This is an optimization exercise on Yosys and OpenROAD, whose aim is small area and a short achievable clock period, not a production implementation. RTL that was checked went through simulation tests only; none was proved equivalent to the original. Not every run is shown, and edits may drop behaviour that the tests do not exercise. The RTL of runs 2 to 4 and 6 was laid out without a check of its function. No activity file was given, so power comes from the tool's default toggle rates.

===== flow/run.sh =====
#!/bin/bash
# synth_recipe.tcl (not shown) runs the flow's synth.tcl, then flattens the netlist and writes it again
# the make line also repeats each setting of config.mk as NAME=value (left out here)
make -C /OpenROAD-flow-scripts/flow DESIGN_CONFIG=/design/flow/config.mk WORK_HOME=/design/flow/orfs CLKGATE_MAP_FILE= SYNTH_SCRIPT=/design/flow/synth_recipe.tcl finish

===== flow/config.mk =====
export PLATFORM = sky130hd
export DESIGN_NAME = ALU_TOP
export DESIGN_NICKNAME = ALU_TOP
export VERILOG_FILES = /design/flow/design.v
export SDC_FILE = /design/flow/constraint.sdc
export NUM_CORES = 4
export LEC_CHECK = 0
export CAP_MARGIN = 20
export CORE_MARGIN = 2
export CORE_UTILIZATION = 40
export SLEW_MARGIN = 20

===== flow/constraint.sdc =====
create_clock -name core_clock -period 32.0 [get_ports {CLK}]
set_input_delay 6.4000 -clock core_clock [delete_from_list [all_inputs] [get_ports {CLK}]]
set_output_delay 6.4000 -clock core_clock [all_outputs]
set_load 0.01 [all_outputs]

===== flow/design.v =====
module Decoder(
input       [3:2]            ALU_FUN,
output      reg              Logic_Enable,
output      reg              Shift_Enable,
output      reg              Arith_Enable,
output      reg              CMP_Enable
);
always @(*)               
 begin 
  case (ALU_FUN)
		   2'b00 : 
		   begin 
		    Arith_Enable = 1'b1;
			Shift_Enable = 1'b0;
			Logic_Enable = 1'b0;
			CMP_Enable = 1'b0;
		   end
		   2'b01 :                                       
		   begin 
		    Arith_Enable = 1'b0;
			Shift_Enable = 1'b0;
			Logic_Enable = 1'b1;
			CMP_Enable = 1'b0;
		   end
		   2'b10 :                                       
		   begin 
		    Arith_Enable = 1'b0;
			Shift_Enable = 1'b0;
			Logic_Enable = 1'b0;
			CMP_Enable = 1'b1;
		   end
		   2'b11 :                                       
		   begin 
		    Arith_Enable = 1'b0;
			Shift_Enable = 1'b1;
			Logic_Enable = 1'b0;
			CMP_Enable = 1'b0;
		   end
	endcase 
end 	
endmodule
module Arith_Unit #(parameter Width = 16)
(
input     [Width-1 :0]                 A,
input     [Width-1 :0]                 B,
input                                  CLK,
input                                  RST,
input       [1:0]                      ALU_FUN,
input                                  Arith_Enable,
output      reg[Width-1 :0]            Arith_OUT,
output      reg                        Carry_OUT,
output      reg                        Arith_Flag
);
wire                         High; 
wire                         LOW;
reg   [Width-1 :0]           Arith_OUT_R;
reg                          Arith_Flag_R;
reg                          Carry_OUT_R;
always @(*) 
 begin
  Carry_OUT_R = 1'b0;
  Arith_Flag_R = Arith_Enable;
  if (Arith_Enable)  
   begin 
            Arith_Flag_R = High;
	  case (ALU_FUN)
			   2'b00 :                                       
			   begin 
			   {Carry_OUT_R , Arith_OUT_R} = A + B;
			   end
			   2'b01 :                                      
			   begin 
			   Arith_OUT_R = A - B;
			   end
			   2'b10 :                                      
			   begin
			   Arith_OUT_R = A * B ;
			   end
			   2'b11 :                                     
			   begin
			   Arith_OUT_R = (B == {Width{1'b0}}) ? {Width{1'b1}} : A / B ;
			   end
		endcase 
	end
   else 
    begin
	  Arith_OUT_R= 16'b0;	
	end	
end 	
always @(posedge CLK or negedge RST)                 
 begin 
	 if (!RST)
	  begin
	    Arith_OUT <= 16'b0;
	    Arith_Flag <= 1'b0;
		Carry_OUT <= 1'b0;
	  end
	 else 
	  begin
	    Arith_OUT <= Arith_OUT_R;
 	    Arith_Flag <= Arith_Flag_R;
		Carry_OUT <= Carry_OUT_R;
	  end
 end
assign High = 1'b1;
assign LOW = 1'b0;
endmodule   
module Logic_Unit  #(parameter Width = 16)
(
input       [Width-1 :0]               A,
input       [Width-1 :0]               B,
input                                  CLK,
input       [1:0]                      ALU_FUN,
input                                  RST,
input                                  Logic_Enable,
output      reg                        Logic_Flag,
output      reg[Width-1 :0]            Logic_OUT
);
wire                         High; 
wire                         LOW;
reg    [Width-1 :0]          Logic_OUT_R;
reg                          Logic_Flag_R;
always @(*)               
 begin 
  Logic_Flag_R = Logic_Enable;
  if (Logic_Enable)
   begin
               Logic_Flag_R = High;
	  case (ALU_FUN)
			   2'b00 :                                       
			   begin
			   Logic_OUT_R = A & B;
			   end
			   2'b01 :                                       
			   begin
			   Logic_OUT_R = A | B;
			   end
			   2'b10 :                                       
			   begin
			   Logic_OUT_R = ~(A & B);
			   end
			   2'b11 :                                        
			   begin
			   Logic_OUT_R = ~(A | B);
			   end
		endcase
     end	
	else		
	 begin
	 Logic_OUT_R = 16'b0;
	 end
end 	
always @ (posedge CLK or negedge RST)                 
 begin 
 if (!RST)
  begin
  Logic_OUT <= 16'b0;
  Logic_Flag <= 1'b0;
  end
 else
  begin 
  Logic_OUT <= Logic_OUT_R;
  Logic_Flag <= Logic_Flag_R;
  end
end
assign High = 1'b1;
assign LOW = 1'b0;
endmodule   
module CMP_Unit #(parameter Width = 16)
(
input       [Width-1 :0]               A,
input       [Width-1 :0]               B,
input                                  CLK,
input       [1:0]                      ALU_FUN,
input                                  RST,
input                                  CMP_Enable,
output      reg                        CMP_Flag,
output      reg[Width-1 :0]            CMP_OUT
);
wire                         High; 
wire                         LOW;
reg   [Width-1 :0]           CMP_OUT_R;
reg                          CMP_Flag_R;
always @(*)               
 begin 
  CMP_Flag_R = CMP_Enable;
  CMP_OUT_R = 16'b0;
  if (CMP_Enable)
   begin
               CMP_Flag_R = High;
	  case (ALU_FUN)
			   2'b00 : 
			   begin                                   
				 CMP_OUT_R = 16'b0000;
				 end
			   2'b01 : 
			   begin 
				if (A == B)                                      
				 CMP_OUT_R = 16'b0001;
				 end
			   2'b10 :                                        
			   begin 
				if ( A > B)
				 CMP_OUT_R = 16'b0010;
				 end
			   2'b11 :                                       
			   begin
				if (A < B)
				 CMP_OUT_R = 16'b0011;
				 end
		endcase 
	end
  else
   begin
    CMP_OUT_R = 16'b0;
  end	
end 	
always @ (posedge CLK or negedge RST)                 
begin 
 if (!RST)
  begin
  CMP_OUT <= 16'b0;
  CMP_Flag <= 1'b0;
  end
 else
  begin 
  CMP_OUT <= CMP_OUT_R;
  CMP_Flag <= CMP_Flag_R;
  end
end
assign High = 1'b1;
assign LOW = 1'b0;
endmodule   
module Shift_Unit #(parameter Width = 16)
(
input       [Width-1 :0]                  A,
input       [Width-1 :0]                  B,
input                                     CLK,
input       [1:0]                         ALU_FUN,
input                                     RST,
input                                     Shift_Enable,
output      reg                           Shift_Flag,
output      reg[Width-1 :0]               Shift_OUT
);
wire                         High; 
wire                         LOW;
reg   [Width-1 :0]           Shift_OUT_R;
reg                          Shift_Flag_R;
always @(*)               
 begin 
  Shift_Flag_R = Shift_Enable;
  if (Shift_Enable)
   begin
              Shift_Flag_R = High;
	  case (ALU_FUN)
			   2'b00 :                                        
			   begin 
			   Shift_OUT_R = A >> 16'b0001;
			   end
			   2'b01 :                                        
			   begin
			   Shift_OUT_R = A << 16'b0001;
			   end
			   2'b10 :                                        
			   begin 
			   Shift_OUT_R = B >> 16'b0001;
			   end
			   2'b11 :                                        
			   begin
			   Shift_OUT_R = B << 16'b0001;
			   end
		endcase 
	end
  else
   begin 
     Shift_OUT_R = 16'b0;
  end	 
end 	
always @ (posedge CLK or negedge RST)                 
 begin 
  if (!RST)
   begin 
  Shift_OUT <= 16'b0;
  Shift_Flag <= 1'b0;
   end
  else
   begin  
  Shift_OUT <= Shift_OUT_R;
  Shift_Flag <= Shift_Flag_R;
  end
end
assign High = 1'b1;
assign LOW = 1'b0;
endmodule   
module ALU_TOP #(parameter Width = 16)
( 
input        [Width-1 :0]                                 A,
input        [Width-1 :0]                                 B,
input        [3:0]                                        ALU_FUN,
input                                                     CLK,
input                                                     RST,
output       [Width-1 :0]                                 Arith_OUT,
output                                                    Arith_Flag,
output                                                    Carry_OUT,
output       [Width-1 :0]                                 Logic_Out,
output                                                    Logic_Flag,
output       [Width-1 :0]                                 CMP_OUT,
output                                                    CMP_Flag,
output                                                    Shift_Flag,
output       [Width-1 :0]                                 Shift_OUT
);
wire      Shift_Enable,Logic_Enable,Arith_Enable,CMP_Enable;
Decoder DUT1 (
.ALU_FUN(ALU_FUN[3:2]),
.Logic_Enable(Logic_Enable),
.Shift_Enable(Shift_Enable),
.Arith_Enable(Arith_Enable),
.CMP_Enable(CMP_Enable)
);
Arith_Unit DUT2 (
.A(A),
.B(B),
.CLK(CLK),
.RST(RST),
.ALU_FUN(ALU_FUN[1:0]),
.Arith_Enable(Arith_Enable),
.Arith_OUT(Arith_OUT),
.Carry_OUT(Carry_OUT),
.Arith_Flag(Arith_Flag)
);
Logic_Unit DUT3 (
.A(A),
.B(B),
.CLK(CLK),
.RST(RST),
.ALU_FUN(ALU_FUN[1:0]),
.Logic_Enable(Logic_Enable),
.Logic_Flag(Logic_Flag),
.Logic_OUT(Logic_Out)
);
CMP_Unit DUT4 (
.A(A),
.B(B),
.CLK(CLK),
.RST(RST),
.ALU_FUN(ALU_FUN[1:0]),
.CMP_Enable(CMP_Enable),
.CMP_Flag(CMP_Flag),
.CMP_OUT(CMP_OUT)
);
Shift_Unit DUT5(
.A(A),
.B(B),
.CLK(CLK),
.RST(RST),
.ALU_FUN(ALU_FUN[1:0]),
.Shift_Enable(Shift_Enable),
.Shift_Flag(Shift_Flag),
.Shift_OUT(Shift_OUT)
);
endmodule

### Routing congestion map, run 1

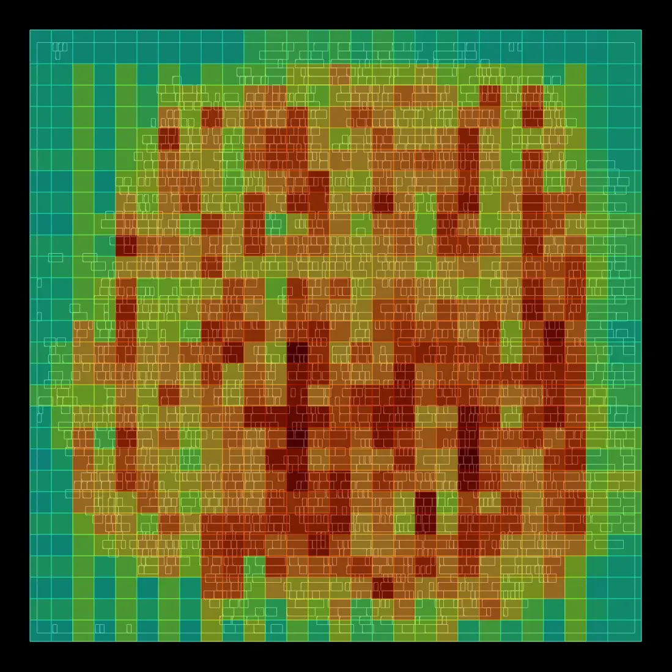
Core Util, Final: 51.1%
met2 Use GR: 47.6%
met3 Resource Use GR: 4.27%
grt peak-use layer: met2
met1 GRT Util: 38.3%

### Routed clock nets over the placement, run 1

Scale: 3 px per um.
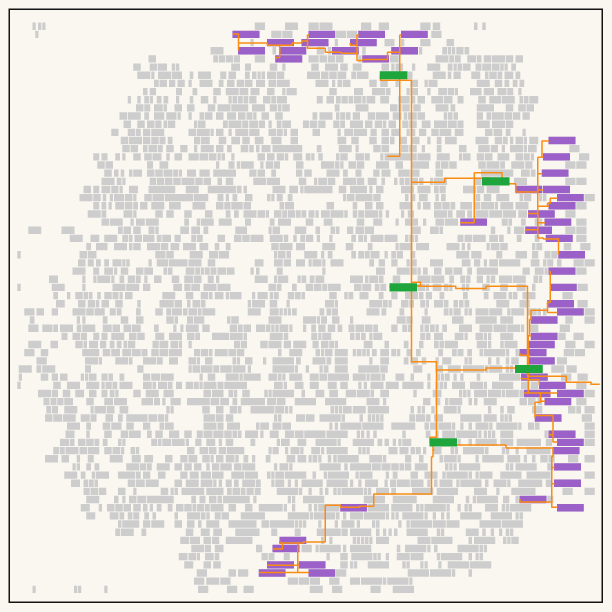
- clock drivers: green (count 5)
- flip-flops: purple (count 55)
- clock wires: orange (length 889 um)
- routed clock nets: 6

==> summary.md, run 1 <==
| Metric | Value |
|---|---|
| WL per Instance | `21.3 um` |
| Syn Inst Count | `1920` |
| Num Clock Sinks | `55` |
| Slew HR | `29.2%` |
| Die W | `197 um` |
| Pins Over Slew Limit | `0` |
| Full die area | `38900 um^2` |
| DP Worst Slack | `-889 ps` |
| GRT Util Overall | `29.0%` |
| Ranking of synthesized cells by area | `ha_1 20%, fa_1 11%, dfrtp_1 9.2%` |
| Initial core utilization | `40.7%` |
| Final Setup Violations | `0` |
| Worst-path fanout max | `8` |
| Power Dens Cells | `42.9 nW/um^2` |
| Hold_buf cts | `0` |
| # port buffers | `92` |
| Antenna cells | `0` |
| DP HPWL | `43400 um` |
| VDD IR max | `65.9 uV` |
| Final Power | `0.804 mW` |
| Primary FF master, synth | `dfrtp_1` |
| MaxCap Viol Count | `0` |
| Layout Cell Area excl Fill | `18700 um^2` |
| Avg Cell Area, Syn | `7.78 um^2` |
| Sequential share of the synthesized area | `9.22%` |
| Synth top cells by count | `236 x ha_1, 187 x nor2_1, 185 x inv_1` |
| Final period util | `96.8%` |
| Core area | `36700 um^2` |
| Maximum root-to-sink buffer count | `2` |
| Yosys synthesis warning count | `5` |
| Mapped Area | `14900 um^2` |
| Placer Congestion | `0.983` |
| Most numerous cell in the Yosys netlist | `ha_1` |
| Final hold violations | `0` |
| CTS Buf Count | `5` |
| Final WS setup | `1040 ps` |
| Worst hold path class | `input port to async pin` |
| Min Tclk post-route | `30960 ps` |
| Global-route wire length before repair | `87100 um` |
| Most common cell on crit path | `ha_1` |
| Synth Register Bits | `55` |
| DR DRC count | `0` |
| Post-Layout Cell Count | `2668` |
| CTS tree | `done` |
| CTS clk-pin slew, worst paths | `80 ps` |
| DR vias/cell | `5.83` |
| Required time of the critical path | `32200 ps` |
| Synth top area share | `19.8%` |
| Post-DP Area | `17900 um^2` |
| Number of global-route vias before repair | `15.3k` |
| DP Cell Count | `2642` |
| First-pass DRT Iterations | `6` |
| Run status | `no timing/DRC/antenna violations` |
| Ratio of cells with drive above 1 in the final layout | `19.0%` |
| Starting DRT DRC Count | `1250` |
| CTS root buf | `clkbuf_16` |
| Kind of critical path | `input port to flip-flop` |
| Pleak | `8.98 nW` |
| Fmax | `0.0323 GHz` |
| Die Height | `197 um` |
| Crit path capture type | `flip-flop` |
| Routed Antenna Nets | `0` |
| Netlist cell types | `84` |
| Worst Tran Pin Value | `1030 ps` |
| Row count | `70` |
| Critical Path Slowest Stage Cell | `or4b_2` |
| Share of flip-flops with an asynchronous set or reset | `100%` |
| Dominant cell type by area after synthesis | `ha_1` |
| Global route overflow | `0` |
| Startpoint types | `input port` |
| Via count | `15.5k` |
| EDFF count, synth | `0` |
| Io pins | `107` |
| Total wire length | `56900 um` |
| Initial antenna violation count | `0` |
| Hold slack | `6210 ps` |
| Data arrival, critical path | `31160 ps` |
| H-tree depth reported by CTS | `2` |
| Area Growth Syn to Fin | `25.6%` |
### Register map, names as in the netlist, run 1

Scale: 2 px per um.
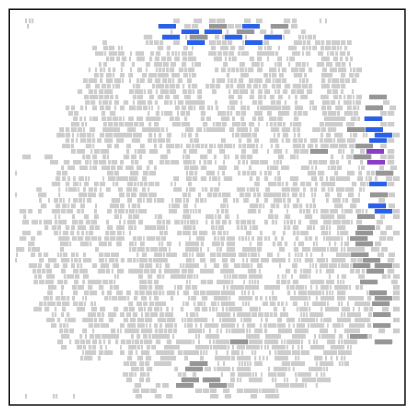
- `DUT4.CMP_OUT`: purple (sequential cells 2)
- `DUT3.Logic_OUT`: blue (sequential cells 16)
fraction of area in registers: 7.34%
register area: 1380 um^2
Flop+latch power: 0.0764 mW

run 1: worst max-delay path: cells and delay by family:
| kind | cells | cell delay [ps] |
|---|---|---|
| buffers and inverters | 12 | 1910 |
| AOI/OAI and AO/OA | 55 | 10740 |
| muxes | 5 | 1310 |
| and+or+nand+nor | 29 | 6400 |
| xor gates and xnor gates | 1 | 170 |
| adders and majority gates | 15 | 4140 |
run 1: report_power, final:
part           switching [mW]  leakage (nW)  total [mW]  internal (mW)
logic                   0.363          8.15       0.655          0.292
registers             0.00141         0.740      0.0764         0.0750
clock network          0.0285        0.0900      0.0734         0.0449
run 1: path summary, 6_finish.rpt:
path / slack, ps / depth (start not counted) / start / end
max: 1040 / 117 / B[6] / DUT2.Arith_OUT[0]
min: 6210 / 2 / RST / DUT5.Shift_OUT[1]
max in group asynchronous: 25300 / 2 / RST / DUT3.Logic_Flag
min in group core_clock: 6760 / 2 / ALU_FUN[2] / DUT4.CMP_Flag
run 1: layout make-up:
type                            instances  area (um^2)
Fill cell                            3565        18000
Multi-Input combinational cell       1593        13000
Timing Repair Buffer                  354         2900
Sequential cell                        55         1380
Inverter                              190          713
Tap cell                              468          586
Clock buffer                            5          125
Clock inverter                          3         67.6
run 1: per-stage QoR:
stage / TNS [ps] / util, %
2_1_floorplan: 0 / -
5_1_grt: -188 / 51.1
4_1_cts: 0 / 49.6
6_report: 0 / 51.1
3_5_place_dp: -889 / 48.9
3_3_place_gp: -357 / 48.9
run 1: placed cells by master, fill, tap and decap left out, drive strengths merged, types with 55 or more instances in the layout:
cell and count:
nor2 188, nor3 55, ha 236, clkdlybuf4s50 80, inv 186, fa 82
nand2 176, a21oi 145, buf 265, xnor2 96, dfrtp 55, o21ai 73
run 1: timing repair:
| item | CTS | global route |
|---|---|---|
| pin swaps | 1 | 27 |
| gates resized for setup | 14 | 88 |
| endpoints found under the setup margin | 1 | 2 |
| buffers inserted | 0 | 18 |
run 1: registers in the layout, summed over array words and instances (netlist names):
| signal | count |
|---|---|
| DUT4.CMP_OUT | 2 |
| DUT2.Arith_Flag | 1 |
| DUT3.Logic_Flag | 1 |
| DUT3.Logic_OUT | 16 |
| DUT2.Arith_OUT | 16 |
| DUT2.Carry_OUT | 1 |
| DUT5.Shift_Flag | 1 |
| DUT4.CMP_Flag | 1 |
| DUT5.Shift_OUT | 16 |
run 1: layer usage:
layer,part of all wire [%],GRT usage (%)
met1,43,38.3
met2,45,47.6
met3,7.9,4.27
met4,4.2,11.6
met5,0,0
run 1: cell families (layout without fill, tap and decap cells):
kind of cell / Yosys count / count (layout) / synth area share, %
and+or+nand+nor: 607 / 607 / 18.9
AOI/OAI and AO/OA: 465 / 465 / 20.7
adders and majority gates: 318 / 318 / 30.8
buffers and inverters: 285 / 552 / 7.55
xor gates and xnor gates: 140 / 140 / 8.21
DFF: 55 / 55 / 9.22
muxes: 49 / 49 / 4.63
other: 1 / 14 / 0.0251
==> run 2, diff against run 1 <==
==> flow/design.v (replaced) <==
module ALU_TOP #(parameter Width = 16)
(
  input  [Width-1:0] A,
  input  [Width-1:0] B,
  input  [3:0]       ALU_FUN,
  input              CLK,
  input              RST,
  output [Width-1:0] Arith_OUT,
  output             Arith_Flag,
  output             Carry_OUT,
  output [Width-1:0] Logic_Out,
  output             Logic_Flag,
  output [Width-1:0] CMP_OUT,
  output             CMP_Flag,
  output             Shift_Flag,
  output [Width-1:0] Shift_OUT
);
  localparam K = 5;
  wire mul1 = (ALU_FUN == 4'b0010);
  wire div1 = (ALU_FUN == 4'b0011);
  wire [15:0] Bx1 = B ^ {16{div1}};
  wire [16:0] bz;
  assign bz[0] = 1'b1;
  genvar j;
  generate
    for (j = 1; j <= 16; j = j + 1) begin : g_bz
      assign bz[j] = bz[j-1] & ~B[16-j];
    end
  endgenerate
  wire [15:0] r1 [15:K];
  wire [15:K] q1;
  generate
    for (j = 15; j >= K; j = j - 1) begin : g_row1
      localparam W = 16 - j;
      wire a = A[j] & ~mul1;
      wire [W-1:0] t;
      if (j == 15) begin : g_first
        assign t = a;
      end else begin : g_next
        assign t = {r1[j+1][W-2:0], a};
      end
      wire [W:0] s = {1'b0, t} + {1'b0, Bx1[W-1:0]} + div1;
      wire sel = (mul1 & A[j]) | (div1 & bz[j] & s[W]);
      assign q1[j] = sel;
      wire [W-1:0] rr = sel ? s[W-1:0] : t;
      assign r1[j] = {{(16-W){1'b0}}, rr};
    end
  endgenerate
  reg [15:0]   Br;
  reg [K-1:0]  Alo;
  reg [15-K:0] Rr;    
  reg [15:K]   Qr;
  reg [1:0]    Fr;
  reg fA, fL, fC, fS;
  always @(posedge CLK) begin
    Br  <= B;
    Alo <= A[K-1:0];
    Rr  <= r1[K][15-K:0];
    Qr  <= q1;
    Fr  <= ALU_FUN[1:0];
  end
  always @(posedge CLK or negedge RST) begin
    if (!RST) begin
      fA <= 1'b0; fL <= 1'b0; fC <= 1'b0; fS <= 1'b0;
    end else begin
      fA <= (ALU_FUN[3:2] == 2'b00);
      fL <= (ALU_FUN[3:2] == 2'b01);
      fC <= (ALU_FUN[3:2] == 2'b10);
      fS <= (ALU_FUN[3:2] == 2'b11);
    end
  end
  wire add2 = fA & (Fr == 2'b00);
  wire sub2 = fA & (Fr == 2'b01);
  wire mul2 = fA & (Fr == 2'b10);
  wire div2 = fA & (Fr == 2'b11);
  wire sb2  = div2 | sub2;
  wire [15:0] Bx2 = Br ^ {16{sb2}};
  wire [16:0] bz2;
  assign bz2[0] = 1'b1;
  generate
    for (j = 1; j <= 16; j = j + 1) begin : g_bz2
      assign bz2[j] = bz2[j-1] & ~Br[16-j];
    end
  endgenerate
  wire [15:0] r2 [K:0];
  assign r2[K] = {{K{1'b0}}, Rr};
  wire [K-1:0] q2;
  wire c0;
  generate
    for (j = K - 1; j >= 0; j = j - 1) begin : g_row2
      localparam W = 16 - j;
      wire a = Alo[j] & ~mul2;
      wire [W-1:0] t = {r2[j+1][W-2:0], a};
      wire [W:0] s = {1'b0, t} + {1'b0, Bx2[W-1:0]} + sb2;
      wire sel;
      if (j == 0) begin : g_last
        assign sel = (mul2 & Alo[j]) | (div2 & bz2[j] & s[W]) | add2 | sub2;
        assign c0 = s[W];
      end else begin : g_mid
        assign sel = (mul2 & Alo[j]) | (div2 & bz2[j] & s[W]);
      end
      assign q2[j] = sel;
      wire [W-1:0] rr = sel ? s[W-1:0] : t;
      assign r2[j] = {{(16-W){1'b0}}, rr};
    end
  endgenerate
  wire [15:0] Ar = {Rr, Alo};    
  assign Arith_OUT = div2 ? {Qr, q2} : (fA ? r2[0] : 16'b0);
  assign Arith_Flag = fA;
  assign Carry_OUT  = add2 & c0;
  reg [15:0] lo;
  always @(*) begin
    case (Fr)
      2'b00: lo = Ar & Br;
      2'b01: lo = Ar | Br;
      2'b10: lo = ~(Ar & Br);
      default: lo = ~(Ar | Br);
    endcase
  end
  assign Logic_Out  = fL ? lo : 16'b0;
  assign Logic_Flag = fL;
  wire eq = (Ar == Br);
  wire gt = (Ar > Br);
  wire lt = ~eq & ~gt;
  wire [1:0] cmp = (Fr == 2'b01) ? {1'b0, eq} :
                   (Fr == 2'b10) ? {gt, 1'b0} :
                   (Fr == 2'b11) ? {lt, lt} : 2'b00;
  assign CMP_OUT  = {14'b0, fC ? cmp : 2'b00};
  assign CMP_Flag = fC;
  reg [15:0] sh;
  always @(*) begin
    case (Fr)
      2'b00: sh = Ar >> 1;
      2'b01: sh = Ar << 1;
      2'b10: sh = Br >> 1;
      default: sh = Br << 1;
    endcase
  end
  assign Shift_OUT  = fS ? sh : 16'b0;
  assign Shift_Flag = fS;
endmodule
### Layout detail, run 2

Region (65, 65) to (105, 105) um. Cells in gray, sequential cells in the stronger gray; small squares are vias.
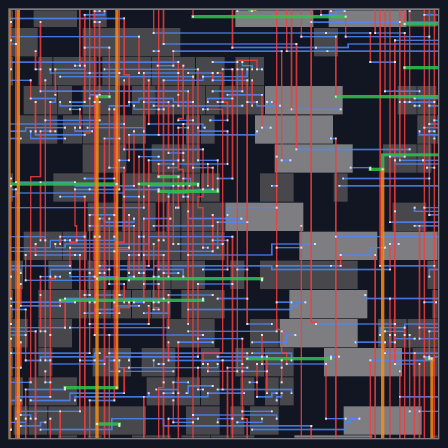
- metal 2: red
- metal 4: orange
- metal 3: green
- metal 1: blue
- sequential cells in the window: 12
- cells with their middle in the window: 105
- most frequent: dfxtp_1 (12), nor2_1 (10)
- netlist names of flops here include: `Rr` (9), `Alo` (2)

==> run 2 against run 1 <==
Against the previous run:
- critical path depth fell by 34
- worst hold slack improved by 89 ps
- fmax rose by 13%
- global-route usage fell by 3.8 points
- synthesized cell count fell by 25%
- design area fell by 33%
- cell count fell by 29%
- sequential cell count fell by 6
- synthesized area fell by 25%
- wire length fell by 35%
- critical endpoint is now Rr[4]
==> summary.md, run 2 <==
| Metric | Value |
|---|---|
| Starting DRT DRC Count | `660 (-47%)` |
| Run status | `no timing/DRC/antenna violations` |
| Final period util | `86.0% (-11 points)` |
| CTS root buf | `clkbuf_16` |
| Area Growth Syn to Fin | `13.3%` |
| CP max stage delay | `770 ps` |
| Via count | `10.9k (-30%)` |
| RSZ-0062 raised after global routing | `false` |
| Number of global-route vias before repair | `10.3k (-33%)` |
| Power Dens Cells | `34.9 nW/um^2 (-19%)` |
| EDFF count, synth | `0 (unchanged)` |
| MaxCap Viol Count | `0 (unchanged)` |
| CTS clk-pin slew, worst paths | `70 ps (about the same)` |
| Placer Congestion | `0.919 (-6.5%)` |
| Initial core utilization | `40.4% (-0.30 points)` |
| Num Clock Sinks | `49 (-11%)` |
| Die W | `171 um (-13%)` |
| Pins Over Slew Limit | `0 (unchanged)` |
| Required time of the critical path | `32180 ps (-20 ps)` |
| Synth Area in XOR/XNOR | `10.0% (+1.8 points)` |
| Simple-gate share of the synthesized area | `19.5% (+0.55 points)` |
| Top reg by flops | `Br` |
| Setup bufs post-CTS | `0 (unchanged)` |
| Dominant cell type by area after synthesis | `ha_1` |
| DR vias/cell | `5.75 (-1.3%)` |
| Largest regs | `Br: 16 flops, Qr: 11 flops, Rr: 11 flops` |
| Worst-path fanout max | `17 (+9)` |
| Antenna cells | `0 (unchanged)` |
| Share of flip-flops with an asynchronous set or reset | `8.16% (-92 points)` |
| Avg Cell Area, Syn | `7.77 um^2 (about the same)` |
| Post-DP Area | `12400 um^2 (-31%)` |
| Global-route wire length before repair | `57400 um (-34%)` |
| Most common cell on crit path | `ha_1` |
| Slew HR | `20.2% (-9.1 points)` |
| Ratio of cells with drive above 1 in the final layout | `7.88% (-11 points)` |
| WL per Instance | `19.6 um (-8.3%)` |
| TNS Setup | `0 ps (unchanged)` |
| Initial antenna violation count | `0 (unchanged)` |
| Die Height | `171 um (-13%)` |
| Compound-Gate Fraction of Synth Area | `24.8% (+4.2 points)` |
| DP Worst Slack | `4340 ps (+5230 ps)` |
| Maximum root-to-sink buffer count | `2 (unchanged)` |
| Synth top area share | `18.8% (-1.0 points)` |
| Ranking of synthesized cells by area | `ha_1 19%, dfxtp_1 8.1%, xnor2_1 7.2%` |
| Fmax | `0.0363 GHz (+13%)` |
| Netlist cell types | `86 (+2.4%)` |
| # port buffers | `92 (unchanged)` |
| DR DRC count | `0 (unchanged)` |
| Worst Tran Pin Value | `1190 ps (+154 ps)` |
| Most common cell after layout, fill and taps aside | `ha_1` |
| Hold_buf cts | `0 (unchanged)` |
| Core area | `27600 um^2 (-25%)` |
| DP Cell Count | `1880 (-29%)` |
| Crit path capture type | `flip-flop` |
| Post-synthesis mux area share | `9.50% (+4.9 points)` |
| Primary FF master, synth | `dfxtp_1` |
| Routed Antenna Nets | `0 (unchanged)` |
| DP HPWL | `30000 um (-31%)` |
| Layout Cell Area excl Fill | `12600 um^2 (-33%)` |
| VDD IR max | `21.0 uV (-68%)` |
| Synth top cells by count | `167 x ha_1, 110 x a21oi_1, 103 x nand2_1` |
| Commonest non-fill, non-tap cells in the layout | `167 x ha_1, 110 x a21oi_1, 103 x nand2_1, 101 x nor2_1, 93 x o21ai_0` |
| Largest family of logic cells by synthesized area | `compound AO/OA/AOI/OAI gates` |
| Pleak | `5.60 nW (-38%)` |
| Row count | `61 (-13%)` |
| CTS Buf Count | `5 (unchanged)` |
| Mapped Area | `11100 um^2 (-25%)` |
| Min Tclk post-route | `27510 ps (-3450 ps)` |
| Synthesized-area fraction occupied by adder cells | `21.5% (-9.3 points)` |
| Most numerous cell in the Yosys netlist | `ha_1` |
| Kind of critical path | `input port to flip-flop` |
| Full die area | `29200 um^2 (-25%)` |
| Post-Layout Cell Count | `1888 (-29%)` |
| Worst hold path class | `input port to async pin` |
| H-tree depth reported by CTS | `2 (unchanged)` |
| Critical Path Slowest Stage Cell | `o21ai_1` |
| Startpoint types | `input port` |
| First-pass DRT Iterations | `7 (+1)` |
| Data arrival, critical path | `27690 ps (-3470 ps)` |
| CTS resizes | `0 (-14)` |
| Final Setup Violations | `0 (unchanged)` |
| GRT Util Overall | `25.2% (-3.8 points)` |
| Final WS setup | `4490 ps (+3450 ps)` |
| Total wire length | `36900 um (-35%)` |
| Final hold violations | `0 (unchanged)` |
| Io pins | `107 (unchanged)` |
| Max reg flops | `16` |
| Syn Inst Count | `1432 (-25%)` |
| CTS tree | `done` |
| Synth Register Bits | `49 (-11%)` |
| Global route overflow | `0 (unchanged)` |
| Yosys synthesis warning count | `1 (-4)` |
| Sequential share of the synthesized area | `9.00% (-0.22 points)` |
### Register map, names as in the netlist, run 2

Scale: 2 px per um.
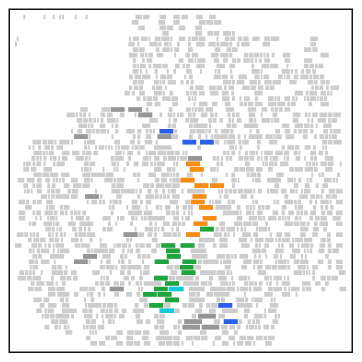
Flop+latch power: 0.0750 mW
fraction of area in registers: 7.96%
register area: 1000 um^2
Core Util, Final: 45.7%

## run 2: kinds of logic after synthesis
logic type,after synthesis
AO/OA/AOI/OAI,418
XOR/XNOR,127
adder cells (fa/ha/maj),182
buffers and inverters,148
flip-flops,49
multiplexers,81
other,1
AND/OR/NAND/NOR,426
## run 2: worst paths after layout
path	from	endpoint	slack, ps
min in group core_clock	A[3]	Alo[3]	6550
hold / removal	RST	fL	6300
max in group asynchronous	RST	fS	25540
setup / recovery	ALU_FUN[3]	Rr[4]	4490
## run 2: metrics by stage
step	hold WS, ps	power, mW
3_3_place_gp	6610	0.378
5_1_grt	6300	0.478
3_5_place_dp	6610	0.380
2_1_floorplan	6100	0.303
4_1_cts	6290	0.438
6_report	6300	0.440
## run 2: critical path, delay by kind of cell
kind	cells	cell delay, ps
simple gates	13	2450
fa+ha+maj	10	3410
compound gates	41	10170
mux	7	2310
buf+inv	11	2780
xor+xnor	1	140
## run 2: cell type report
cell class              count  area, um^2
clock buffers               5         125
multi-input cells        1248        9560
well taps                 378         473
clock inverters             3        28.8
fillers                  2769       14900
inverters                  94         353
repair buffers            111        1060
flip-flops and latches     49        1000
## run 2: power by group
group / internal [mW] / switching, mW
combinational: 0.139 / 0.170
sequential: 0.0650 / 0.00995
clock: 0.0300 / 0.0261
## run 2: per-layer routing
layer / global-route usage, % / part of all wire [%] / up-vias
met3: 0.948 / 3.8 / 62
met5: 0 / 0 / -
li1: - / - / 5337
met1: 33.0 / 45 / 5180
met4: 8.44 / 3.4 / 0
met2: 44.3 / 48 / 281
==> run 3, diff against run 2 <==
--- a/flow/design.v
+++ b/flow/design.v
@@ -16,5 +16,5 @@
   output [Width-1:0] Shift_OUT
 );
-  localparam K = 5;
+  localparam K = 8;
   wire mul1 = (ALU_FUN == 4'b0010);
   wire div1 = (ALU_FUN == 4'b0011);
@@ -40,5 +40,6 @@
         assign t = {r1[j+1][W-2:0], a};
       end
-      wire [W:0] s = {1'b0, t} + {1'b0, Bx1[W-1:0]} + div1;
+      wire [W+1:0] s2 = {1'b0, t, 1'b1} + {1'b0, Bx1[W-1:0], div1};
+      wire [W:0] s = s2[W+1:1];
       wire sel = (mul1 & A[j]) | (div1 & bz[j] & s[W]);
       assign q1[j] = sel;
@@ -92,5 +93,6 @@
       wire a = Alo[j] & ~mul2;
       wire [W-1:0] t = {r2[j+1][W-2:0], a};
-      wire [W:0] s = {1'b0, t} + {1'b0, Bx2[W-1:0]} + sb2;
+      wire [W+1:0] s2 = {1'b0, t, 1'b1} + {1'b0, Bx2[W-1:0], sb2};
+      wire [W:0] s = s2[W+1:1];
       wire sel;
       if (j == 0) begin : g_last
### Register map, names as in the netlist, run 3

Scale: 2 px per um.
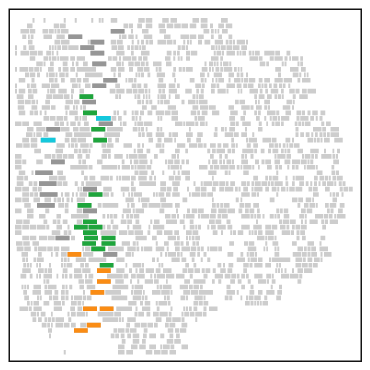
- `Br`: green (sequential cells 16)
- `Rr`: orange (sequential cells 8; where lower left)
- `Fr`: cyan (sequential cells 2)
- not colored: 20

==> run 3 against run 2 <==
Against the previous run:
- non-clock buffer count grew 1
- global-route usage grew 0.61 points
- critical endpoint is now Arith_OUT[1]
- fmax grew 1.4%
- highest routed layer unchanged
- still clean on timing, DRC and antenna
==> summary.md, run 3 <==
| Metric | Value |
|---|---|
| Met1 GRT Util | `33.6% (+0.59 points)` |
| Ratio of cells with drive above 1 in the final layout | `7.00% (-0.88 points)` |
| Final period util | `84.8% (-1.2 points)` |
| Initial antenna violation count | `0 (unchanged)` |
| Core area | `28800 um^2 (+4.5%)` |
| Crit path capture type | `output pin` |
| Min Tclk post-route | `27130 ps (-385 ps)` |
| Netlist cell types | `98 (+14%)` |
| Hold_buf cts | `0 (unchanged)` |
| DR vias/cell | `5.85 (+1.7%)` |
| EDFF count, synth | `0 (unchanged)` |
| Die W | `175 um (+2.6%)` |
| Num Clock Sinks | `46 (-6.1%)` |
| Top reg by flops | `Br` |
| Sequential share of the synthesized area | `8.02% (-0.97 points)` |
| TNS Setup | `0 ps (unchanged)` |
| CTS resizes | `0 (unchanged)` |
| Final hold violations | `0 (unchanged)` |
| Maximum root-to-sink buffer count | `2 (unchanged)` |
| Ranking of synthesized cells by area | `ha_1 20%, xnor2_1 7.7%, dfxtp_1 7.2%` |
| Avg Cell Area, Syn | `7.47 um^2 (-3.8%)` |
| Primary FF master, synth | `dfxtp_1` |
| Io pins | `107 (unchanged)` |
| Slew HR | `35.5% (+15 points)` |
| Most numerous cell in the Yosys netlist | `ha_1` |
| Number of global-route vias before repair | `11.4k (+11%)` |
| Worst hold path class | `input port to async pin` |
| DP Cell Count | `2018 (+7.3%)` |
| Required time of the critical path | `25600 ps (-6580 ps)` |
| Register area | `943 um^2 (-6.0%)` |
| Area of the multi-input gates | `10300 um^2 (+7.3%)` |
| Share of flip-flops with an asynchronous set or reset | `8.70% (+0.53 points)` |
| Layout Cell Area excl Fill | `13200 um^2 (+4.8%)` |
| Routed Antenna Nets | `0 (unchanged)` |
| Fillcell total | `2937 (+6.1%)` |
| Largest net degree at the start of global routing | `73` |
| Post-Layout Cell Count | `2026 (+7.3%)` |
| Startpoint types | `flip-flop` |
| Initial core utilization | `40.7% (+0.36 points)` |
| Nets@finish | `1863` |
| Grt peak-use layer | `met2` |
| Core Util, Final | `45.9% (+0.17 points)` |
| Yosys synthesis warning count | `1 (unchanged)` |
| DR DRC count | `0 (unchanged)` |
| Hold slack | `6310 ps (+9.09 ps)` |
| Fmax | `0.0369 GHz (+1.4%)` |
| Row count | `62 (+1.6%)` |
| Worst-path fanout max | `72 (+55)` |
| Pleak | `5.85 nW (+4.4%)` |
| First-pass DRT Iterations | `5 (-2)` |
| Placer Congestion | `0.968 (+5.3%)` |
| Setup bufs post-CTS | `0 (unchanged)` |
| CTS root buf | `clkbuf_16` |
| Synth top area share | `19.6% (+0.85 points)` |
| DP HPWL | `32900 um (+9.9%)` |
| H-tree depth reported by CTS | `2 (unchanged)` |
| Commonest non-fill, non-tap cells in the layout | `184 x ha_1, 147 x nand2_1, 129 x a21oi_1, 120 x nor2_1, 99 x xnor2_1` |
| CTS tree | `done` |
| Area Growth Syn to Fin | `12.7%` |
| CTS clk-pin slew, worst paths | `70 ps (about the same)` |
| Die Height | `175 um (+2.6%)` |
| Starting DRT DRC Count | `799 (+21%)` |
| Full die area | `30700 um^2 (+5.3%)` |
| CP max stage delay | `750 ps (-20 ps)` |
| Kind of critical path | `flip-flop to output pin` |
| Met2 Use GR | `43.8% (-0.57 points)` |
| Most common cell on crit path | `ha_1` |
| Run status | `no timing/DRC/antenna violations` |
| Worst Tran Pin Value | `964 ps (-225 ps)` |
| Power Dens Cells | `34.9 nW/um^2 (-0.12%)` |
| Met3 Resource Use GR | `2.09% (+1.1 points)` |
| Data arrival, critical path | `20730 ps (-6960 ps)` |
| # port buffers | `92 (unchanged)` |
| Via count | `11.9k (+9.2%)` |
| Pins Over Slew Limit | `0 (unchanged)` |
| VDD IR max | `19.6 uV (-6.7%)` |
| Synth Register Bits | `46 (-6.1%)` |
| Most common cell after layout, fill and taps aside | `ha_1` |
| Syn Inst Count | `1569 (+9.6%)` |
| Max reg flops | `16 (unchanged)` |
| Post-DP Area | `13100 um^2 (+4.9%)` |
| CTS Buf Count | `5 (unchanged)` |
| Antenna cells | `0 (unchanged)` |
| Mapped Area | `11700 um^2 (+5.4%)` |
| Final Power | `0.461 mW (+4.7%)` |
| Final Setup Violations | `0 (unchanged)` |
| Global-route wire length before repair | `62700 um (+9.4%)` |
| Global route overflow | `0 (unchanged)` |
| MaxCap Viol Count | `0 (unchanged)` |
| RSZ-0062 raised after global routing | `false` |
| Dominant cell type by area after synthesis | `ha_1` |
| GRT Util Overall | `25.8% (+0.61 points)` |
| Synth top cells by count | `184 x ha_1, 147 x nand2_1, 129 x a21oi_1` |
| Total wire length | `40500 um (+9.6%)` |
| DP Worst Slack | `5420 ps (+1080 ps)` |
| Crit. Startpoint | `Fr[0]` |
| Critical Path Slowest Stage Cell | `o21ai_1` |
| WL per Instance | `20.0 um (+2.1%)` |
| Final WS setup | `4870 ps (+385 ps)` |
### Routed metal, one color a layer, run 3

Scale: 3 px per um.
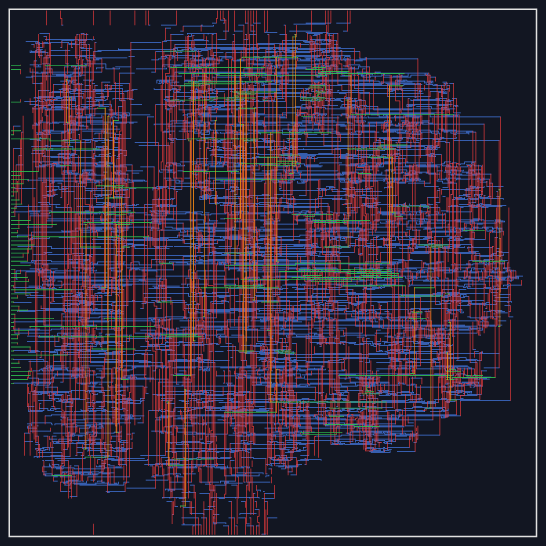
- metal 2: red (wire length 18800 um)
- metal 3: green (wire length 1870 um)
- metal 4: orange (wire length 1760 um)
- metal 1: blue (wire length 18100 um)

## run 3: area by class of cell
cell class / count / share of cell area [%]
multi-input combinational: 1393 / 77.6
inverter: 83 / 2.36
sequential: 46 / 7.14
tap: 384 / 3.64
timing repair buffer: 112 / 8.11
clock buffer: 5 / 0.947
clock inverter: 3 / 0.189
## run 3: per-layer routing
layer | vias up | share of wire (%)
met3 | 76 | 4.6
li1 | 5848 | -
met5 | - | 0
met2 | 339 | 46
met4 | 0 | 4.3
met1 | 5593 | 45
## run 3: worst paths after layout
check                          endpoint  slack [ps]  depth (start not counted)
worst max-delay path       Arith_OUT[1]        4870                         68
worst min-delay path                 fL        6310                          1
max in group asynchronous            fA       25520                          1
min in group core_clock          Alo[7]        6540                          1
## run 3: cell families (layout without fill, tap and decap cells)
| family | Yosys count | in the layout | share of synthesized area [%] |
|---|---|---|---|
| compound gates | 506 | 506 | 29.1 |
| simple gates | 491 | 491 | 20.9 |
| fa+ha+maj | 184 | 184 | 19.6 |
| xor+xnor | 150 | 150 | 11.2 |
| buf+inv | 143 | 203 | 5.18 |
| mux | 48 | 48 | 5.90 |
| flops | 46 | 46 | 8.02 |
| other cells | 1 | 14 | 0.0320 |
## run 3: worst max-delay path: cells and delay by family, from the launching register on
| kind | cells | cell delay (ps) |
|---|---|---|
| mux | 1 | 410 |
| simple gates | 14 | 3270 |
| buf+inv | 5 | 1920 |
| compound gates | 39 | 11150 |
| flops | 1 | 310 |
| fa+ha+maj | 8 | 2920 |
| xor+xnor | 1 | 390 |
## run 3: report_power, final
group          switching, mW  internal [mW]
registers            0.00840         0.0606
logic                  0.192          0.148
clock network         0.0230         0.0293
## Run 4: large edit since run 3, in outline
flow/design.v: 143 -> 739 lines; modules unchanged: 0
  ALU_TOP: edited, 143 -> 739 lines
--- a/flow/config.mk
+++ b/flow/config.mk
@@ -6,4 +6,5 @@
 export NUM_CORES = 4
 export LEC_CHECK = 0
+export ABC_AREA = 1
 export CAP_MARGIN = 20
 export CORE_MARGIN = 2
### Register map, names as in the netlist, run 4

Scale: 2 px per um.
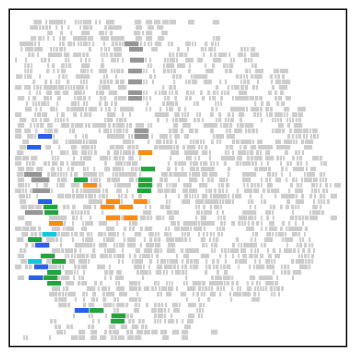
- `Fr`: cyan (sequential cells 2)
- `Rr`: orange (sequential cells 9)
- `Alo`: blue (sequential cells 7)
- `Br`: green (sequential cells 16)

==> run 4 against run 3 <==
Against the previous run:
- wire length down 12%
- sequential cell count up 1
- still clean
- synthesized cell count up 5.0%
- critical endpoint is now Arith_OUT[0]
- worst hold slack worse by 5.9 ps
- core utilization about the same
- critical path depth up 22
- highest routed layer unchanged
- synthesized area down 8.4%
- die area down 8.2%
- largest cell class unchanged
- sequential power up 1%
- cell count up 1.3%
- clock-buffer cell count unchanged
- sequential share of layout area up 0.85 points
==> summary.md, run 4 <==
| Metric | Value |
|---|---|
| DP Cell Count | `2044 (+1.3%)` |
| EDFF count, synth | `0 (unchanged)` |
| Setup bufs post-CTS | `0 (unchanged)` |
| Mapped Area | `10700 um^2 (-8.4%)` |
| Yosys synthesis warning count | `1 (unchanged)` |
| TNS Setup | `0 ps (unchanged)` |
| CTS clk-pin slew, worst paths | `70 ps (about the same)` |
| Psw | `0.207 mW (-7.3%)` |
| Synth top cells by count | `440 x nand2_1, 208 x inv_1, 164 x ha_1` |
| Met3 wire length | `1390 um (-26%)` |
| Pleak | `6.30 nW (+7.7%)` |
| DR vias/cell | `5.35 (-8.6%)` |
| Global route overflow | `0 (unchanged)` |
| Worst-path fanout max | `35 (-51%)` |
| Row count | `59 (-4.8%)` |
| Compound-Gate Fraction of Synth Area | `15.4% (-14 points)` |
| Run status | `no timing/DRC/antenna violations` |
| Commonest non-fill, non-tap cells in the layout | `440 x nand2_1, 208 x inv_1, 164 x ha_1, 148 x nand3_1, 110 x a21oi_1` |
| Area of the multi-input gates | `8650 um^2 (-16%)` |
| Fillcell total | `2721 (-7.4%)` |
| Metal1 wirelength | `16300 um (-9.7%)` |
| Crit path capture type | `output pin` |
| Top Metal Used | `met4` |
| Most numerous cell in the Yosys netlist | `nand2_1` |
| Top reg by flops | `Br` |
| CTS tree | `done` |
| CP max stage delay | `780 ps (+30 ps)` |
| DR DRC count | `0 (unchanged)` |
| Final WS setup | `7740 ps (+2870 ps)` |
| Most common cell on crit path | `nand2_1` |
| Most common cell after layout, fill and taps aside | `nand2_1` |
| Simple-gate share of the synthesized area | `30.5% (+9.6 points)` |
| Netlist cell types | `59 (-40%)` |
| Total wire length | `35700 um (-12%)` |
| Post-synthesis mux area share | `0% (-5.9 points)` |
| VDD IR max | `29.2 uV (+49%)` |
| First-pass DRT Iterations | `5 (unchanged)` |
| Number of global-route vias before repair | `10.5k (-7.8%)` |
| Post-Layout Cell Count | `2053 (+1.3%)` |
| Required time of the critical path | `25600 ps (about the same)` |
| Worst hold path class | `input port to async pin` |
| # port buffers | `92 (unchanged)` |
| Antenna cells | `0 (unchanged)` |
| Sequential share of the synthesized area | `8.94% (+0.92 points)` |
| Ranking of synthesized cells by area | `ha_1 19%, nand2_1 15%, dfxtp_1 8.0%` |
| Final period util | `75.8% (-9.0 points)` |
| Io pins | `107 (unchanged)` |
| Primary FF master, synth | `dfxtp_1` |
| H-tree depth reported by CTS | `2 (unchanged)` |
| Core Util, Final | `45.9% (about the same)` |
| DP Worst Slack | `8320 ps (+2890 ps)` |
| DR WL met2 | `17100 um (-8.8%)` |
| Largest net degree at the start of global routing | `46 (-37%)` |
| Nets@finish | `1957 (+5.0%)` |
| Synth top area share | `19.1% (-0.53 points)` |
| Post-DP Area | `11900 um^2 (-9.1%)` |
| Core area | `26200 um^2 (-8.9%)` |
| Avg Cell Area, Syn | `6.52 um^2 (-13%)` |
| Global-route wire length before repair | `56300 um (-10%)` |
| Initial antenna violation count | `0 (unchanged)` |
| Synth Area in XOR/XNOR | `7.91% (-3.3 points)` |
| Pins Over Slew Limit | `0 (unchanged)` |
| Die Height | `168 um (-4.2%)` |
| Area Growth Syn to Fin | `12.0%` |
| Power Dens Cells | `34.0 nW/um^2 (-2.4%)` |
### Routed clock nets over the placement, run 4

Scale: 4 px per um.
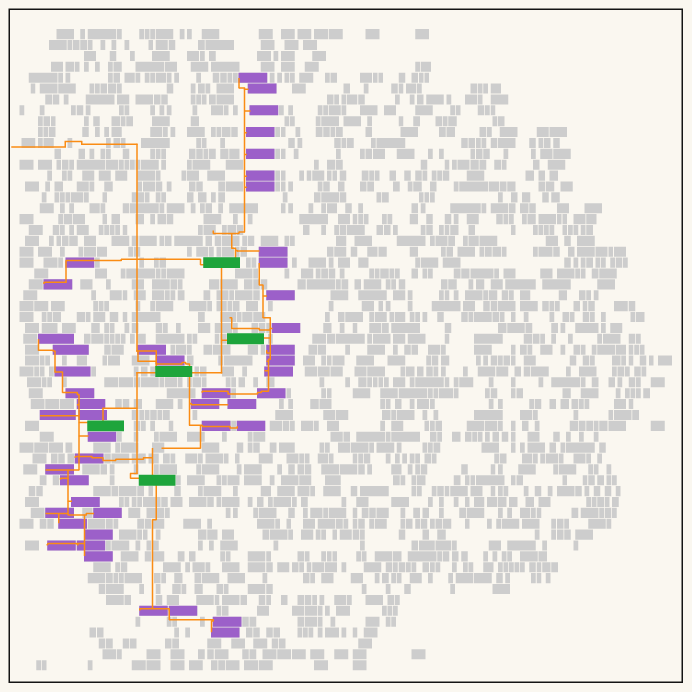
clock share of power: 13.8%
clock-net power: 0.0565 mW

-- run 4: per-stage QoR --
stage	hold slack (ps)	total power, mW
floorplan	6100	0.276
global placement	6620	0.347
detailed placement	6620	0.350
CTS	6300	0.407
global route	6310	0.450
finish	6300	0.409
-- run 4: power by group through the flow --
stage                     logic [mW]  registers [mW]  clock network, mW
after global placement         0.276          0.0712                  0
after CTS                      0.281          0.0698             0.0567
after detailed placement       0.278          0.0712                  0
final                          0.283          0.0699             0.0565
after floorplan                0.208          0.0674                  0
after global routing           0.320          0.0704             0.0595
-- run 4: routing by layer --
| layer | GRT usage, % | up-vias |
|---|---|---|
| met3 | 1.55 | 43 |
| met1 | 33.1 | 5151 |
| li1 | - | 5497 |
| met2 | 44.4 | 294 |
| met5 | 0 | - |
| met4 | 6.28 | 0 |
-- run 4: cells by family (layout without fill, tap and decap cells) --
| logic type | Yosys count | after routing |
|---|---|---|
| DFF | 47 | 47 |
| AOI/OAI and AO/OA | 274 | 274 |
| xor gates and xnor gates | 97 | 97 |
| buffers and inverters | 280 | 338 |
| adders and majority gates | 202 | 202 |
| and+or+nand+nor | 746 | 746 |
| other | 1 | 14 |
-- run 4: worst paths after layout --
kind / start / endpoint / cells after the start / slack (ps)
setup / recovery: Fr[0] / Arith_OUT[0] / 90 / 7740
hold / removal: RST / fS / 1 / 6300
max in group asynchronous: RST / fL / 1 / 25530
min in group core_clock: A[0] / Alo[0] / 1 / 6540
-- run 4: cell type report --
cell class / instances / area share [%]
sequential: 47 / 7.99
inverter: 231 / 7.27
clock inverter: 3 / 0.239
tap: 335 / 3.48
timing repair buffer: 99 / 8.07
multi-input combinational: 1333 / 71.9
clock buffer: 5 / 1.04
-- run 4: worst max-delay path, delay by kind of cell, from the launching register on --
kind                       cells  cell delay (ps)
AOI/OAI and AO/OA             23             5220
and+or+nand+nor               44             5050
adders and majority gates      9             3250
buffers and inverters         13             2950
xor gates and xnor gates       1              780
DFF                            1              310
==> run 5, diff against run 4 <==
--- a/flow/design.v
+++ b/flow/design.v
@@ -245,15 +245,57 @@
   wire r7_sel = (mul1 & A[7]) | (div1 & bz1[7] & r7_c);
   wire [8:0] r7_r = r7_sel ? r7_s : r7_t;
+  wire r6_a = A[6] & ~mul1;
+  wire [9:0] r6_t = {r7_r[8:0], r6_a};
+  wire [9:0] r6_p = r6_t ^ bx1[9:0];
+  wire [9:0] r6_g = r6_t & bx1[9:0];
+  wire r6_G1 = r6_g[0] | (r6_p[0] & div1);
+  wire r6_G2 = r6_g[2] | (r6_p[2] & r6_g[1]);
+  wire r6_P2 = r6_p[2] & r6_p[1];
+  wire r6_G3 = r6_g[4] | (r6_p[4] & r6_g[3]);
+  wire r6_P3 = r6_p[4] & r6_p[3];
+  wire r6_G4 = r6_g[6] | (r6_p[6] & r6_g[5]);
+  wire r6_P4 = r6_p[6] & r6_p[5];
+  wire r6_G5 = r6_g[8] | (r6_p[8] & r6_g[7]);
+  wire r6_P5 = r6_p[8] & r6_p[7];
+  wire r6_G6 = r6_g[1] | (r6_p[1] & r6_G1);
+  wire r6_G7 = r6_G2 | (r6_P2 & r6_G1);
+  wire r6_G8 = r6_g[5] | (r6_p[5] & r6_G3);
+  wire r6_P8 = r6_p[5] & r6_P3;
+  wire r6_G9 = r6_G4 | (r6_P4 & r6_G3);
+  wire r6_P9 = r6_P4 & r6_P3;
+  wire r6_G10 = r6_g[9] | (r6_p[9] & r6_G5);
+  wire r6_P10 = r6_p[9] & r6_P5;
+  wire r6_G11 = r6_g[3] | (r6_p[3] & r6_G7);
+  wire r6_G12 = r6_G3 | (r6_P3 & r6_G7);
+  wire r6_G13 = r6_G8 | (r6_P8 & r6_G7);
+  wire r6_G14 = r6_G9 | (r6_P9 & r6_G7);
+  wire r6_G15 = r6_g[7] | (r6_p[7] & r6_G14);
+  wire r6_G16 = r6_G5 | (r6_P5 & r6_G14);
+  wire r6_G17 = r6_G10 | (r6_P10 & r6_G14);
+  wire [9:0] r6_s;
+  assign r6_s[0] = r6_p[0] ^ div1;
+  assign r6_s[1] = r6_p[1] ^ r6_G1;
+  assign r6_s[2] = r6_p[2] ^ r6_G6;
+  assign r6_s[3] = r6_p[3] ^ r6_G7;
+  assign r6_s[4] = r6_p[4] ^ r6_G11;
+  assign r6_s[5] = r6_p[5] ^ r6_G12;
+  assign r6_s[6] = r6_p[6] ^ r6_G13;
+  assign r6_s[7] = r6_p[7] ^ r6_G14;
+  assign r6_s[8] = r6_p[8] ^ r6_G15;
+  assign r6_s[9] = r6_p[9] ^ r6_G16;
+  wire r6_c = r6_G17;
+  wire r6_sel = (mul1 & A[6]) | (div1 & bz1[6] & r6_c);
+  wire [9:0] r6_r = r6_sel ? r6_s : r6_t;
   reg [15:0]   Br;
-  reg [6:0]  Alo;
-  reg [8:0] Rr;    
-  reg [15:7]   Qr;
+  reg [5:0]  Alo;
+  reg [9:0] Rr;    
+  reg [15:6]   Qr;
   reg [1:0]    Fr;
   reg fA, fL, fC, fS;
   always @(posedge CLK) begin
     Br  <= B;
-    Alo <= A[6:0];
-    Rr  <= r7_r;
-    Qr  <= {r15_sel, r14_sel, r13_sel, r12_sel, r11_sel, r10_sel, r9_sel, r8_sel, r7_sel};
+    Alo <= A[5:0];
+    Rr  <= r6_r;
+    Qr  <= {r15_sel, r14_sel, r13_sel, r12_sel, r11_sel, r10_sel, r9_sel, r8_sel, r7_sel, r6_sel};
     Fr  <= ALU_FUN[1:0];
   end
@@ -292,49 +334,7 @@
   assign bz2[15] = bz2[14] & ~Br[1];
   assign bz2[16] = bz2[15] & ~Br[0];
-  wire [15:0] Alo16 = {9'b0, Alo};
-  wire r6_a = Alo16[6] & ~mul2;
-  wire [9:0] r6_t = {Rr[8:0], r6_a};
-  wire [9:0] r6_p = r6_t ^ bx2[9:0];
-  wire [9:0] r6_g = r6_t & bx2[9:0];
-  wire r6_G1 = r6_g[0] | (r6_p[0] & sb2);
-  wire r6_G2 = r6_g[2] | (r6_p[2] & r6_g[1]);
-  wire r6_P2 = r6_p[2] & r6_p[1];
-  wire r6_G3 = r6_g[4] | (r6_p[4] & r6_g[3]);
-  wire r6_P3 = r6_p[4] & r6_p[3];
-  wire r6_G4 = r6_g[6] | (r6_p[6] & r6_g[5]);
-  wire r6_P4 = r6_p[6] & r6_p[5];
-  wire r6_G5 = r6_g[8] | (r6_p[8] & r6_g[7]);
-  wire r6_P5 = r6_p[8] & r6_p[7];
-  wire r6_G6 = r6_g[1] | (r6_p[1] & r6_G1);
-  wire r6_G7 = r6_G2 | (r6_P2 & r6_G1);
-  wire r6_G8 = r6_g[5] | (r6_p[5] & r6_G3);
-  wire r6_P8 = r6_p[5] & r6_P3;
-  wire r6_G9 = r6_G4 | (r6_P4 & r6_G3);
-  wire r6_P9 = r6_P4 & r6_P3;
-  wire r6_G10 = r6_g[9] | (r6_p[9] & r6_G5);
-  wire r6_P10 = r6_p[9] & r6_P5;
-  wire r6_G11 = r6_g[3] | (r6_p[3] & r6_G7);
-  wire r6_G12 = r6_G3 | (r6_P3 & r6_G7);
-  wire r6_G13 = r6_G8 | (r6_P8 & r6_G7);
-  wire r6_G14 = r6_G9 | (r6_P9 & r6_G7);
-  wire r6_G15 = r6_g[7] | (r6_p[7] & r6_G14);
-  wire r6_G16 = r6_G5 | (r6_P5 & r6_G14);
-  wire r6_G17 = r6_G10 | (r6_P10 & r6_G14);
-  wire [9:0] r6_s;
-  assign r6_s[0] = r6_p[0] ^ sb2;
-  assign r6_s[1] = r6_p[1] ^ r6_G1;
-  assign r6_s[2] = r6_p[2] ^ r6_G6;
-  assign r6_s[3] = r6_p[3] ^ r6_G7;
-  assign r6_s[4] = r6_p[4] ^ r6_G11;
-  assign r6_s[5] = r6_p[5] ^ r6_G12;
-  assign r6_s[6] = r6_p[6] ^ r6_G13;
-  assign r6_s[7] = r6_p[7] ^ r6_G14;
-  assign r6_s[8] = r6_p[8] ^ r6_G15;
-  assign r6_s[9] = r6_p[9] ^ r6_G16;
-  wire r6_c = r6_G17;
-  wire r6_sel = (mul2 & Alo16[6]) | (div2 & bz2[6] & r6_c);
-  wire [9:0] r6_r = r6_sel ? r6_s : r6_t;
+  wire [15:0] Alo16 = {10'b0, Alo};
   wire r5_a = Alo16[5] & ~mul2;
-  wire [10:0] r5_t = {r6_r[9:0], r5_a};
+  wire [10:0] r5_t = {Rr[9:0], r5_a};
   wire [10:0] r5_p = r5_t ^ bx2[10:0];
   wire [10:0] r5_g = r5_t & bx2[10:0];
@@ -704,5 +704,5 @@
   wire [15:0] r0_r = r0_sel ? r0_s : r0_t;
   wire [15:0] Ar = {Rr, Alo};    
-  assign Arith_OUT  = div2 ? {Qr, r6_sel, r5_sel, r4_sel, r3_sel, r2_sel, r1_sel, r0_sel} : (fA ? r0_r : 16'b0);
+  assign Arith_OUT  = div2 ? {Qr, r5_sel, r4_sel, r3_sel, r2_sel, r1_sel, r0_sel} : (fA ? r0_r : 16'b0);
   assign Arith_Flag = fA;
   assign Carry_OUT  = add2 & r0_c;
### Clock nets, run 5

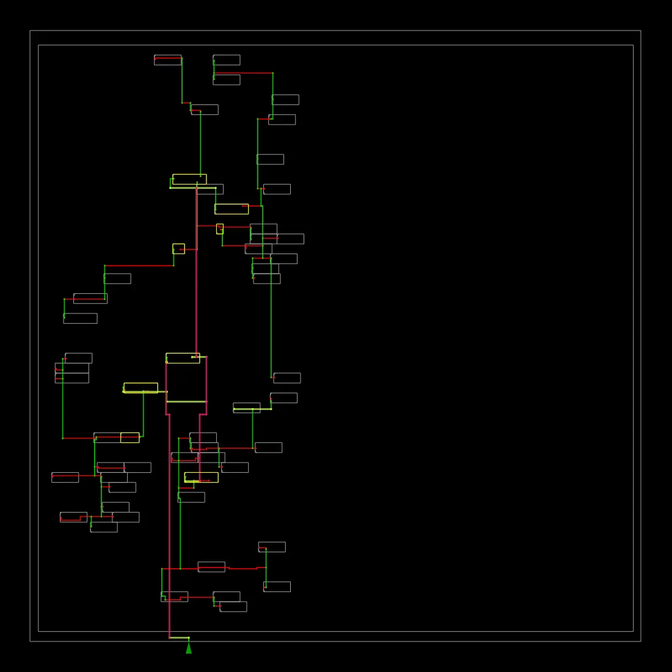
CLK BUF: 6
clock-net power: 0.0581 mW
FFs & Latches: 48
CTS Buf Count: 5

==> run 5 against run 4 <==
Against the previous run:
- largest power group unchanged
- critical path depth rose by 20
- largest cell class unchanged
- core utilization fell by 0.24 points
- die area fell by 0.83%
- combinational power fell by 2%
- still clean
- power fell by 0.31%
- first-iteration DRC count fell by 1.1%
==> summary.md, run 5 <==
| Metric | Value |
|---|---|
| Run status | `no timing/DRC/antenna violations` |
| Most common cell after layout, fill and taps aside | `nand2_1` |
| Routed Antenna Nets | `0` |
| Sequential share of the synthesized area | `9.21% (+0.26 points)` |
| Most numerous cell in the Yosys netlist | `nand2_1` |
| DR vias/cell | `5.33 (-0.35%)` |
| Syn Inst Count | `1632` |
| Final Setup Violations | `0` |
| Post-Layout Cell Count | `2032 (-1.0%)` |
| Startpoint types | `input port` |
| Total wire length | `35900 um (+0.56%)` |
| Worst-path fanout max | `21 (-40%)` |
| CTS resizes | `0` |
| Final Power | `0.408 mW (-0.31%)` |
| Die Height | `167 um (-0.42%)` |
| Synth Register Bits | `48` |
| VDD IR max | `21.7 uV (-26%)` |
| Core area | `26100 um^2 (-0.28%)` |
| Post-DP Area | `11800 um^2 (-0.76%)` |
| Final WS setup | `8130 ps (+393 ps)` |
| Ranking of synthesized cells by area | `ha_1 19%, nand2_1 15%, dfxtp_1 8.3%` |
| Ratio of cells with drive above 1 in the final layout | `5.30%` |
| Final hold violations | `0` |
| Hold slack | `6290 ps (-9.17 ps)` |
| Full die area | `27900 um^2` |
| Share of flip-flops with an asynchronous set or reset | `8.33%` |
| Fillcell total | `2750 (+1.1%)` |
| Pleak | `6.33 nW (+0.53%)` |
| Min Tclk post-route | `23870 ps` |
| Pins Over Slew Limit | `0 (unchanged)` |
| Crit path buffers/inverters | `12 (-1)` |
| MaxCap Viol Count | `0` |
| Worst hold path class | `input port to async pin` |
| Via count | `10.8k` |
| Netlist cell types | `58 (-1.7%)` |
| Global-route wire length before repair | `57300 um (+1.8%)` |
| Largest regs | `Br: 16 flops, Qr: 10 flops, Rr: 10 flops` |
| DR DRC count | `0 (unchanged)` |
| Maximum root-to-sink buffer count | `2` |
| EDFF count, synth | `0 (unchanged)` |
| Worst Tran Pin Value | `874 ps` |
| Number of global-route vias before repair | `10.8k (+2.9%)` |
| Mapped Area | `10700 um^2 (-0.85%)` |
| Top reg by flops | `Br` |
| CTS clk-pin slew, worst paths | `80 ps (about the same)` |
| Max reg flops | `16` |
| Placer Congestion | `0.927` |
| # port buffers | `92 (unchanged)` |
| Hold_buf cts | `0` |
| Largest net degree at the start of global routing | `48 (+4.3%)` |
| H-tree depth reported by CTS | `2 (unchanged)` |
| Primary FF master, synth | `dfxtp_1` |
| Kind of critical path | `input port to flip-flop` |
| Most common cell on crit path | `nand2_1` |
| Initial antenna violation count | `0 (unchanged)` |
| First-pass DRT Iterations | `16 (+11)` |
| DP Worst Slack | `7910 ps (-405 ps)` |
| Worst path top cell family by delay | `simple AND/OR/NAND/NOR gates` |
| Data arrival, critical path | `24110 ps` |
| WL per Instance | `17.6 um` |
| Synth top area share | `19.3% (+0.16 points)` |
| CTS tree | `done` |
| Final period util | `74.6% (-1.2 points)` |
| Synth top cells by count | `431 x nand2_1, 208 x inv_1, 164 x ha_1` |
| CP max stage delay | `680 ps (-100 ps)` |
| RSZ-0062 raised after global routing | `false` |
| Crit path capture type | `flip-flop` |
| DP Cell Count | `2024 (-0.98%)` |
| Avg Cell Area, Syn | `6.53 um^2 (about the same)` |
| TNS Setup | `0 ps (unchanged)` |
| Nets@finish | `1936 (-1.1%)` |
| Fmax | `0.0419 GHz` |
| Critical Path Slowest Stage Cell | `a21oi_1` |
| Io pins | `107 (unchanged)` |
| Antenna cells | `0 (unchanged)` |
| Area Growth Syn to Fin | `12.0% (about the same)` |
| Row count | `59 (unchanged)` |
| Critical Path Stages | `110 (+22%)` |
| Initial core utilization | `40.8%` |
| Dominant cell type by area after synthesis | `ha_1` |
| Core Util, Final | `45.7% (-0.24 points)` |
| GRT Util Overall | `25.6%` |
| Yosys synthesis warning count | `1 (unchanged)` |
| Num Clock Sinks | `48` |
| Required time of the critical path | `32230 ps (+6630 ps)` |
| Power Dens Cells | `34.2 nW/um^2 (+0.49%)` |
| Commonest non-fill, non-tap cells in the layout | `431 x nand2_1, 208 x inv_1, 164 x ha_1, 156 x nand3_1, 115 x a21oi_1` |
| CTS root buf | `clkbuf_16` |
| Starting DRT DRC Count | `834` |
| Setup bufs post-CTS | `0 (unchanged)` |
| Global route overflow | `0 (unchanged)` |
| Die W | `167 um` |
| Layout Cell Area excl Fill | `11900 um^2` |
| DP HPWL | `29900 um` |
| Slew HR | `41.7%` |
### Routed clock nets over the placement, run 5

Scale: 4 px per um.
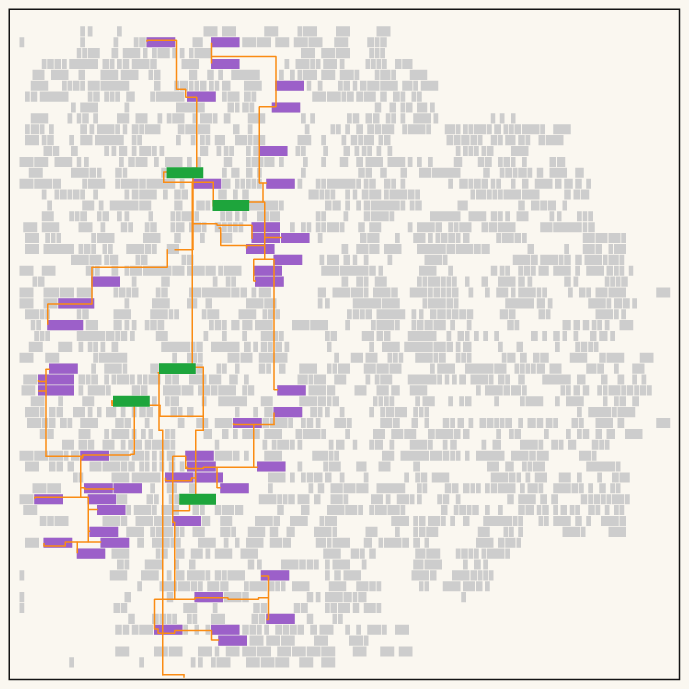
- clock wires: orange (length 819 um)
- flip-flops: purple (count 48)
- clock drivers: green (count 5)
- routed clock nets: 6
clock share of power: 14.2%

## run 5: metal layers
metal,share of wire [%],GRT usage [%],vias to the layer above
li1,-,-,5429
met1,43,32.7,4991
met2,48,44.3,340
met3,5.3,2.51,75
met4,3.9,10.5,0
met5,0,0,-
## run 5: worst max-delay path by stage
stage	start	endpoint	slack, ps
final	ALU_FUN[3]	Rr[5]	8130
after global routing	ALU_FUN[3]	Rr[7]	6130
after CTS	ALU_FUN[3]	Rr[7]	8220
after detailed placement	ALU_FUN[3]	Rr[7]	7910
after global placement	ALU_FUN[3]	Rr[7]	8020
after floorplan	ALU_FUN[3]	Rr[1]	11500
## run 5: power by group
part           internal [mW]  leakage, nW  total (mW)  switching (mW)
Sequential            0.0636        0.419      0.0725         0.00890
Combinational          0.109         5.83       0.277           0.168
Clock                 0.0314       0.0772      0.0581          0.0267
## run 5: final cells by class
class | count | area, um^2 | area share, %
clock buffers | 6 | 139 | 1.16
clock inverters | 2 | 13.8 | 0.115
inverters | 228 | 858 | 7.19
multi-input cells | 1316 | 8560 | 71.8
flip-flops and latches | 48 | 981 | 8.22
well taps | 335 | 419 | 3.51
repair buffers | 97 | 958 | 8.03
## run 5: logic make-up after synthesis
group / count (synthesis) / synth area share (%)
AOI/OAI and AO/OA: 260 / 14.7
other: 1 / 0.0352
and+or+nand+nor: 733 / 30.0
buffers and inverters: 281 / 10.9
DFF: 48 / 9.21
xor gates and xnor gates: 107 / 8.80
adders and majority gates: 202 / 26.4
==> run 6, diff against run 5 <==
--- a/flow/design.v
+++ b/flow/design.v
@@ -18,5 +18,6 @@
   wire mul1 = (ALU_FUN == 4'b0010);
   wire div1 = (ALU_FUN == 4'b0011);
-  wire [15:0] bx1 = B ^ {16{div1}};
+  wire s1 = ALU_FUN[0] | (ALU_FUN[3:2] == 2'b10);
+  wire [15:0] bx1 = B ^ {16{s1}};
   wire [16:0] bz1;
   assign bz1[0] = 1'b1;
@@ -41,7 +42,7 @@
   wire [0:0] r15_p = r15_t ^ bx1[0:0];
   wire [0:0] r15_g = r15_t & bx1[0:0];
-  wire r15_G1 = r15_g[0] | (r15_p[0] & div1);
+  wire r15_G1 = r15_g[0] | (r15_p[0] & s1);
   wire [0:0] r15_s;
-  assign r15_s[0] = r15_p[0] ^ div1;
+  assign r15_s[0] = r15_p[0] ^ s1;
   wire r15_c = r15_G1;
   wire r15_sel = (mul1 & A[15]) | (div1 & bz1[15] & r15_c);
@@ -51,8 +52,8 @@
   wire [1:0] r14_p = r14_t ^ bx1[1:0];
   wire [1:0] r14_g = r14_t & bx1[1:0];
-  wire r14_G1 = r14_g[0] | (r14_p[0] & div1);
+  wire r14_G1 = r14_g[0] | (r14_p[0] & s1);
   wire r14_G2 = r14_g[1] | (r14_p[1] & r14_G1);
   wire [1:0] r14_s;
-  assign r14_s[0] = r14_p[0] ^ div1;
+  assign r14_s[0] = r14_p[0] ^ s1;
   assign r14_s[1] = r14_p[1] ^ r14_G1;
   wire r14_c = r14_G2;
@@ -63,5 +64,5 @@
   wire [2:0] r13_p = r13_t ^ bx1[2:0];
   wire [2:0] r13_g = r13_t & bx1[2:0];
-  wire r13_G1 = r13_g[0] | (r13_p[0] & div1);
+  wire r13_G1 = r13_g[0] | (r13_p[0] & s1);
   wire r13_G2 = r13_g[2] | (r13_p[2] & r13_g[1]);
   wire r13_P2 = r13_p[2] & r13_p[1];
@@ -69,5 +70,5 @@
   wire r13_G4 = r13_G2 | (r13_P2 & r13_G1);
   wire [2:0] r13_s;
-  assign r13_s[0] = r13_p[0] ^ div1;
+  assign r13_s[0] = r13_p[0] ^ s1;
   assign r13_s[1] = r13_p[1] ^ r13_G1;
   assign r13_s[2] = r13_p[2] ^ r13_G3;
@@ -79,5 +80,5 @@
   wire [3:0] r12_p = r12_t ^ bx1[3:0];
   wire [3:0] r12_g = r12_t & bx1[3:0];
-  wire r12_G1 = r12_g[0] | (r12_p[0] & div1);
+  wire r12_G1 = r12_g[0] | (r12_p[0] & s1);
   wire r12_G2 = r12_g[2] | (r12_p[2] & r12_g[1]);
   wire r12_P2 = r12_p[2] & r12_p[1];
@@ -86,5 +87,5 @@
   wire r12_G5 = r12_g[3] | (r12_p[3] & r12_G4);
   wire [3:0] r12_s;
-  assign r12_s[0] = r12_p[0] ^ div1;
+  assign r12_s[0] = r12_p[0] ^ s1;
   assign r12_s[1] = r12_p[1] ^ r12_G1;
   assign r12_s[2] = r12_p[2] ^ r12_G3;
@@ -97,5 +98,5 @@
   wire [4:0] r11_p = r11_t ^ bx1[4:0];
   wire [4:0] r11_g = r11_t & bx1[4:0];
-  wire r11_G1 = r11_g[0] | (r11_p[0] & div1);
+  wire r11_G1 = r11_g[0] | (r11_p[0] & s1);
   wire r11_G2 = r11_g[2] | (r11_p[2] & r11_g[1]);
   wire r11_P2 = r11_p[2] & r11_p[1];
@@ -107,5 +108,5 @@
   wire r11_G7 = r11_G3 | (r11_P3 & r11_G5);
   wire [4:0] r11_s;
-  assign r11_s[0] = r11_p[0] ^ div1;
+  assign r11_s[0] = r11_p[0] ^ s1;
   assign r11_s[1] = r11_p[1] ^ r11_G1;
   assign r11_s[2] = r11_p[2] ^ r11_G4;
@@ -119,5 +120,5 @@
   wire [5:0] r10_p = r10_t ^ bx1[5:0];
   wire [5:0] r10_g = r10_t & bx1[5:0];
-  wire r10_G1 = r10_g[0] | (r10_p[0] & div1);
+  wire r10_G1 = r10_g[0] | (r10_p[0] & s1);
   wire r10_G2 = r10_g[2] | (r10_p[2] & r10_g[1]);
   wire r10_P2 = r10_p[2] & r10_p[1];
@@ -132,5 +133,5 @@
   wire r10_G9 = r10_G6 | (r10_P6 & r10_G5);
   wire [5:0] r10_s;
-  assign r10_s[0] = r10_p[0] ^ div1;
+  assign r10_s[0] = r10_p[0] ^ s1;
   assign r10_s[1] = r10_p[1] ^ r10_G1;
   assign r10_s[2] = r10_p[2] ^ r10_G4;
@@ -145,5 +146,5 @@
   wire [6:0] r9_p = r9_t ^ bx1[6:0];
   wire [6:0] r9_g = r9_t & bx1[6:0];
-  wire r9_G1 = r9_g[0] | (r9_p[0] & div1);
+  wire r9_G1 = r9_g[0] | (r9_p[0] & s1);
   wire r9_G2 = r9_g[2] | (r9_p[2] & r9_g[1]);
   wire r9_P2 = r9_p[2] & r9_p[1];
@@ -163,5 +164,5 @@
   wire r9_G12 = r9_G8 | (r9_P8 & r9_G6);
   wire [6:0] r9_s;
-  assign r9_s[0] = r9_p[0] ^ div1;
+  assign r9_s[0] = r9_p[0] ^ s1;
   assign r9_s[1] = r9_p[1] ^ r9_G1;
   assign r9_s[2] = r9_p[2] ^ r9_G5;
@@ -177,5 +178,5 @@
   wire [7:0] r8_p = r8_t ^ bx1[7:0];
   wire [7:0] r8_g = r8_t & bx1[7:0];
-  wire r8_G1 = r8_g[0] | (r8_p[0] & div1);
+  wire r8_G1 = r8_g[0] | (r8_p[0] & s1);
   wire r8_G2 = r8_g[2] | (r8_p[2] & r8_g[1]);
   wire r8_P2 = r8_p[2] & r8_p[1];
@@ -196,5 +197,5 @@
   wire r8_G13 = r8_g[7] | (r8_p[7] & r8_G12);
   wire [7:0] r8_s;
-  assign r8_s[0] = r8_p[0] ^ div1;
+  assign r8_s[0] = r8_p[0] ^ s1;
   assign r8_s[1] = r8_p[1] ^ r8_G1;
   assign r8_s[2] = r8_p[2] ^ r8_G5;
@@ -211,5 +212,5 @@
   wire [8:0] r7_p = r7_t ^ bx1[8:0];
   wire [8:0] r7_g = r7_t & bx1[8:0];
-  wire r7_G1 = r7_g[0] | (r7_p[0] & div1);
+  wire r7_G1 = r7_g[0] | (r7_p[0] & s1);
   wire r7_G2 = r7_g[2] | (r7_p[2] & r7_g[1]);
   wire r7_P2 = r7_p[2] & r7_p[1];
@@ -233,5 +234,5 @@
   wire r7_G15 = r7_G5 | (r7_P5 & r7_G13);
   wire [8:0] r7_s;
-  assign r7_s[0] = r7_p[0] ^ div1;
+  assign r7_s[0] = r7_p[0] ^ s1;
   assign r7_s[1] = r7_p[1] ^ r7_G1;
   assign r7_s[2] = r7_p[2] ^ r7_G6;
@@ -249,5 +250,5 @@
   wire [9:0] r6_p = r6_t ^ bx1[9:0];
   wire [9:0] r6_g = r6_t & bx1[9:0];
-  wire r6_G1 = r6_g[0] | (r6_p[0] & div1);
+  wire r6_G1 = r6_g[0] | (r6_p[0] & s1);
   wire r6_G2 = r6_g[2] | (r6_p[2] & r6_g[1]);
   wire r6_P2 = r6_p[2] & r6_p[1];
@@ -274,5 +275,5 @@
   wire r6_G17 = r6_G10 | (r6_P10 & r6_G14);
   wire [9:0] r6_s;
-  assign r6_s[0] = r6_p[0] ^ div1;
+  assign r6_s[0] = r6_p[0] ^ s1;
   assign r6_s[1] = r6_p[1] ^ r6_G1;
   assign r6_s[2] = r6_p[2] ^ r6_G6;
@@ -287,5 +288,5 @@
   wire r6_sel = (mul1 & A[6]) | (div1 & bz1[6] & r6_c);
   wire [9:0] r6_r = r6_sel ? r6_s : r6_t;
-  reg [15:0]   Br;
+  reg [15:0]   BXr;   
   reg [5:0]  Alo;
   reg [9:0] Rr;    
@@ -294,5 +295,5 @@
   reg fA, fL, fC, fS;
   always @(posedge CLK) begin
-    Br  <= B;
+    BXr <= bx1;
     Alo <= A[5:0];
     Rr  <= r6_r;
@@ -314,30 +315,30 @@
   wire mul2 = fA & (Fr == 2'b10);
   wire div2 = fA & (Fr == 2'b11);
-  wire sb2  = div2 | sub2;
-  wire [15:0] bx2 = Br ^ {16{sb2}};
+  wire sr = Fr[0] | fC;
+  wire [15:0] Br = BXr ^ {16{sr}};
   wire [16:0] bz2;
   assign bz2[0] = 1'b1;
-  assign bz2[1] = bz2[0] & ~Br[15];
-  assign bz2[2] = bz2[1] & ~Br[14];
-  assign bz2[3] = bz2[2] & ~Br[13];
-  assign bz2[4] = bz2[3] & ~Br[12];
-  assign bz2[5] = bz2[4] & ~Br[11];
-  assign bz2[6] = bz2[5] & ~Br[10];
-  assign bz2[7] = bz2[6] & ~Br[9];
-  assign bz2[8] = bz2[7] & ~Br[8];
-  assign bz2[9] = bz2[8] & ~Br[7];
-  assign bz2[10] = bz2[9] & ~Br[6];
-  assign bz2[11] = bz2[10] & ~Br[5];
-  assign bz2[12] = bz2[11] & ~Br[4];
-  assign bz2[13] = bz2[12] & ~Br[3];
-  assign bz2[14] = bz2[13] & ~Br[2];
-  assign bz2[15] = bz2[14] & ~Br[1];
-  assign bz2[16] = bz2[15] & ~Br[0];
+  assign bz2[1] = bz2[0] & BXr[15];
+  assign bz2[2] = bz2[1] & BXr[14];
+  assign bz2[3] = bz2[2] & BXr[13];
+  assign bz2[4] = bz2[3] & BXr[12];
+  assign bz2[5] = bz2[4] & BXr[11];
+  assign bz2[6] = bz2[5] & BXr[10];
+  assign bz2[7] = bz2[6] & BXr[9];
+  assign bz2[8] = bz2[7] & BXr[8];
+  assign bz2[9] = bz2[8] & BXr[7];
+  assign bz2[10] = bz2[9] & BXr[6];
+  assign bz2[11] = bz2[10] & BXr[5];
+  assign bz2[12] = bz2[11] & BXr[4];
+  assign bz2[13] = bz2[12] & BXr[3];
+  assign bz2[14] = bz2[13] & BXr[2];
+  assign bz2[15] = bz2[14] & BXr[1];
+  assign bz2[16] = bz2[15] & BXr[0];
   wire [15:0] Alo16 = {10'b0, Alo};
   wire r5_a = Alo16[5] & ~mul2;
   wire [10:0] r5_t = {Rr[9:0], r5_a};
-  wire [10:0] r5_p = r5_t ^ bx2[10:0];
-  wire [10:0] r5_g = r5_t & bx2[10:0];
-  wire r5_G1 = r5_g[0] | (r5_p[0] & sb2);
+  wire [10:0] r5_p = r5_t ^ BXr[10:0];
+  wire [10:0] r5_g = r5_t & BXr[10:0];
+  wire r5_G1 = r5_g[0] | (r5_p[0] & sr);
   wire r5_G2 = r5_g[2] | (r5_p[2] & r5_g[1]);
   wire r5_P2 = r5_p[2] & r5_p[1];
@@ -369,5 +370,5 @@
   wire r5_G20 = r5_G12 | (r5_P12 & r5_G16);
   wire [10:0] r5_s;
-  assign r5_s[0] = r5_p[0] ^ sb2;
+  assign r5_s[0] = r5_p[0] ^ sr;
   assign r5_s[1] = r5_p[1] ^ r5_G1;
   assign r5_s[2] = r5_p[2] ^ r5_G7;
@@ -385,7 +386,7 @@
   wire r4_a = Alo16[4] & ~mul2;
   wire [11:0] r4_t = {r5_r[10:0], r4_a};
-  wire [11:0] r4_p = r4_t ^ bx2[11:0];
-  wire [11:0] r4_g = r4_t & bx2[11:0];
-  wire r4_G1 = r4_g[0] | (r4_p[0] & sb2);
+  wire [11:0] r4_p = r4_t ^ BXr[11:0];
+  wire [11:0] r4_g = r4_t & BXr[11:0];
+  wire r4_G1 = r4_g[0] | (r4_p[0] & sr);
   wire r4_G2 = r4_g[2] | (r4_p[2] & r4_g[1]);
   wire r4_P2 = r4_p[2] & r4_p[1];
@@ -420,5 +421,5 @@
   wire r4_G22 = r4_G17 | (r4_P17 & r4_G16);
   wire [11:0] r4_s;
-  assign r4_s[0] = r4_p[0] ^ sb2;
+  assign r4_s[0] = r4_p[0] ^ sr;
   assign r4_s[1] = r4_p[1] ^ r4_G1;
   assign r4_s[2] = r4_p[2] ^ r4_G7;
@@ -437,7 +438,7 @@
   wire r3_a = Alo16[3] & ~mul2;
   wire [12:0] r3_t = {r4_r[11:0], r3_a};
-  wire [12:0] r3_p = r3_t ^ bx2[12:0];
-  wire [12:0] r3_g = r3_t & bx2[12:0];
-  wire r3_G1 = r3_g[0] | (r3_p[0] & sb2);
+  wire [12:0] r3_p = r3_t ^ BXr[12:0];
+  wire [12:0] r3_g = r3_t & BXr[12:0];
+  wire r3_G1 = r3_g[0] | (r3_p[0] & sr);
   wire r3_G2 = r3_g[2] | (r3_p[2] & r3_g[1]);
   wire r3_P2 = r3_p[2] & r3_p[1];
@@ -477,5 +478,5 @@
   wire r3_G25 = r3_G19 | (r3_P19 & r3_G17);
   wire [12:0] r3_s;
-  assign r3_s[0] = r3_p[0] ^ sb2;
+  assign r3_s[0] = r3_p[0] ^ sr;
   assign r3_s[1] = r3_p[1] ^ r3_G1;
   assign r3_s[2] = r3_p[2] ^ r3_G8;
@@ -495,7 +496,7 @@
   wire r2_a = Alo16[2] & ~mul2;
   wire [13:0] r2_t = {r3_r[12:0], r2_a};
-  wire [13:0] r2_p = r2_t ^ bx2[13:0];
-  wire [13:0] r2_g = r2_t & bx2[13:0];
-  wire r2_G1 = r2_g[0] | (r2_p[0] & sb2);
+  wire [13:0] r2_p = r2_t ^ BXr[13:0];
+  wire [13:0] r2_g = r2_t & BXr[13:0];
+  wire r2_G1 = r2_g[0] | (r2_p[0] & sr);
   wire r2_G2 = r2_g[2] | (r2_p[2] & r2_g[1]);
   wire r2_P2 = r2_p[2] & r2_p[1];
@@ -540,5 +541,5 @@
   wire r2_G28 = r2_G21 | (r2_P21 & r2_G18);
   wire [13:0] r2_s;
-  assign r2_s[0] = r2_p[0] ^ sb2;
+  assign r2_s[0] = r2_p[0] ^ sr;
   assign r2_s[1] = r2_p[1] ^ r2_G1;
   assign r2_s[2] = r2_p[2] ^ r2_G8;
@@ -559,7 +560,7 @@
   wire r1_a = Alo16[1] & ~mul2;
   wire [14:0] r1_t = {r2_r[13:0], r1_a};
-  wire [14:0] r1_p = r1_t ^ bx2[14:0];
-  wire [14:0] r1_g = r1_t & bx2[14:0];
-  wire r1_G1 = r1_g[0] | (r1_p[0] & sb2);
+  wire [14:0] r1_p = r1_t ^ BXr[14:0];
+  wire [14:0] r1_g = r1_t & BXr[14:0];
+  wire r1_G1 = r1_g[0] | (r1_p[0] & sr);
   wire r1_G2 = r1_g[2] | (r1_p[2] & r1_g[1]);
   wire r1_P2 = r1_p[2] & r1_p[1];
@@ -611,5 +612,5 @@
   wire r1_G32 = r1_G24 | (r1_P24 & r1_G20);
   wire [14:0] r1_s;
-  assign r1_s[0] = r1_p[0] ^ sb2;
+  assign r1_s[0] = r1_p[0] ^ sr;
   assign r1_s[1] = r1_p[1] ^ r1_G1;
   assign r1_s[2] = r1_p[2] ^ r1_G9;
@@ -631,7 +632,7 @@
   wire r0_a = Alo16[0] & ~mul2;
   wire [15:0] r0_t = {r1_r[14:0], r0_a};
-  wire [15:0] r0_p = r0_t ^ bx2[15:0];
-  wire [15:0] r0_g = r0_t & bx2[15:0];
-  wire r0_G1 = r0_g[0] | (r0_p[0] & sb2);
+  wire [15:0] r0_p = r0_t ^ BXr[15:0];
+  wire [15:0] r0_g = r0_t & BXr[15:0];
+  wire r0_G1 = r0_g[0] | (r0_p[0] & sr);
   wire r0_G2 = r0_g[2] | (r0_p[2] & r0_g[1]);
   wire r0_P2 = r0_p[2] & r0_p[1];
@@ -684,5 +685,5 @@
   wire r0_G33 = r0_g[15] | (r0_p[15] & r0_G32);
   wire [15:0] r0_s;
-  assign r0_s[0] = r0_p[0] ^ sb2;
+  assign r0_s[0] = r0_p[0] ^ sr;
   assign r0_s[1] = r0_p[1] ^ r0_G1;
   assign r0_s[2] = r0_p[2] ^ r0_G9;
@@ -702,5 +703,6 @@
   wire r0_c = r0_G33;
   wire r0_sel = (mul2 & Alo16[0]) | (div2 & bz2[0] & r0_c) | add2 | sub2;
-  wire [15:0] r0_r = r0_sel ? r0_s : r0_t;
+  wire r0_rsel = (mul2 & Alo16[0]) | add2 | sub2;
+  wire [15:0] r0_r = r0_rsel ? r0_s : r0_t;
   wire [15:0] Ar = {Rr, Alo};    
   assign Arith_OUT  = div2 ? {Qr, r5_sel, r4_sel, r3_sel, r2_sel, r1_sel, r0_sel} : (fA ? r0_r : 16'b0);
@@ -718,7 +720,8 @@
   assign Logic_Out  = fL ? lo : 16'b0;
   assign Logic_Flag = fL;
-  wire eq = (Ar == Br);
-  wire gt = (Ar > Br);
-  wire lt = ~eq & ~gt;
+  wire eq = &(r0_t ^ BXr);
+  wire ge = r0_c;
+  wire gt = ge & ~eq;
+  wire lt = ~ge;
   wire [1:0] cmp = (Fr == 2'b01) ? {1'b0, eq} :
                    (Fr == 2'b10) ? {gt, 1'b0} :
### Routing congestion map, run 6

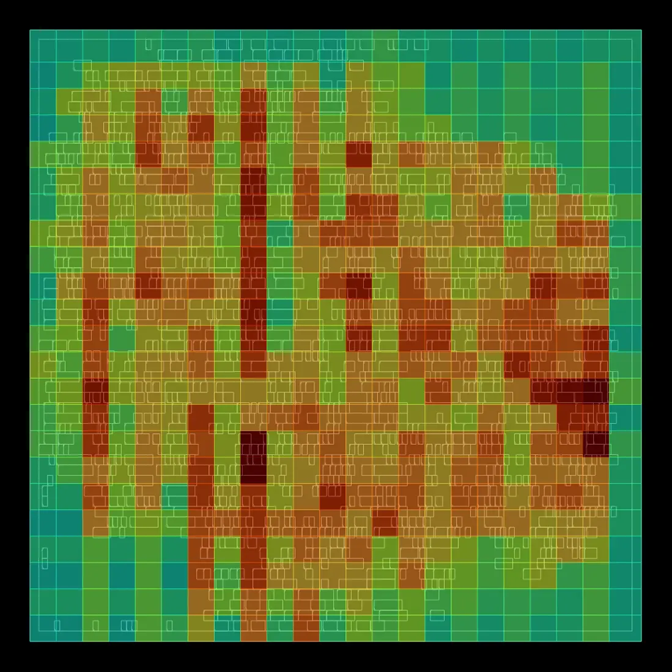
GRT Util Overall: 25.4%
Core Util, Final: 46.0%
WL per Instance: 17.3 um
met2 Use GR: 43.8%

==> run 6 against run 5 <==
Against the previous run:
- sequential share of layout area is 0.63 points higher
- critical path depth is 23 lower
- die area is 8.1% lower
- largest cell class unchanged
==> summary.md, run 6 <==
| Metric | Value |
|---|---|
| Sequential share of the synthesized area | `10.0% (+0.84 points)` |
| CP max stage delay | `710 ps (+30 ps)` |
| Max reg flops | `16 (unchanged)` |
| H-tree depth reported by CTS | `2 (unchanged)` |
| CTS root buf | `clkbuf_16` |
| Synth top cells by count | `396 x nand2_1, 172 x inv_1, 137 x nand3_1` |
| Required time of the critical path | `25600 ps (-6630 ps)` |
| Setup bufs post-CTS | `0 (unchanged)` |
| Worst hold path class | `input port to async pin` |
| EDFF count, synth | `0 (unchanged)` |
| Nets@finish | `1756 (-9.3%)` |
| Antenna cells | `0 (unchanged)` |
| Pleak | `5.69 nW (-10%)` |
| Initial antenna violation count | `0 (unchanged)` |
| CTS Buf Count | `5 (unchanged)` |
| Number of global-route vias before repair | `9583 (-11%)` |
| Worst Tran Pin Value | `1000 ps (+130 ps)` |
| Placer Congestion | `0.959 (+3.4%)` |
| Die W | `160 um (-4.2%)` |
| Die Height | `160 um (-4.2%)` |
| Most common cell on crit path | `nand2_1` |
| Crit path buffers/inverters | `11 (-1)` |
| Global route overflow | `0 (unchanged)` |
| Run status | `no timing/DRC/antenna violations` |
| Fmax | `0.0413 GHz (-1.4%)` |
| Worst path top cell family by delay | `compound AO/OA/AOI/OAI gates` |
| Slew HR | `33.0% (-8.8 points)` |
| CTS clk-pin slew, worst paths | `60 ps (-20 ps)` |
| Synth top area share | `15.2% (-4.0 points)` |
| Most common cell after layout, fill and taps aside | `nand2_1` |
| Starting DRT DRC Count | `712 (-15%)` |
| Hold_buf cts | `0 (unchanged)` |
| Total wire length | `32500 um (-9.2%)` |
| First-pass DRT Iterations | `5 (-11)` |
| Startpoint types | `flip-flop` |
| Routed Antenna Nets | `0 (unchanged)` |
| Full die area | `25700 um^2 (-8.1%)` |
| Primary FF master, synth | `dfxtp_1` |
| Final Setup Violations | `0 (unchanged)` |
| Top reg by flops | `BXr` |
| Num Clock Sinks | `48 (unchanged)` |
| Kind of critical path | `flip-flop to output pin` |
| Psw | `0.212 mW (+4.2%)` |
| Synth Register Bits | `48 (unchanged)` |
| Crit path capture type | `output pin` |
| Yosys synthesis warning count | `1 (unchanged)` |
| Largest net degree at the start of global routing | `37 (-23%)` |
| CTS resizes | `0 (unchanged)` |
| Min Tclk post-route | `24210 ps (+338 ps)` |
| Ranking of synthesized cells by area | `nand2_1 15%, ha_1 15%, dfxtp_1 9.0%` |
| Initial core utilization | `40.5% (-0.26 points)` |
| DP HPWL | `27100 um (-9.4%)` |
| Sequential share of power | `18.2% (+0.4 points)` |
| Internal Power | `0.216 mW (+5.8%)` |
| Core area | `24100 um^2 (-7.8%)` |
| Ratio of cells with drive above 1 in the final layout | `7.58% (+2.3 points)` |
| MaxCap Viol Count | `0 (unchanged)` |
| VDD IR max | `25.1 uV (+16%)` |
| Final period util | `75.7% (+1.1 points)` |
| Avg Cell Area, Syn | `6.58 um^2 (+0.87%)` |
| Share of flip-flops with an asynchronous set or reset | `8.33% (unchanged)` |
| Most numerous cell in the Yosys netlist | `nand2_1` |
| DP Worst Slack | `8370 ps (+463 ps)` |
| DR vias/cell | `5.27 (-1.2%)` |
| Final WS setup | `7790 ps (-338 ps)` |
### Layout detail, run 6

Region (60, 60) to (100, 100) um. Cells in gray, sequential cells in the stronger gray; small squares are vias.
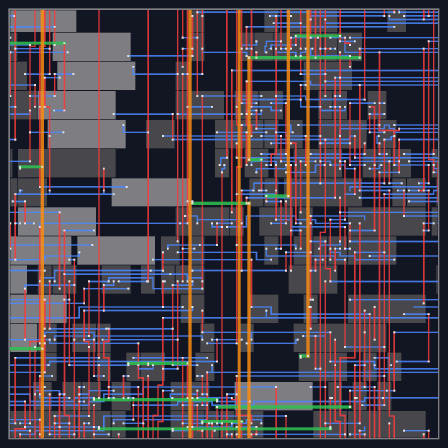
- metal 1: blue
- metal 3: green
- metal 4: orange
- metal 2: red
- most frequent: inv_1 (22), nand2_1 (17), dfxtp_1 (11)
- netlist names of flops here include: `BXr` (6), `Qr` (3)
- cells with their middle in the window: 114
- sequential cells in the window: 11

## run 6: changes by cell type in the layout (fill, tap and decap cells not counted), moves of 13 or more
cell      before  now
a21oi_1      115   84
ha_1         164  118
inv_1        208  172
nand2_1      431  396
nand3_1      156  137
o21ai_0       54   85
o221ai_1      14    1
o22ai_1       15    1
xor2_1        81   67
## run 6: worst paths after layout
| kind | end | startpoint | slack, ps | cells after the start |
|---|---|---|---|---|
| setup / recovery | CMP_OUT[0] | Fr[0] | 7790 | 87 |
| max in group asynchronous | fL | RST | 25540 | 1 |
| min in group core_clock | Alo[2] | A[2] | 6540 | 1 |
| hold / removal | fA | RST | 6300 | 1 |
## run 6: cell type report
cell class                      instances  area, um^2
Clock buffer                            6         129
Clock inverter                          2        16.3
Fill cell                            2612       13000
Inverter                              189         722
Multi-Input combinational cell       1209        7820
Sequential cell                        48         981
Tap cell                              324         405
Timing Repair Buffer                  103        1000
## run 6: cells by family (layout without fill, tap and decap cells)
group / after synthesis / count (layout) / synth area share (%)
buf+inv: 239 / 300 / 10.4
compound gates: 255 / 255 / 15.4
flops: 48 / 48 / 10.0
fa+ha+maj: 162 / 162 / 24.1
other cells: 1 / 14 / 0.0384
simple gates: 676 / 676 / 30.9
xor+xnor: 102 / 102 / 9.15
## run 6: per-stage QoR
stage | instance area, um^2 | power [mW] | hold WS, ps | instances | util, %
after floorplan | 9810 | 0.292 | 6100 | 1496 | -
after global placement | 10900 | 0.373 | 6620 | 1873 | 45.3
after detailed placement | 10900 | 0.374 | 6620 | 1873 | 45.3
after CTS | 11100 | 0.428 | 6300 | 1881 | 46.0
after global routing | 11100 | 0.473 | 6310 | 1881 | 46.0
final | 11100 | 0.428 | 6300 | 1881 | 46.0
## run 6: power by group through the flow
stage	clock network, mW	registers [mW]	logic, mW
2_1_floorplan	0	0.0728	0.219
3_3_place_gp	0	0.0791	0.294
3_5_place_dp	0	0.0790	0.295
4_1_cts	0.0531	0.0777	0.297
5_1_grt	0.0557	0.0785	0.339
6_report	0.0524	0.0777	0.298
## run 6: routing by layer
layer / GRT usage [%] / up-vias / routed length, um
met5: 0 / - / 0
met1: 33.3 / 4586 / 14100
met2: 43.8 / 292 / 15500
li1: - / 4969 / -
met3: 1.90 / 60 / 1710
met4: 9.21 / 0 / 1230
==> run 7, diff against run 6 <==
--- a/flow/design.v
+++ b/flow/design.v
@@ -18,5 +18,5 @@
   wire mul1 = (ALU_FUN == 4'b0010);
   wire div1 = (ALU_FUN == 4'b0011);
-  wire s1 = ALU_FUN[0] | (ALU_FUN[3:2] == 2'b10);
+  wire s1 = ~ALU_FUN[2] & (ALU_FUN[0] | ALU_FUN[3]);
   wire [15:0] bx1 = B ^ {16{s1}};
   wire [16:0] bz1;
@@ -316,5 +316,4 @@
   wire div2 = fA & (Fr == 2'b11);
   wire sr = Fr[0] | fC;
-  wire [15:0] Br = BXr ^ {16{sr}};
   wire [16:0] bz2;
   assign bz2[0] = 1'b1;
@@ -709,11 +708,11 @@
   assign Arith_Flag = fA;
   assign Carry_OUT  = add2 & r0_c;
-  reg [15:0] lo;
+  reg [15:0] lo;    
   always @(*) begin
     case (Fr)
-      2'b00: lo = Ar & Br;
-      2'b01: lo = Ar | Br;
-      2'b10: lo = ~(Ar & Br);
-      default: lo = ~(Ar | Br);
+      2'b00: lo = Ar & BXr;
+      2'b01: lo = Ar | BXr;
+      2'b10: lo = ~(Ar & BXr);
+      default: lo = ~(Ar | BXr);
     endcase
   end
@@ -734,6 +733,6 @@
       2'b00: sh = Ar >> 1;
       2'b01: sh = Ar << 1;
-      2'b10: sh = Br >> 1;
-      default: sh = Br << 1;
+      2'b10: sh = BXr >> 1;      
+      default: sh = BXr << 1;
     endcase
   end
### Routed metal, one color a layer, run 7

Scale: 3 px per um.
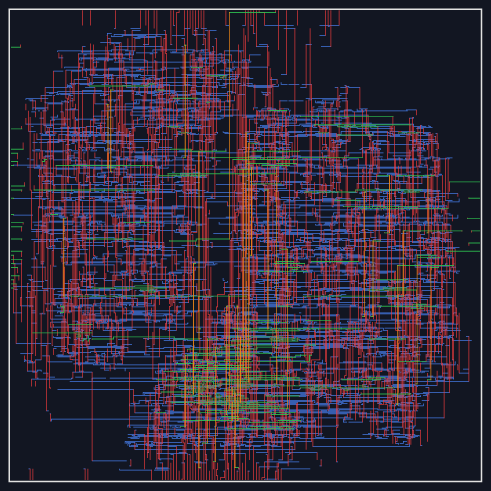
- metal 2: red (wire length 14800 um)
- metal 3: green (wire length 2080 um)
- metal 1: blue (wire length 13700 um)
- metal 4: orange (wire length 1270 um)
total wire length: 31800 um
via count: 9639
GRT Util Overall: 26.2%

==> run 7 against run 6 <==
Against the previous run:
- core utilization grew 1.0 points
- synthesized area shrank 4.2%
- die area shrank 4.1%
- design area shrank 3.4%
- sequential power grew 1%
- sequential share of layout area grew 0.31 points
- combinational power shrank 3%
- critical path depth grew 23
- synthesized cell count shrank 5.1%
- first-iteration DRC count grew 4.8%
- largest cell class unchanged
==> summary.md, run 7 <==
| Metric | Value |
|---|---|
| Pleak | `5.42 nW (-4.7%)` |
| Post-DP Area | `10500 um^2 (-3.5%)` |
| Global-route wire length before repair | `50100 um` |
| Power Dens Cells | `39.9 nW/um^2` |
| Critical Path Stages | `110 (+26%)` |
| Layout Cell Area excl Fill | `10700 um^2 (-3.4%)` |
| Synth Register Bits | `48 (unchanged)` |
| Avg Cell Area, Syn | `6.64 um^2 (+0.90%)` |
| CTS root buf | `clkbuf_16` |
| Largest net degree at the start of global routing | `43 (+16%)` |
| Row count | `55` |
| Fmax | `0.0422 GHz (+2.1%)` |
| Final period util | `74.1% (-1.6 points)` |
| Core Util, Final | `47.0% (+1.0 points)` |
| Ranking of synthesized cells by area | `ha_1 16%, nand2_1 15%, dfxtp_1 9.4%` |
| Hold_buf cts | `0 (unchanged)` |
| First-pass DRT Iterations | `5 (unchanged)` |
| Internal Power | `0.220 mW (+2.0%)` |
| Full die area | `24600 um^2 (-4.1%)` |
| Most common cell on crit path | `nand2_1` |
| WL per Instance | `17.7 um (+2.0%)` |
| Yosys synthesis warning count | `1 (unchanged)` |
| CP max stage delay | `830 ps (+120 ps)` |
| Die Height | `157 um (-2.1%)` |
| Clock share of power | `14.1%` |
| Routed Antenna Nets | `0 (unchanged)` |
| Slew HR | `49.0% (+16 points)` |
| Synth top area share | `15.8% (+0.56 points)` |
| Core area | `22800 um^2 (-5.5%)` |
| Netlist cell types | `58` |
| Number of global-route vias before repair | `9246 (-3.5%)` |
| Sequential share of power | `18.4% (+0.2 points)` |
| Min Tclk post-route | `23700 ps (-507 ps)` |
| Worst Tran Pin Value | `764 ps (-240 ps)` |
| CTS clk-pin slew, worst paths | `70 ps (about the same)` |
| Startpoint types | `input port` |
| Final Setup Violations | `0 (unchanged)` |
| Crit path capture type | `flip-flop` |
| DP HPWL | `26000 um (-4.2%)` |
| Io pins | `107` |
| Pins Over Slew Limit | `0` |
| Placer Congestion | `0.940 (-1.9%)` |
| Required time of the critical path | `32190 ps (+6590 ps)` |
| Run status | `no timing/DRC/antenna violations` |
| Commonest non-fill, non-tap cells in the layout | `371 x nand2_1, 175 x inv_1, 118 x ha_1, 107 x a21oi_1, 103 x nand3_1` |
| Most common cell after layout, fill and taps aside | `nand2_1` |
| Initial antenna violation count | `0 (unchanged)` |
| Worst path top cell family by delay | `simple AND/OR/NAND/NOR gates` |
| Synth top cells by count | `371 x nand2_1, 175 x inv_1, 118 x ha_1` |
| H-tree depth reported by CTS | `2 (unchanged)` |
| Starting DRT DRC Count | `746 (+4.8%)` |
| Setup bufs post-CTS | `0 (unchanged)` |
| Data arrival, critical path | `23890 ps` |
| Psw | `0.207 mW (-2.4%)` |
| Share of flip-flops with an asynchronous set or reset | `8.33% (unchanged)` |
| Die W | `157 um (-2.1%)` |
| Largest regs | `BXr: 16 flops, Qr: 10 flops, Rr: 10 flops` |
| Top reg by flops | `BXr` |
| Global route overflow | `0 (unchanged)` |
| Primary FF master, synth | `dfxtp_1` |
| Area Growth Syn to Fin | `14.4%` |
| Num Clock Sinks | `48 (unchanged)` |
| Maximum root-to-sink buffer count | `2` |
| Final hold violations | `0` |
| Nets@finish | `1687 (-3.9%)` |
| CTS resizes | `0 (unchanged)` |
| Sequential share of the synthesized area | `10.5% (+0.44 points)` |
| Comb power frac | `67.5%` |
| CTS tree | `done` |
| Mapped Area | `9350 um^2` |
| Antenna cells | `0 (unchanged)` |
| Sw frac | `48.5%` |
| # port buffers | `92` |
| RSZ-0062 raised after global routing | `false` |
| Most numerous cell in the Yosys netlist | `nand2_1` |
| VDD IR max | `22.6 uV (-10%)` |
| Dominant cell type by area after synthesis | `ha_1` |
| Worst-path fanout max | `14` |
| Crit path buffers/inverters | `15 (+4)` |
| Critical Path Slowest Stage Cell | `clkdlybuf4s50_1` |
| Kind of critical path | `input port to flip-flop` |
| Initial core utilization | `41.1% (+0.56 points)` |
| Max reg flops | `16 (unchanged)` |
| Ratio of cells with drive above 1 in the final layout | `7.26% (-0.32 points)` |
| EDFF count, synth | `0 (unchanged)` |
| Syn Inst Count | `1408` |
| DR DRC count | `0` |
| TNS Setup | `0 ps` |
| CTS Buf Count | `5 (unchanged)` |
| Worst hold path class | `input port to async pin` |
| MaxCap Viol Count | `0 (unchanged)` |
| DR vias/cell | `5.36 (+1.7%)` |
### Register map, names as in the netlist, run 7

Scale: 2 px per um.
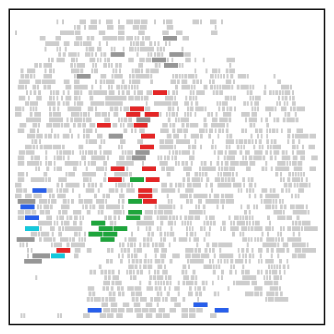
register area: 981 um^2
fraction of area in registers: 9.16%
Flop+latch power: 0.0785 mW

[run 7: layout make-up]
type	count	area [um^2]
flip-flops and latches	48	981
clock inverters	1	30.0
repair buffers	105	1020
inverters	192	726
clock buffers	6	129
fillers	2360	12100
multi-input cells	1135	7430
well taps	313	392
[run 7: per-stage QoR]
stage               setup WS [ps]  power (mW)  instances  hold slack, ps
floorplan                   11380       0.284       1421            6100
global placement             8300       0.364       1793            6630
detailed placement           8140       0.364       1793            6630
CTS                          8420       0.426       1800            6300
global route                 6710       0.470       1800            6300
finish                       8300       0.427       1800            6310
[run 7: worst max-delay path by stage]
stage / from / end / slack, ps
3_5_place_dp: B[0] / Rr[5] / 8140
6_report: B[0] / Rr[8] / 8300
2_1_floorplan: ALU_FUN[0] / Rr[7] / 11380
5_1_grt: B[0] / Rr[8] / 6710
3_3_place_gp: B[0] / Rr[5] / 8300
4_1_cts: B[0] / Rr[8] / 8420
[run 7: logic make-up after synthesis]
family | Yosys count | synth area share [%]
xor gates and xnor gates | 84 | 7.87
buffers and inverters | 238 | 10.6
DFF | 48 | 10.5
and+or+nand+nor | 614 | 28.9
adders and majority gates | 164 | 25.4
other | 1 | 0.0401
AOI/OAI and AO/OA | 259 | 16.7
[run 7: power by group through the flow]
stage,clock (mW),sequential [mW],combinational (mW)
final,0.0602,0.0785,0.288
after global routing,0.0640,0.0788,0.327
after CTS,0.0619,0.0779,0.286
after detailed placement,0,0.0792,0.285
after global placement,0,0.0795,0.284
after floorplan,0,0.0736,0.210
[run 7: routing by layer]
| metal | up-vias | GRT usage [%] | routed length (um) |
|---|---|---|---|
| li1 | 4749 | - | - |
| met1 | 4421 | 34.7 | 13700 |
| met2 | 394 | 43.8 | 14800 |
| met3 | 75 | 2.92 | 2080 |
| met4 | 0 | 10.0 | 1270 |
| met5 | - | 0 | 0 |
==> run 8, diff against run 7 <==
==> flow/flow/run.sh (new file) <==
#!/bin/bash
# The standard layout, with the smallest buffer on the ports.
export BUFFER_PORTS_ARGS="-buffer_cell sky130_fd_sc_hd__buf_1"
bash standard.sh > standard.log 2>&1
==> flow/standard.sh (new file) <==
#!/bin/bash
# synth_recipe.tcl (not shown) runs the flow's synth.tcl, then flattens the netlist and writes it again
# the make line also repeats each setting of config.mk as NAME=value (left out here)
make -C /OpenROAD-flow-scripts/flow DESIGN_CONFIG=/design/flow/config.mk WORK_HOME=/design/flow/orfs CLKGATE_MAP_FILE= SYNTH_SCRIPT=/design/flow/synth_recipe.tcl "${@:-finish}"
--- a/flow/config.mk
+++ b/flow/config.mk
@@ -9,4 +9,4 @@
 export CAP_MARGIN = 20
 export CORE_MARGIN = 2
-export CORE_UTILIZATION = 40
+export CORE_UTILIZATION = 65
 export SLEW_MARGIN = 20
removed: flow/run.sh
### Routed metal, one color a layer, run 8

Scale: 4 px per um.
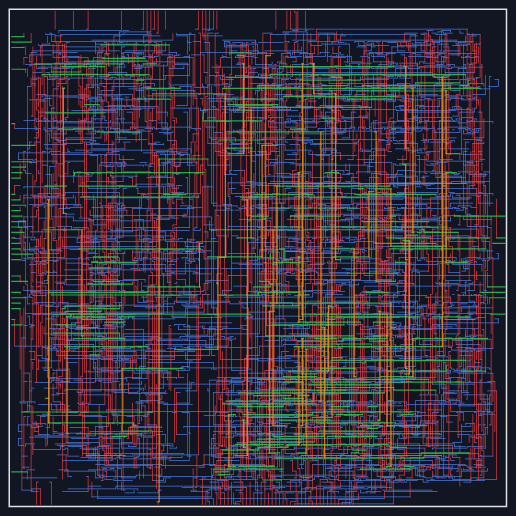
- metal 1: blue (wire length 11500 um)
- metal 4: orange (wire length 1530 um)
- metal 3: green (wire length 2870 um)
- metal 2: red (wire length 13300 um)

==> run 8 against run 7 <==
Against the previous run:
- sequential cell count stayed put
- design area down 6.6%
- still clean on timing, DRC and antenna
- wire length fell by 8.0%
- clock power is 18% higher
- cell count shrank 7.3%
- global-route usage up 13 points
- largest cell class unchanged
- sequential power shrank 2%
- largest power group unchanged
==> summary.md, run 8 <==
| Metric | Value |
|---|---|
| Commonest non-fill, non-tap cells in the layout | `371 x nand2_1, 175 x inv_1, 118 x ha_1, 107 x a21oi_1, 103 x nand3_1` |
| GRT Util Overall | `39.3% (+13 points)` |
| Fillcell total | `1323 (-44%)` |
| Netlist cell types | `58 (unchanged)` |
| TNS Setup | `0 ps (unchanged)` |
| Run status | `no timing/DRC/antenna violations` |
| Initial core utilization | `66.9% (+26 points)` |
| Syn Inst Count | `1408 (unchanged)` |
| Synth top cells by count | `371 x nand2_1, 175 x inv_1, 118 x ha_1` |
| Pins Over Slew Limit | `0 (unchanged)` |
| Via count | `9751 (+1.2%)` |
| Die Height | `124 um (-21%)` |
| First-pass DRT Iterations | `6 (+1)` |
| Worst path top cell family by delay | `compound AO/OA/AOI/OAI gates` |
| Most common cell after layout, fill and taps aside | `nand2_1` |
| Min Tclk post-route | `23190 ps (-511 ps)` |
| Most common cell on crit path | `nand2_1` |
| Crit path buffers/inverters | `14 (-1)` |
| Total wire length | `29200 um (-8.0%)` |
| Share of flip-flops with an asynchronous set or reset | `8.33% (unchanged)` |
| Max reg flops | `16 (unchanged)` |
| Final Power | `0.426 mW (-0.34%)` |
| Power Dens Cells | `42.6 nW/um^2 (+6.7%)` |
| CTS clk-pin slew, worst paths | `80 ps (about the same)` |
| Area of the multi-input gates | `7430 um^2 (unchanged)` |
| Maximum root-to-sink buffer count | `2 (unchanged)` |
| Antenna cells | `0 (unchanged)` |
| Num Clock Sinks | `48 (unchanged)` |
| Post-synthesis mux area share | `0% (unchanged)` |
| Starting DRT DRC Count | `840 (+13%)` |
| Synth Area in XOR/XNOR | `7.87% (unchanged)` |
| # port buffers | `92 (unchanged)` |
| Yosys synthesis warning count | `1 (unchanged)` |
| Synth Register Bits | `48 (unchanged)` |
| CP max stage delay | `550 ps (-280 ps)` |
| Final WS setup | `8810 ps (+511 ps)` |
| Simple-gate share of the synthesized area | `28.9% (unchanged)` |
| CTS Buf Count | `5 (unchanged)` |
| Register area | `981 um^2 (unchanged)` |
| Core Util, Final | `71.5% (+24 points)` |
| Final period util | `72.5% (-1.6 points)` |
| Placer Congestion | `1.00 (+6.7%)` |
| Worst Tran Pin Value | `1010 ps (+244 ps)` |
| Area Growth Syn to Fin | `6.89%` |
| H-tree depth reported by CTS | `2 (unchanged)` |
| Mapped Area | `9350 um^2 (unchanged)` |
| Core area | `14000 um^2 (-39%)` |
| Top reg by flops | `BXr` |
| Largest net degree at the start of global routing | `43 (unchanged)` |
| Critical Path Slowest Stage Cell | `o21ai_1` |
| Data arrival, critical path | `16790 ps (-7100 ps)` |
| Initial antenna violation count | `1 (+1)` |
| Sequential share of the synthesized area | `10.5% (unchanged)` |
| Avg Cell Area, Syn | `6.64 um^2 (unchanged)` |
| Final hold violations | `0 (unchanged)` |
| Global-route wire length before repair | `45900 um (-8.3%)` |
| Ratio of cells with drive above 1 in the final layout | `7.39% (+0.13 points)` |
| Worst-path fanout max | `42 (+28)` |
| Fmax | `0.0431 GHz (+2.2%)` |
| Io pins | `107 (unchanged)` |
| CTS resizes | `0 (unchanged)` |
| Largest regs | `BXr: 16 flops, Qr: 10 flops, Rr: 10 flops` |
| Slew HR | `32.3% (-17 points)` |
| RSZ-0062 raised after global routing | `false` |
| Routed Antenna Nets | `0 (unchanged)` |
| Dominant cell type by area after synthesis | `ha_1` |
| Global route overflow | `0 (unchanged)` |
| Number of global-route vias before repair | `8988 (-2.8%)` |
| CTS tree | `done` |
| WL per Instance | `17.5 um (-0.71%)` |
| Row count | `43 (-22%)` |
| Required time of the critical path | `25600 ps (-6590 ps)` |
| VDD IR max | `22.9 uV (+1.4%)` |
| Largest family of logic cells by synthesized area | `simple AND/OR/NAND/NOR gates` |
| CTS root buf | `clkbuf_16` |
| Most numerous cell in the Yosys netlist | `nand2_1` |
| Final Setup Violations | `0 (unchanged)` |
| Hold_buf cts | `0 (unchanged)` |
| MaxCap Viol Count | `0 (unchanged)` |
| Synthesized-area fraction occupied by adder cells | `25.4% (unchanged)` |
| EDFF count, synth | `0 (unchanged)` |
| DR vias/cell | `5.85 (+9.2%)` |
| DP HPWL | `23900 um (-7.8%)` |
| Die W | `124 um (-21%)` |
| Ranking of synthesized cells by area | `ha_1 16%, nand2_1 15%, dfxtp_1 9.4%` |
| Pleak | `5.21 nW (-3.9%)` |
| Startpoint types | `flip-flop` |
| Compound-Gate Fraction of Synth Area | `16.7% (unchanged)` |
| Synth top area share | `15.8% (unchanged)` |
| Full die area | `15400 um^2 (-38%)` |
| Nets@finish | `1687 (unchanged)` |
| Crit path capture type | `output pin` |
| Primary FF master, synth | `dfxtp_1` |
| DP Worst Slack | `9200 ps (+1050 ps)` |
| DR DRC count | `0 (unchanged)` |
| Worst hold path class | `input port to async pin` |
| Setup bufs post-CTS | `0 (unchanged)` |
### Layout detail, run 8

Region (42, 42) to (82, 82) um. Cells in gray, sequential cells in the stronger gray; small squares are vias.
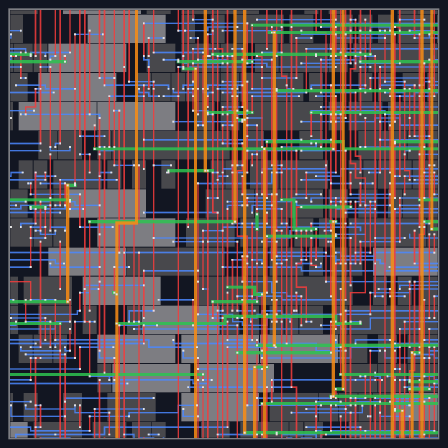
- metal 4: orange
- metal 2: red
- metal 1: blue
- metal 3: green
- most frequent: nand2_1 (28), dfxtp_1 (18), ha_1 (16)
- cells with their middle in the window: 149
- netlist names of flops here include: `BXr` (13), `Alo` (3), `Qr` (2)
- sequential cells in the window: 18

[run 8: cell counts after synthesis]
Identical to the previous run, type by type.
[run 8: cell type report]
type                       count  share of cell area [%]
inverter                     192                    7.26
clock inverter                 3                   0.688
tap                          180                    2.25
sequential                    48                    9.81
clock buffer                   5                    1.25
timing repair buffer         105                    4.43
multi-input combinational   1135                    74.3
[run 8: kinds of logic (layout without fill, tap and decap cells)]
family	after synthesis	count (layout)
compound gates	259	259
xor+xnor	84	84
fa+ha+maj	164	164
buf+inv	238	305
flops	48	48
other cells	1	14
simple gates	614	614
[run 8: worst paths after layout]
check                      start    endpoint  slack (ps)  depth (start not counted)
min                          RST          fC        5900                          1
min in group core_clock     A[5]      Alo[5]        6180                          1
max                        Fr[1]  CMP_OUT[1]        8810                         99
max in group asynchronous    RST          fL       25920                          1
[run 8: through the flow]
stage	hold WS, ps	instances	area, um^2
finish	5900	1668	10000
global route	5910	1668	10000
CTS	5910	1668	10000
detailed placement	6230	1660	9800
global placement	6230	1660	9800
floorplan	6100	1421	9400
[run 8: power breakdown]
| group | leakage, nW | switching, mW | internal [mW] |
|---|---|---|---|
| Clock | 0.0944 | 0.0262 | 0.0451 |
| Combinational | 4.69 | 0.168 | 0.109 |
| Sequential | 0.419 | 0.0120 | 0.0650 |
[run 8: per-layer routing]
layer	track usage (%)	wire, um	vias up
li1	-	-	4748
met1	50.9	11500	4388
met2	63.2	13300	509
met3	6.27	2870	106
met4	20.4	1530	0
met5	0	0	-
==> run 9, diff against run 8 <==
--- a/flow/config.mk
+++ b/flow/config.mk
@@ -9,4 +9,4 @@
 export CAP_MARGIN = 20
 export CORE_MARGIN = 2
-export CORE_UTILIZATION = 65
+export CORE_UTILIZATION = 40
 export SLEW_MARGIN = 20
### Layout detail, run 9

Region (58, 58) to (98, 98) um. Cells in gray, sequential cells in the stronger gray; small squares are vias.
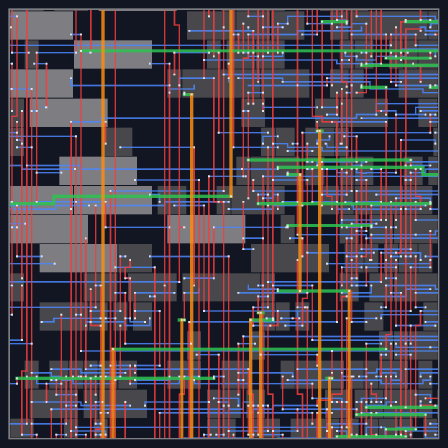

==> run 9 against run 8 <==
Against the previous run:
- still clean
- via count is 2.4% lower
- non-clock buffer count rose by 5
- global-route usage shrank 13 points
- wire length is 8.6% higher
- largest power group unchanged
==> summary.md, run 9 <==
| Metric | Value |
|---|---|
| Largest regs | `BXr: 16 flops, Qr: 10 flops, Rr: 10 flops` |
| CP max stage delay | `450 ps (-100 ps)` |
| Placer Congestion | `0.954 (-4.9%)` |
| Final Setup Violations | `0 (unchanged)` |
| Syn Inst Count | `1408 (unchanged)` |
| Max reg flops | `16 (unchanged)` |
| Power Dens Cells | `40.4 nW/um^2 (-5.0%)` |
| Largest net degree at the start of global routing | `43 (unchanged)` |
| Startpoint types | `input port` |
| Fmax | `0.0435 GHz (+0.82%)` |
| Core area | `22800 um^2 (+63%)` |
| Netlist cell types | `58 (unchanged)` |
| GRT Util Overall | `26.0% (-13 points)` |
| Global route overflow | `0 (unchanged)` |
| Critical Path Slowest Stage Cell | `nand2_1` |
| Most numerous cell in the Yosys netlist | `nand2_1` |
| Most common cell on crit path | `nand2_1` |
| Via count | `9521 (-2.4%)` |
| CTS root buf | `clkbuf_16` |
| Global-route wire length before repair | `49300 um (+7.4%)` |
| Fillcell total | `2442 (+85%)` |
| Final hold violations | `0 (unchanged)` |
| Die W | `157 um (+27%)` |
| Crit path capture type | `flip-flop` |
| Starting DRT DRC Count | `864 (+2.9%)` |
| Initial antenna violation count | `0 (-1)` |
| DP HPWL | `26100 um (+9.2%)` |
| CTS resizes | `0 (unchanged)` |
| Avg Cell Area, Syn | `6.64 um^2 (unchanged)` |
| Pins Over Slew Limit | `0 (unchanged)` |
| Sequential share of the synthesized area | `10.5% (unchanged)` |
| Primary FF master, synth | `dfxtp_1` |
| Antenna cells | `0 (unchanged)` |
| Mapped Area | `9350 um^2 (unchanged)` |
| WL per Instance | `17.6 um (+0.27%)` |
| Dominant cell type by area after synthesis | `ha_1` |
| Number of global-route vias before repair | `9140 (+1.7%)` |
| CTS Buf Count | `5 (unchanged)` |
| DR DRC count | `0 (unchanged)` |
| Worst hold path class | `input port to async pin` |
| Row count | `55 (+28%)` |
| Nets@finish | `1692 (+0.30%)` |
| Kind of critical path | `input port to flip-flop` |
| Top reg by flops | `BXr` |
| Min Tclk post-route | `23000 ps (-189 ps)` |
| Total wire length | `31700 um (+8.6%)` |
| Synth top area share | `15.8% (unchanged)` |
| Required time of the critical path | `32220 ps (+6620 ps)` |
| Data arrival, critical path | `23220 ps (+6430 ps)` |
| Slew HR | `41.2% (+8.8 points)` |
| Share of flip-flops with an asynchronous set or reset | `8.33% (unchanged)` |
| Commonest non-fill, non-tap cells in the layout | `371 x nand2_1, 175 x inv_1, 118 x ha_1, 107 x a21oi_1, 103 x nand3_1` |
| Most common cell after layout, fill and taps aside | `nand2_1` |
| DR vias/cell | `5.27 (-9.8%)` |
| MaxCap Viol Count | `0 (unchanged)` |
| Yosys synthesis warning count | `1 (unchanged)` |
| TNS Setup | `0 ps (unchanged)` |
| Initial core utilization | `41.1% (-26 points)` |
| Routed Antenna Nets | `0 (unchanged)` |
| Setup bufs post-CTS | `0 (unchanged)` |
| EDFF count, synth | `0 (unchanged)` |
| Pleak | `5.21 nW (about the same)` |
| Run status | `no timing/DRC/antenna violations` |
| First-pass DRT Iterations | `5 (-1)` |
| Ratio of cells with drive above 1 in the final layout | `7.64% (+0.24 points)` |
| Final period util | `71.9% (-0.59 points)` |
| Final Power | `0.410 mW (-3.6%)` |
| Ranking of synthesized cells by area | `ha_1 16%, nand2_1 15%, dfxtp_1 9.4%` |
| Maximum root-to-sink buffer count | `2 (unchanged)` |
| Full die area | `24600 um^2 (+60%)` |
| Io pins | `107 (unchanged)` |
| Worst Tran Pin Value | `874 ps (-134 ps)` |
| Num Clock Sinks | `48 (unchanged)` |
| CTS tree | `done` |
| CTS clk-pin slew, worst paths | `70 ps (about the same)` |
| Synth Register Bits | `48 (unchanged)` |
| VDD IR max | `23.0 uV (+0.76%)` |
| Worst-path fanout max | `22 (-48%)` |
| Synth top cells by count | `371 x nand2_1, 175 x inv_1, 118 x ha_1` |
| # port buffers | `92 (unchanged)` |
| RSZ-0062 raised after global routing | `false` |
| Hold_buf cts | `0 (unchanged)` |
| Area Growth Syn to Fin | `8.55%` |
| Die Height | `157 um (+27%)` |
| H-tree depth reported by CTS | `2 (unchanged)` |
### Routed clock nets over the placement, run 9

Scale: 4 px per um.
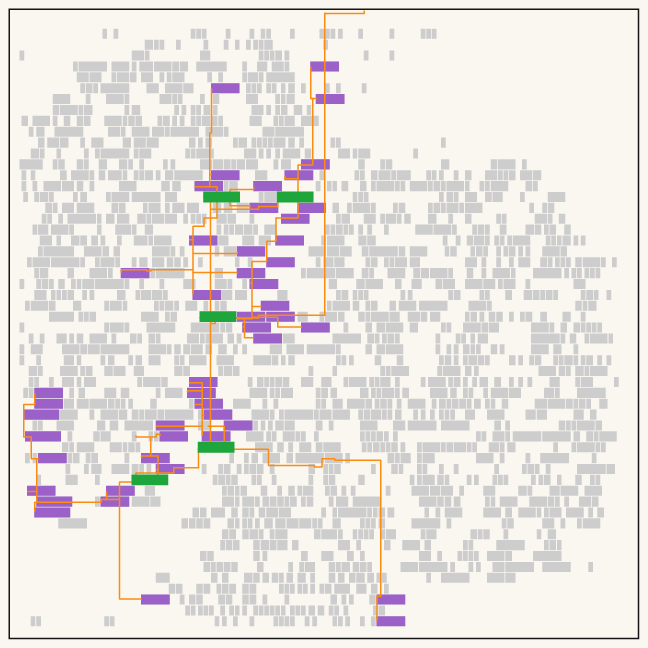
- flip-flops: purple (count 48)
- clock wires: orange (length 736 um)
- clock drivers: green (count 5)
- routed clock nets: 6

## run 9: changes by cell type in the layout (fill, tap and decap cells not counted), sizes merged
cell      delta
clkbuf       +1
bufinv       -2
clkinv       +1
buf          +5
clkinvlp     +1
inv          -1
## run 9: layout make-up
cell class	count	area [um^2]	share of cell area [%]
clock buffer	6	129	1.27
clock inverter	2	16.3	0.160
inverter	192	726	7.15
multi-input combinational	1135	7430	73.2
sequential	48	981	9.66
tap	313	392	3.86
timing repair buffer	110	480	4.73
## run 9: stage by stage
step	worst slack [ps]	utilization (%)	hold slack, ps	instances	area (um^2)
6_report	9000	44.6	5920	1806	10200
5_1_grt	7470	44.6	5920	1806	10200
4_1_cts	9140	44.6	5920	1806	10200
3_5_place_dp	8880	43.9	6240	1798	10000
3_3_place_gp	9030	43.9	6240	1798	10000
2_1_floorplan	11380	-	6100	1421	9400
## run 9: critical path, delay by kind of cell
kind / cells / cell delay [ps]
xor gates and xnor gates: 1 / 280
AOI/OAI and AO/OA: 30 / 5270
buffers and inverters: 16 / 2280
adders and majority gates: 11 / 3370
and+or+nand+nor: 52 / 5560
## run 9: power by group
group | switching, mW | internal, mW | total (mW)
sequential | 0.0112 | 0.0650 | 0.0763
combinational | 0.171 | 0.110 | 0.281
clock | 0.0240 | 0.0292 | 0.0531
## run 9: kinds of logic (layout without fill, tap and decap cells)
logic type               after synthesis  count (layout)  share of synthesized area [%]
AO/OA/AOI/OAI                        259             259                           16.7
XOR/XNOR                              84              84                           7.87
adder cells (fa/ha/maj)              164             164                           25.4
buffers and inverters                238             310                           10.6
flip-flops                            48              48                           10.5
other                                  1              14                         0.0401
AND/OR/NAND/NOR                      614             614                           28.9
## run 9: worst max-delay path by stage
stage	to	startpoint	slack (ps)
6_report	Rr[5]	ALU_FUN[2]	9000
5_1_grt	Rr[5]	ALU_FUN[2]	7470
4_1_cts	Rr[5]	ALU_FUN[2]	9140
3_5_place_dp	Rr[5]	ALU_FUN[2]	8880
3_3_place_gp	Rr[5]	ALU_FUN[2]	9030
2_1_floorplan	Rr[7]	ALU_FUN[0]	11380
## run 9: metal layers
metal	routed length (um)	part of all wire (%)	global-route usage (%)	up-vias
li1	-	-	-	4761
met1	13900	44	34.2	4392
met2	15300	48	44.8	308
met3	1560	4.9	2.45	60
met4	981	3.1	8.39	0
met5	0	0	0	-

==> screenshots <==
Routing congestion map.
picture 1
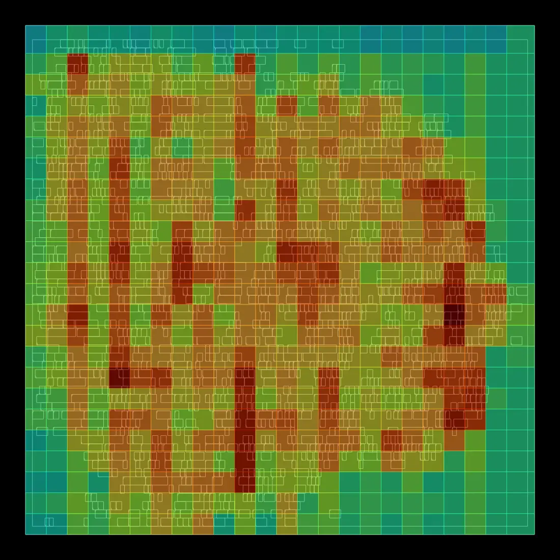
picture 2
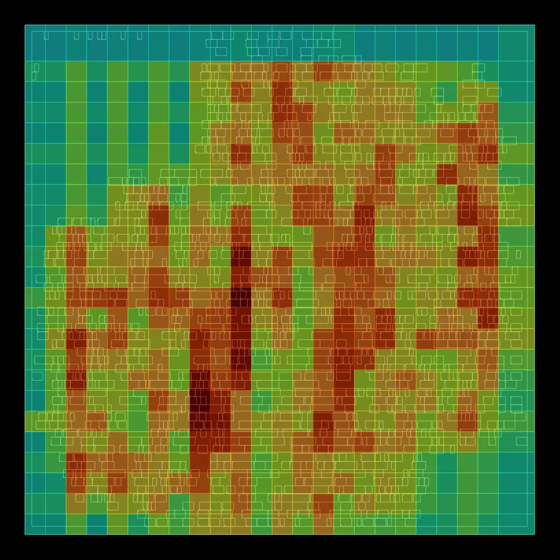
picture 3
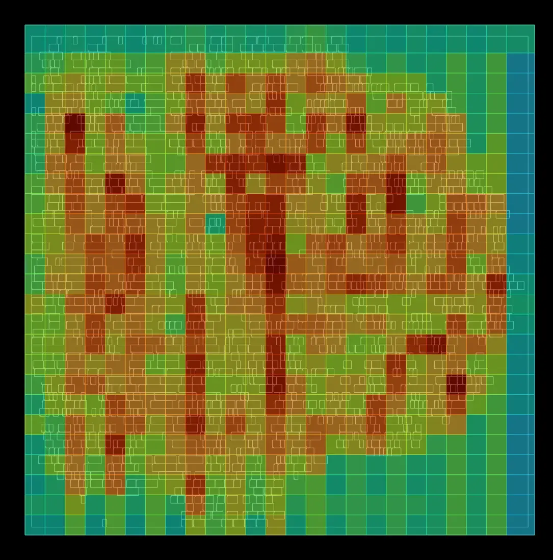
picture 4
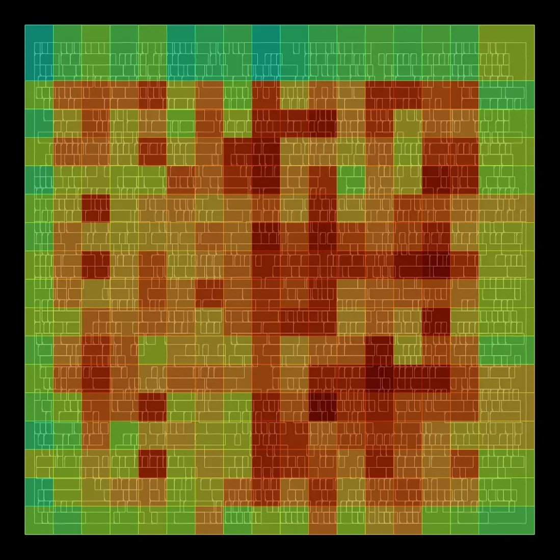
picture 5
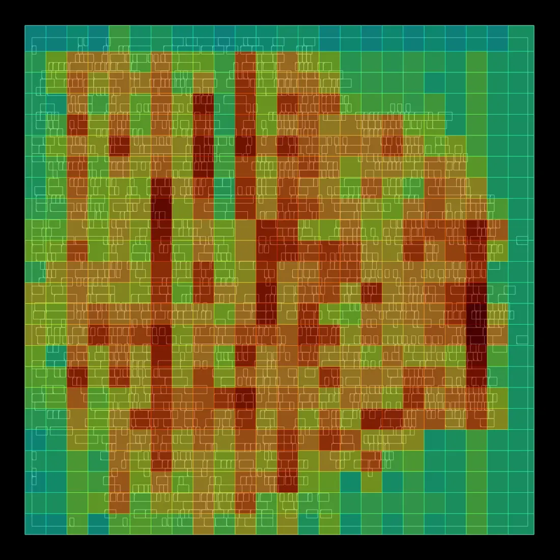
Run 2 is picture 2.
Run 5 is picture 5.
Run 3 is picture 3.
Run 4 is picture 1.
Run 8 is picture 4.
- highest track usage: picture 4
- highest utilization: picture 4


==> gallery <==
Routed metal, one color a layer.
Plate I
Scale: 3 px per um.
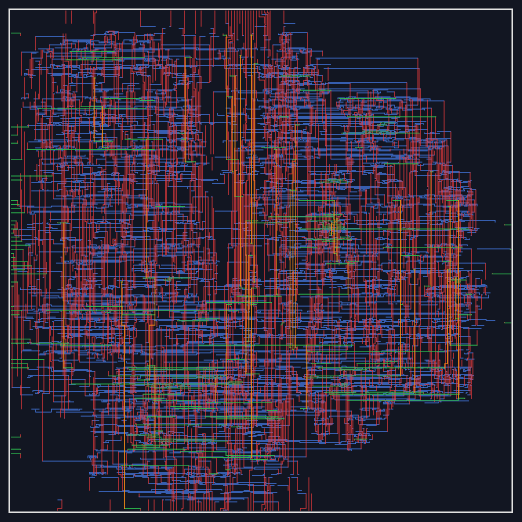
Plate II
Scale: 3 px per um.
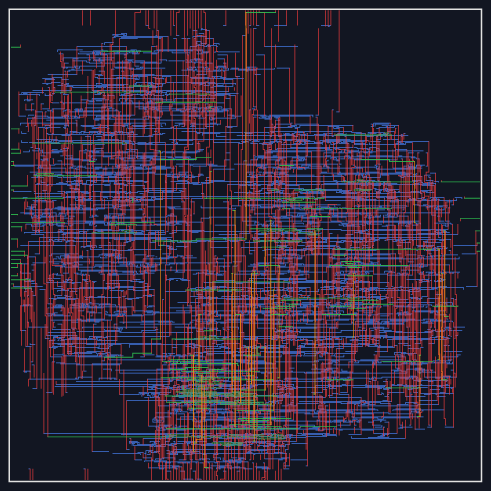
Plate III
Scale: 2 px per um.
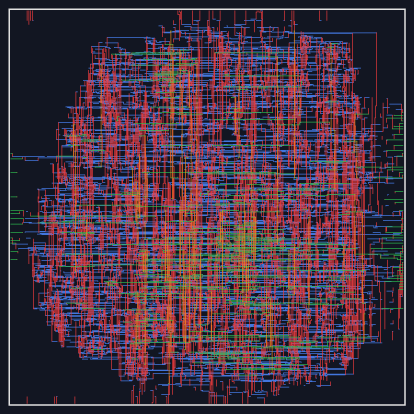
Plate IV
Scale: 3 px per um.
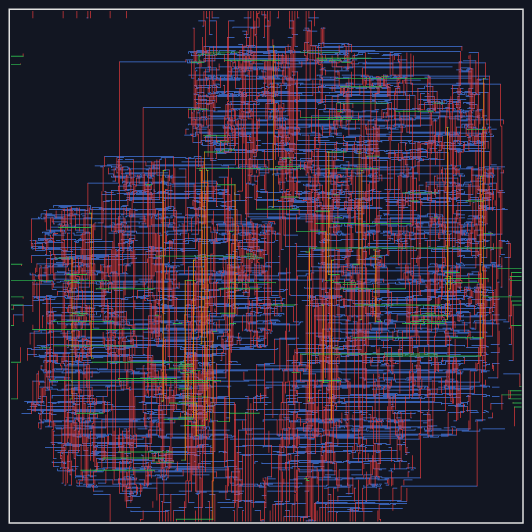
Plate III comes from run 1.
Plate IV comes from run 2.
Plate I comes from run 5.
Plate II comes from run 9.

Key to Plate III:
- metal 3: green (wire length 4520 um)
- metal 2: red (wire length 25.7 mm)
- metal 1: blue (wire length 24.2 mm)
- metal 4: orange (wire length 2410 um)

## separate check: timing with driven ports
How much do the figures lean on ideal ports? The routed layouts below were timed once more, with nothing changed but the port constraints.
Step 1: set_driving_cell puts a clkbuf_16 on CLK and a buf_2 on each other input, an assumption about the parent block.
Step 2, shift: input delay + t, output delay - t, t = (earliest + latest rising clock arrival at the registers) / 2. This alone moves slack from input paths to output paths.
Three values: no drivers, after step 1, after step 2; two values: the first two.
run	shift t [ns]	setup slack, ns	worst hold slack (ns)	worst setup path at the end
run 1	0.363	1.040 / 1.059 / 0.696	6.208 / 6.191 / 6.554	input to register
run 2	0.328	4.485 / 4.496 / 4.169	6.298 / 6.289 / 6.616	input to register
run 3	0.325	4.870 / 4.836 / 5.161	6.307 / 6.297 / 6.622	register to output
run 4	0.337	7.736 / 7.696 / 8.033	6.301 / 6.284 / 6.621	register to output
run 5	0.340	8.129 / 8.145 / 7.805	6.292 / 6.283 / 6.622	input to register
run 6	0.328	7.791 / 7.755 / 8.083	6.299 / 6.295 / 6.623	register to output
run 7	0.334	8.298 / 8.311 / 7.977	6.306 / 6.293 / 6.627	input to register
run 8	0.346	8.809 / 8.765 / 8.912	5.904 / 5.907 / 6.252	input to register
run 9	0.336	8.999 / 9.022 / 8.687	5.919 / 5.910 / 6.245	input to register
After both steps every run listed still meets setup and hold. The setup slack of run 1, which loses most, moves by +0.019 ns with the drivers and by -0.344 ns with both steps.
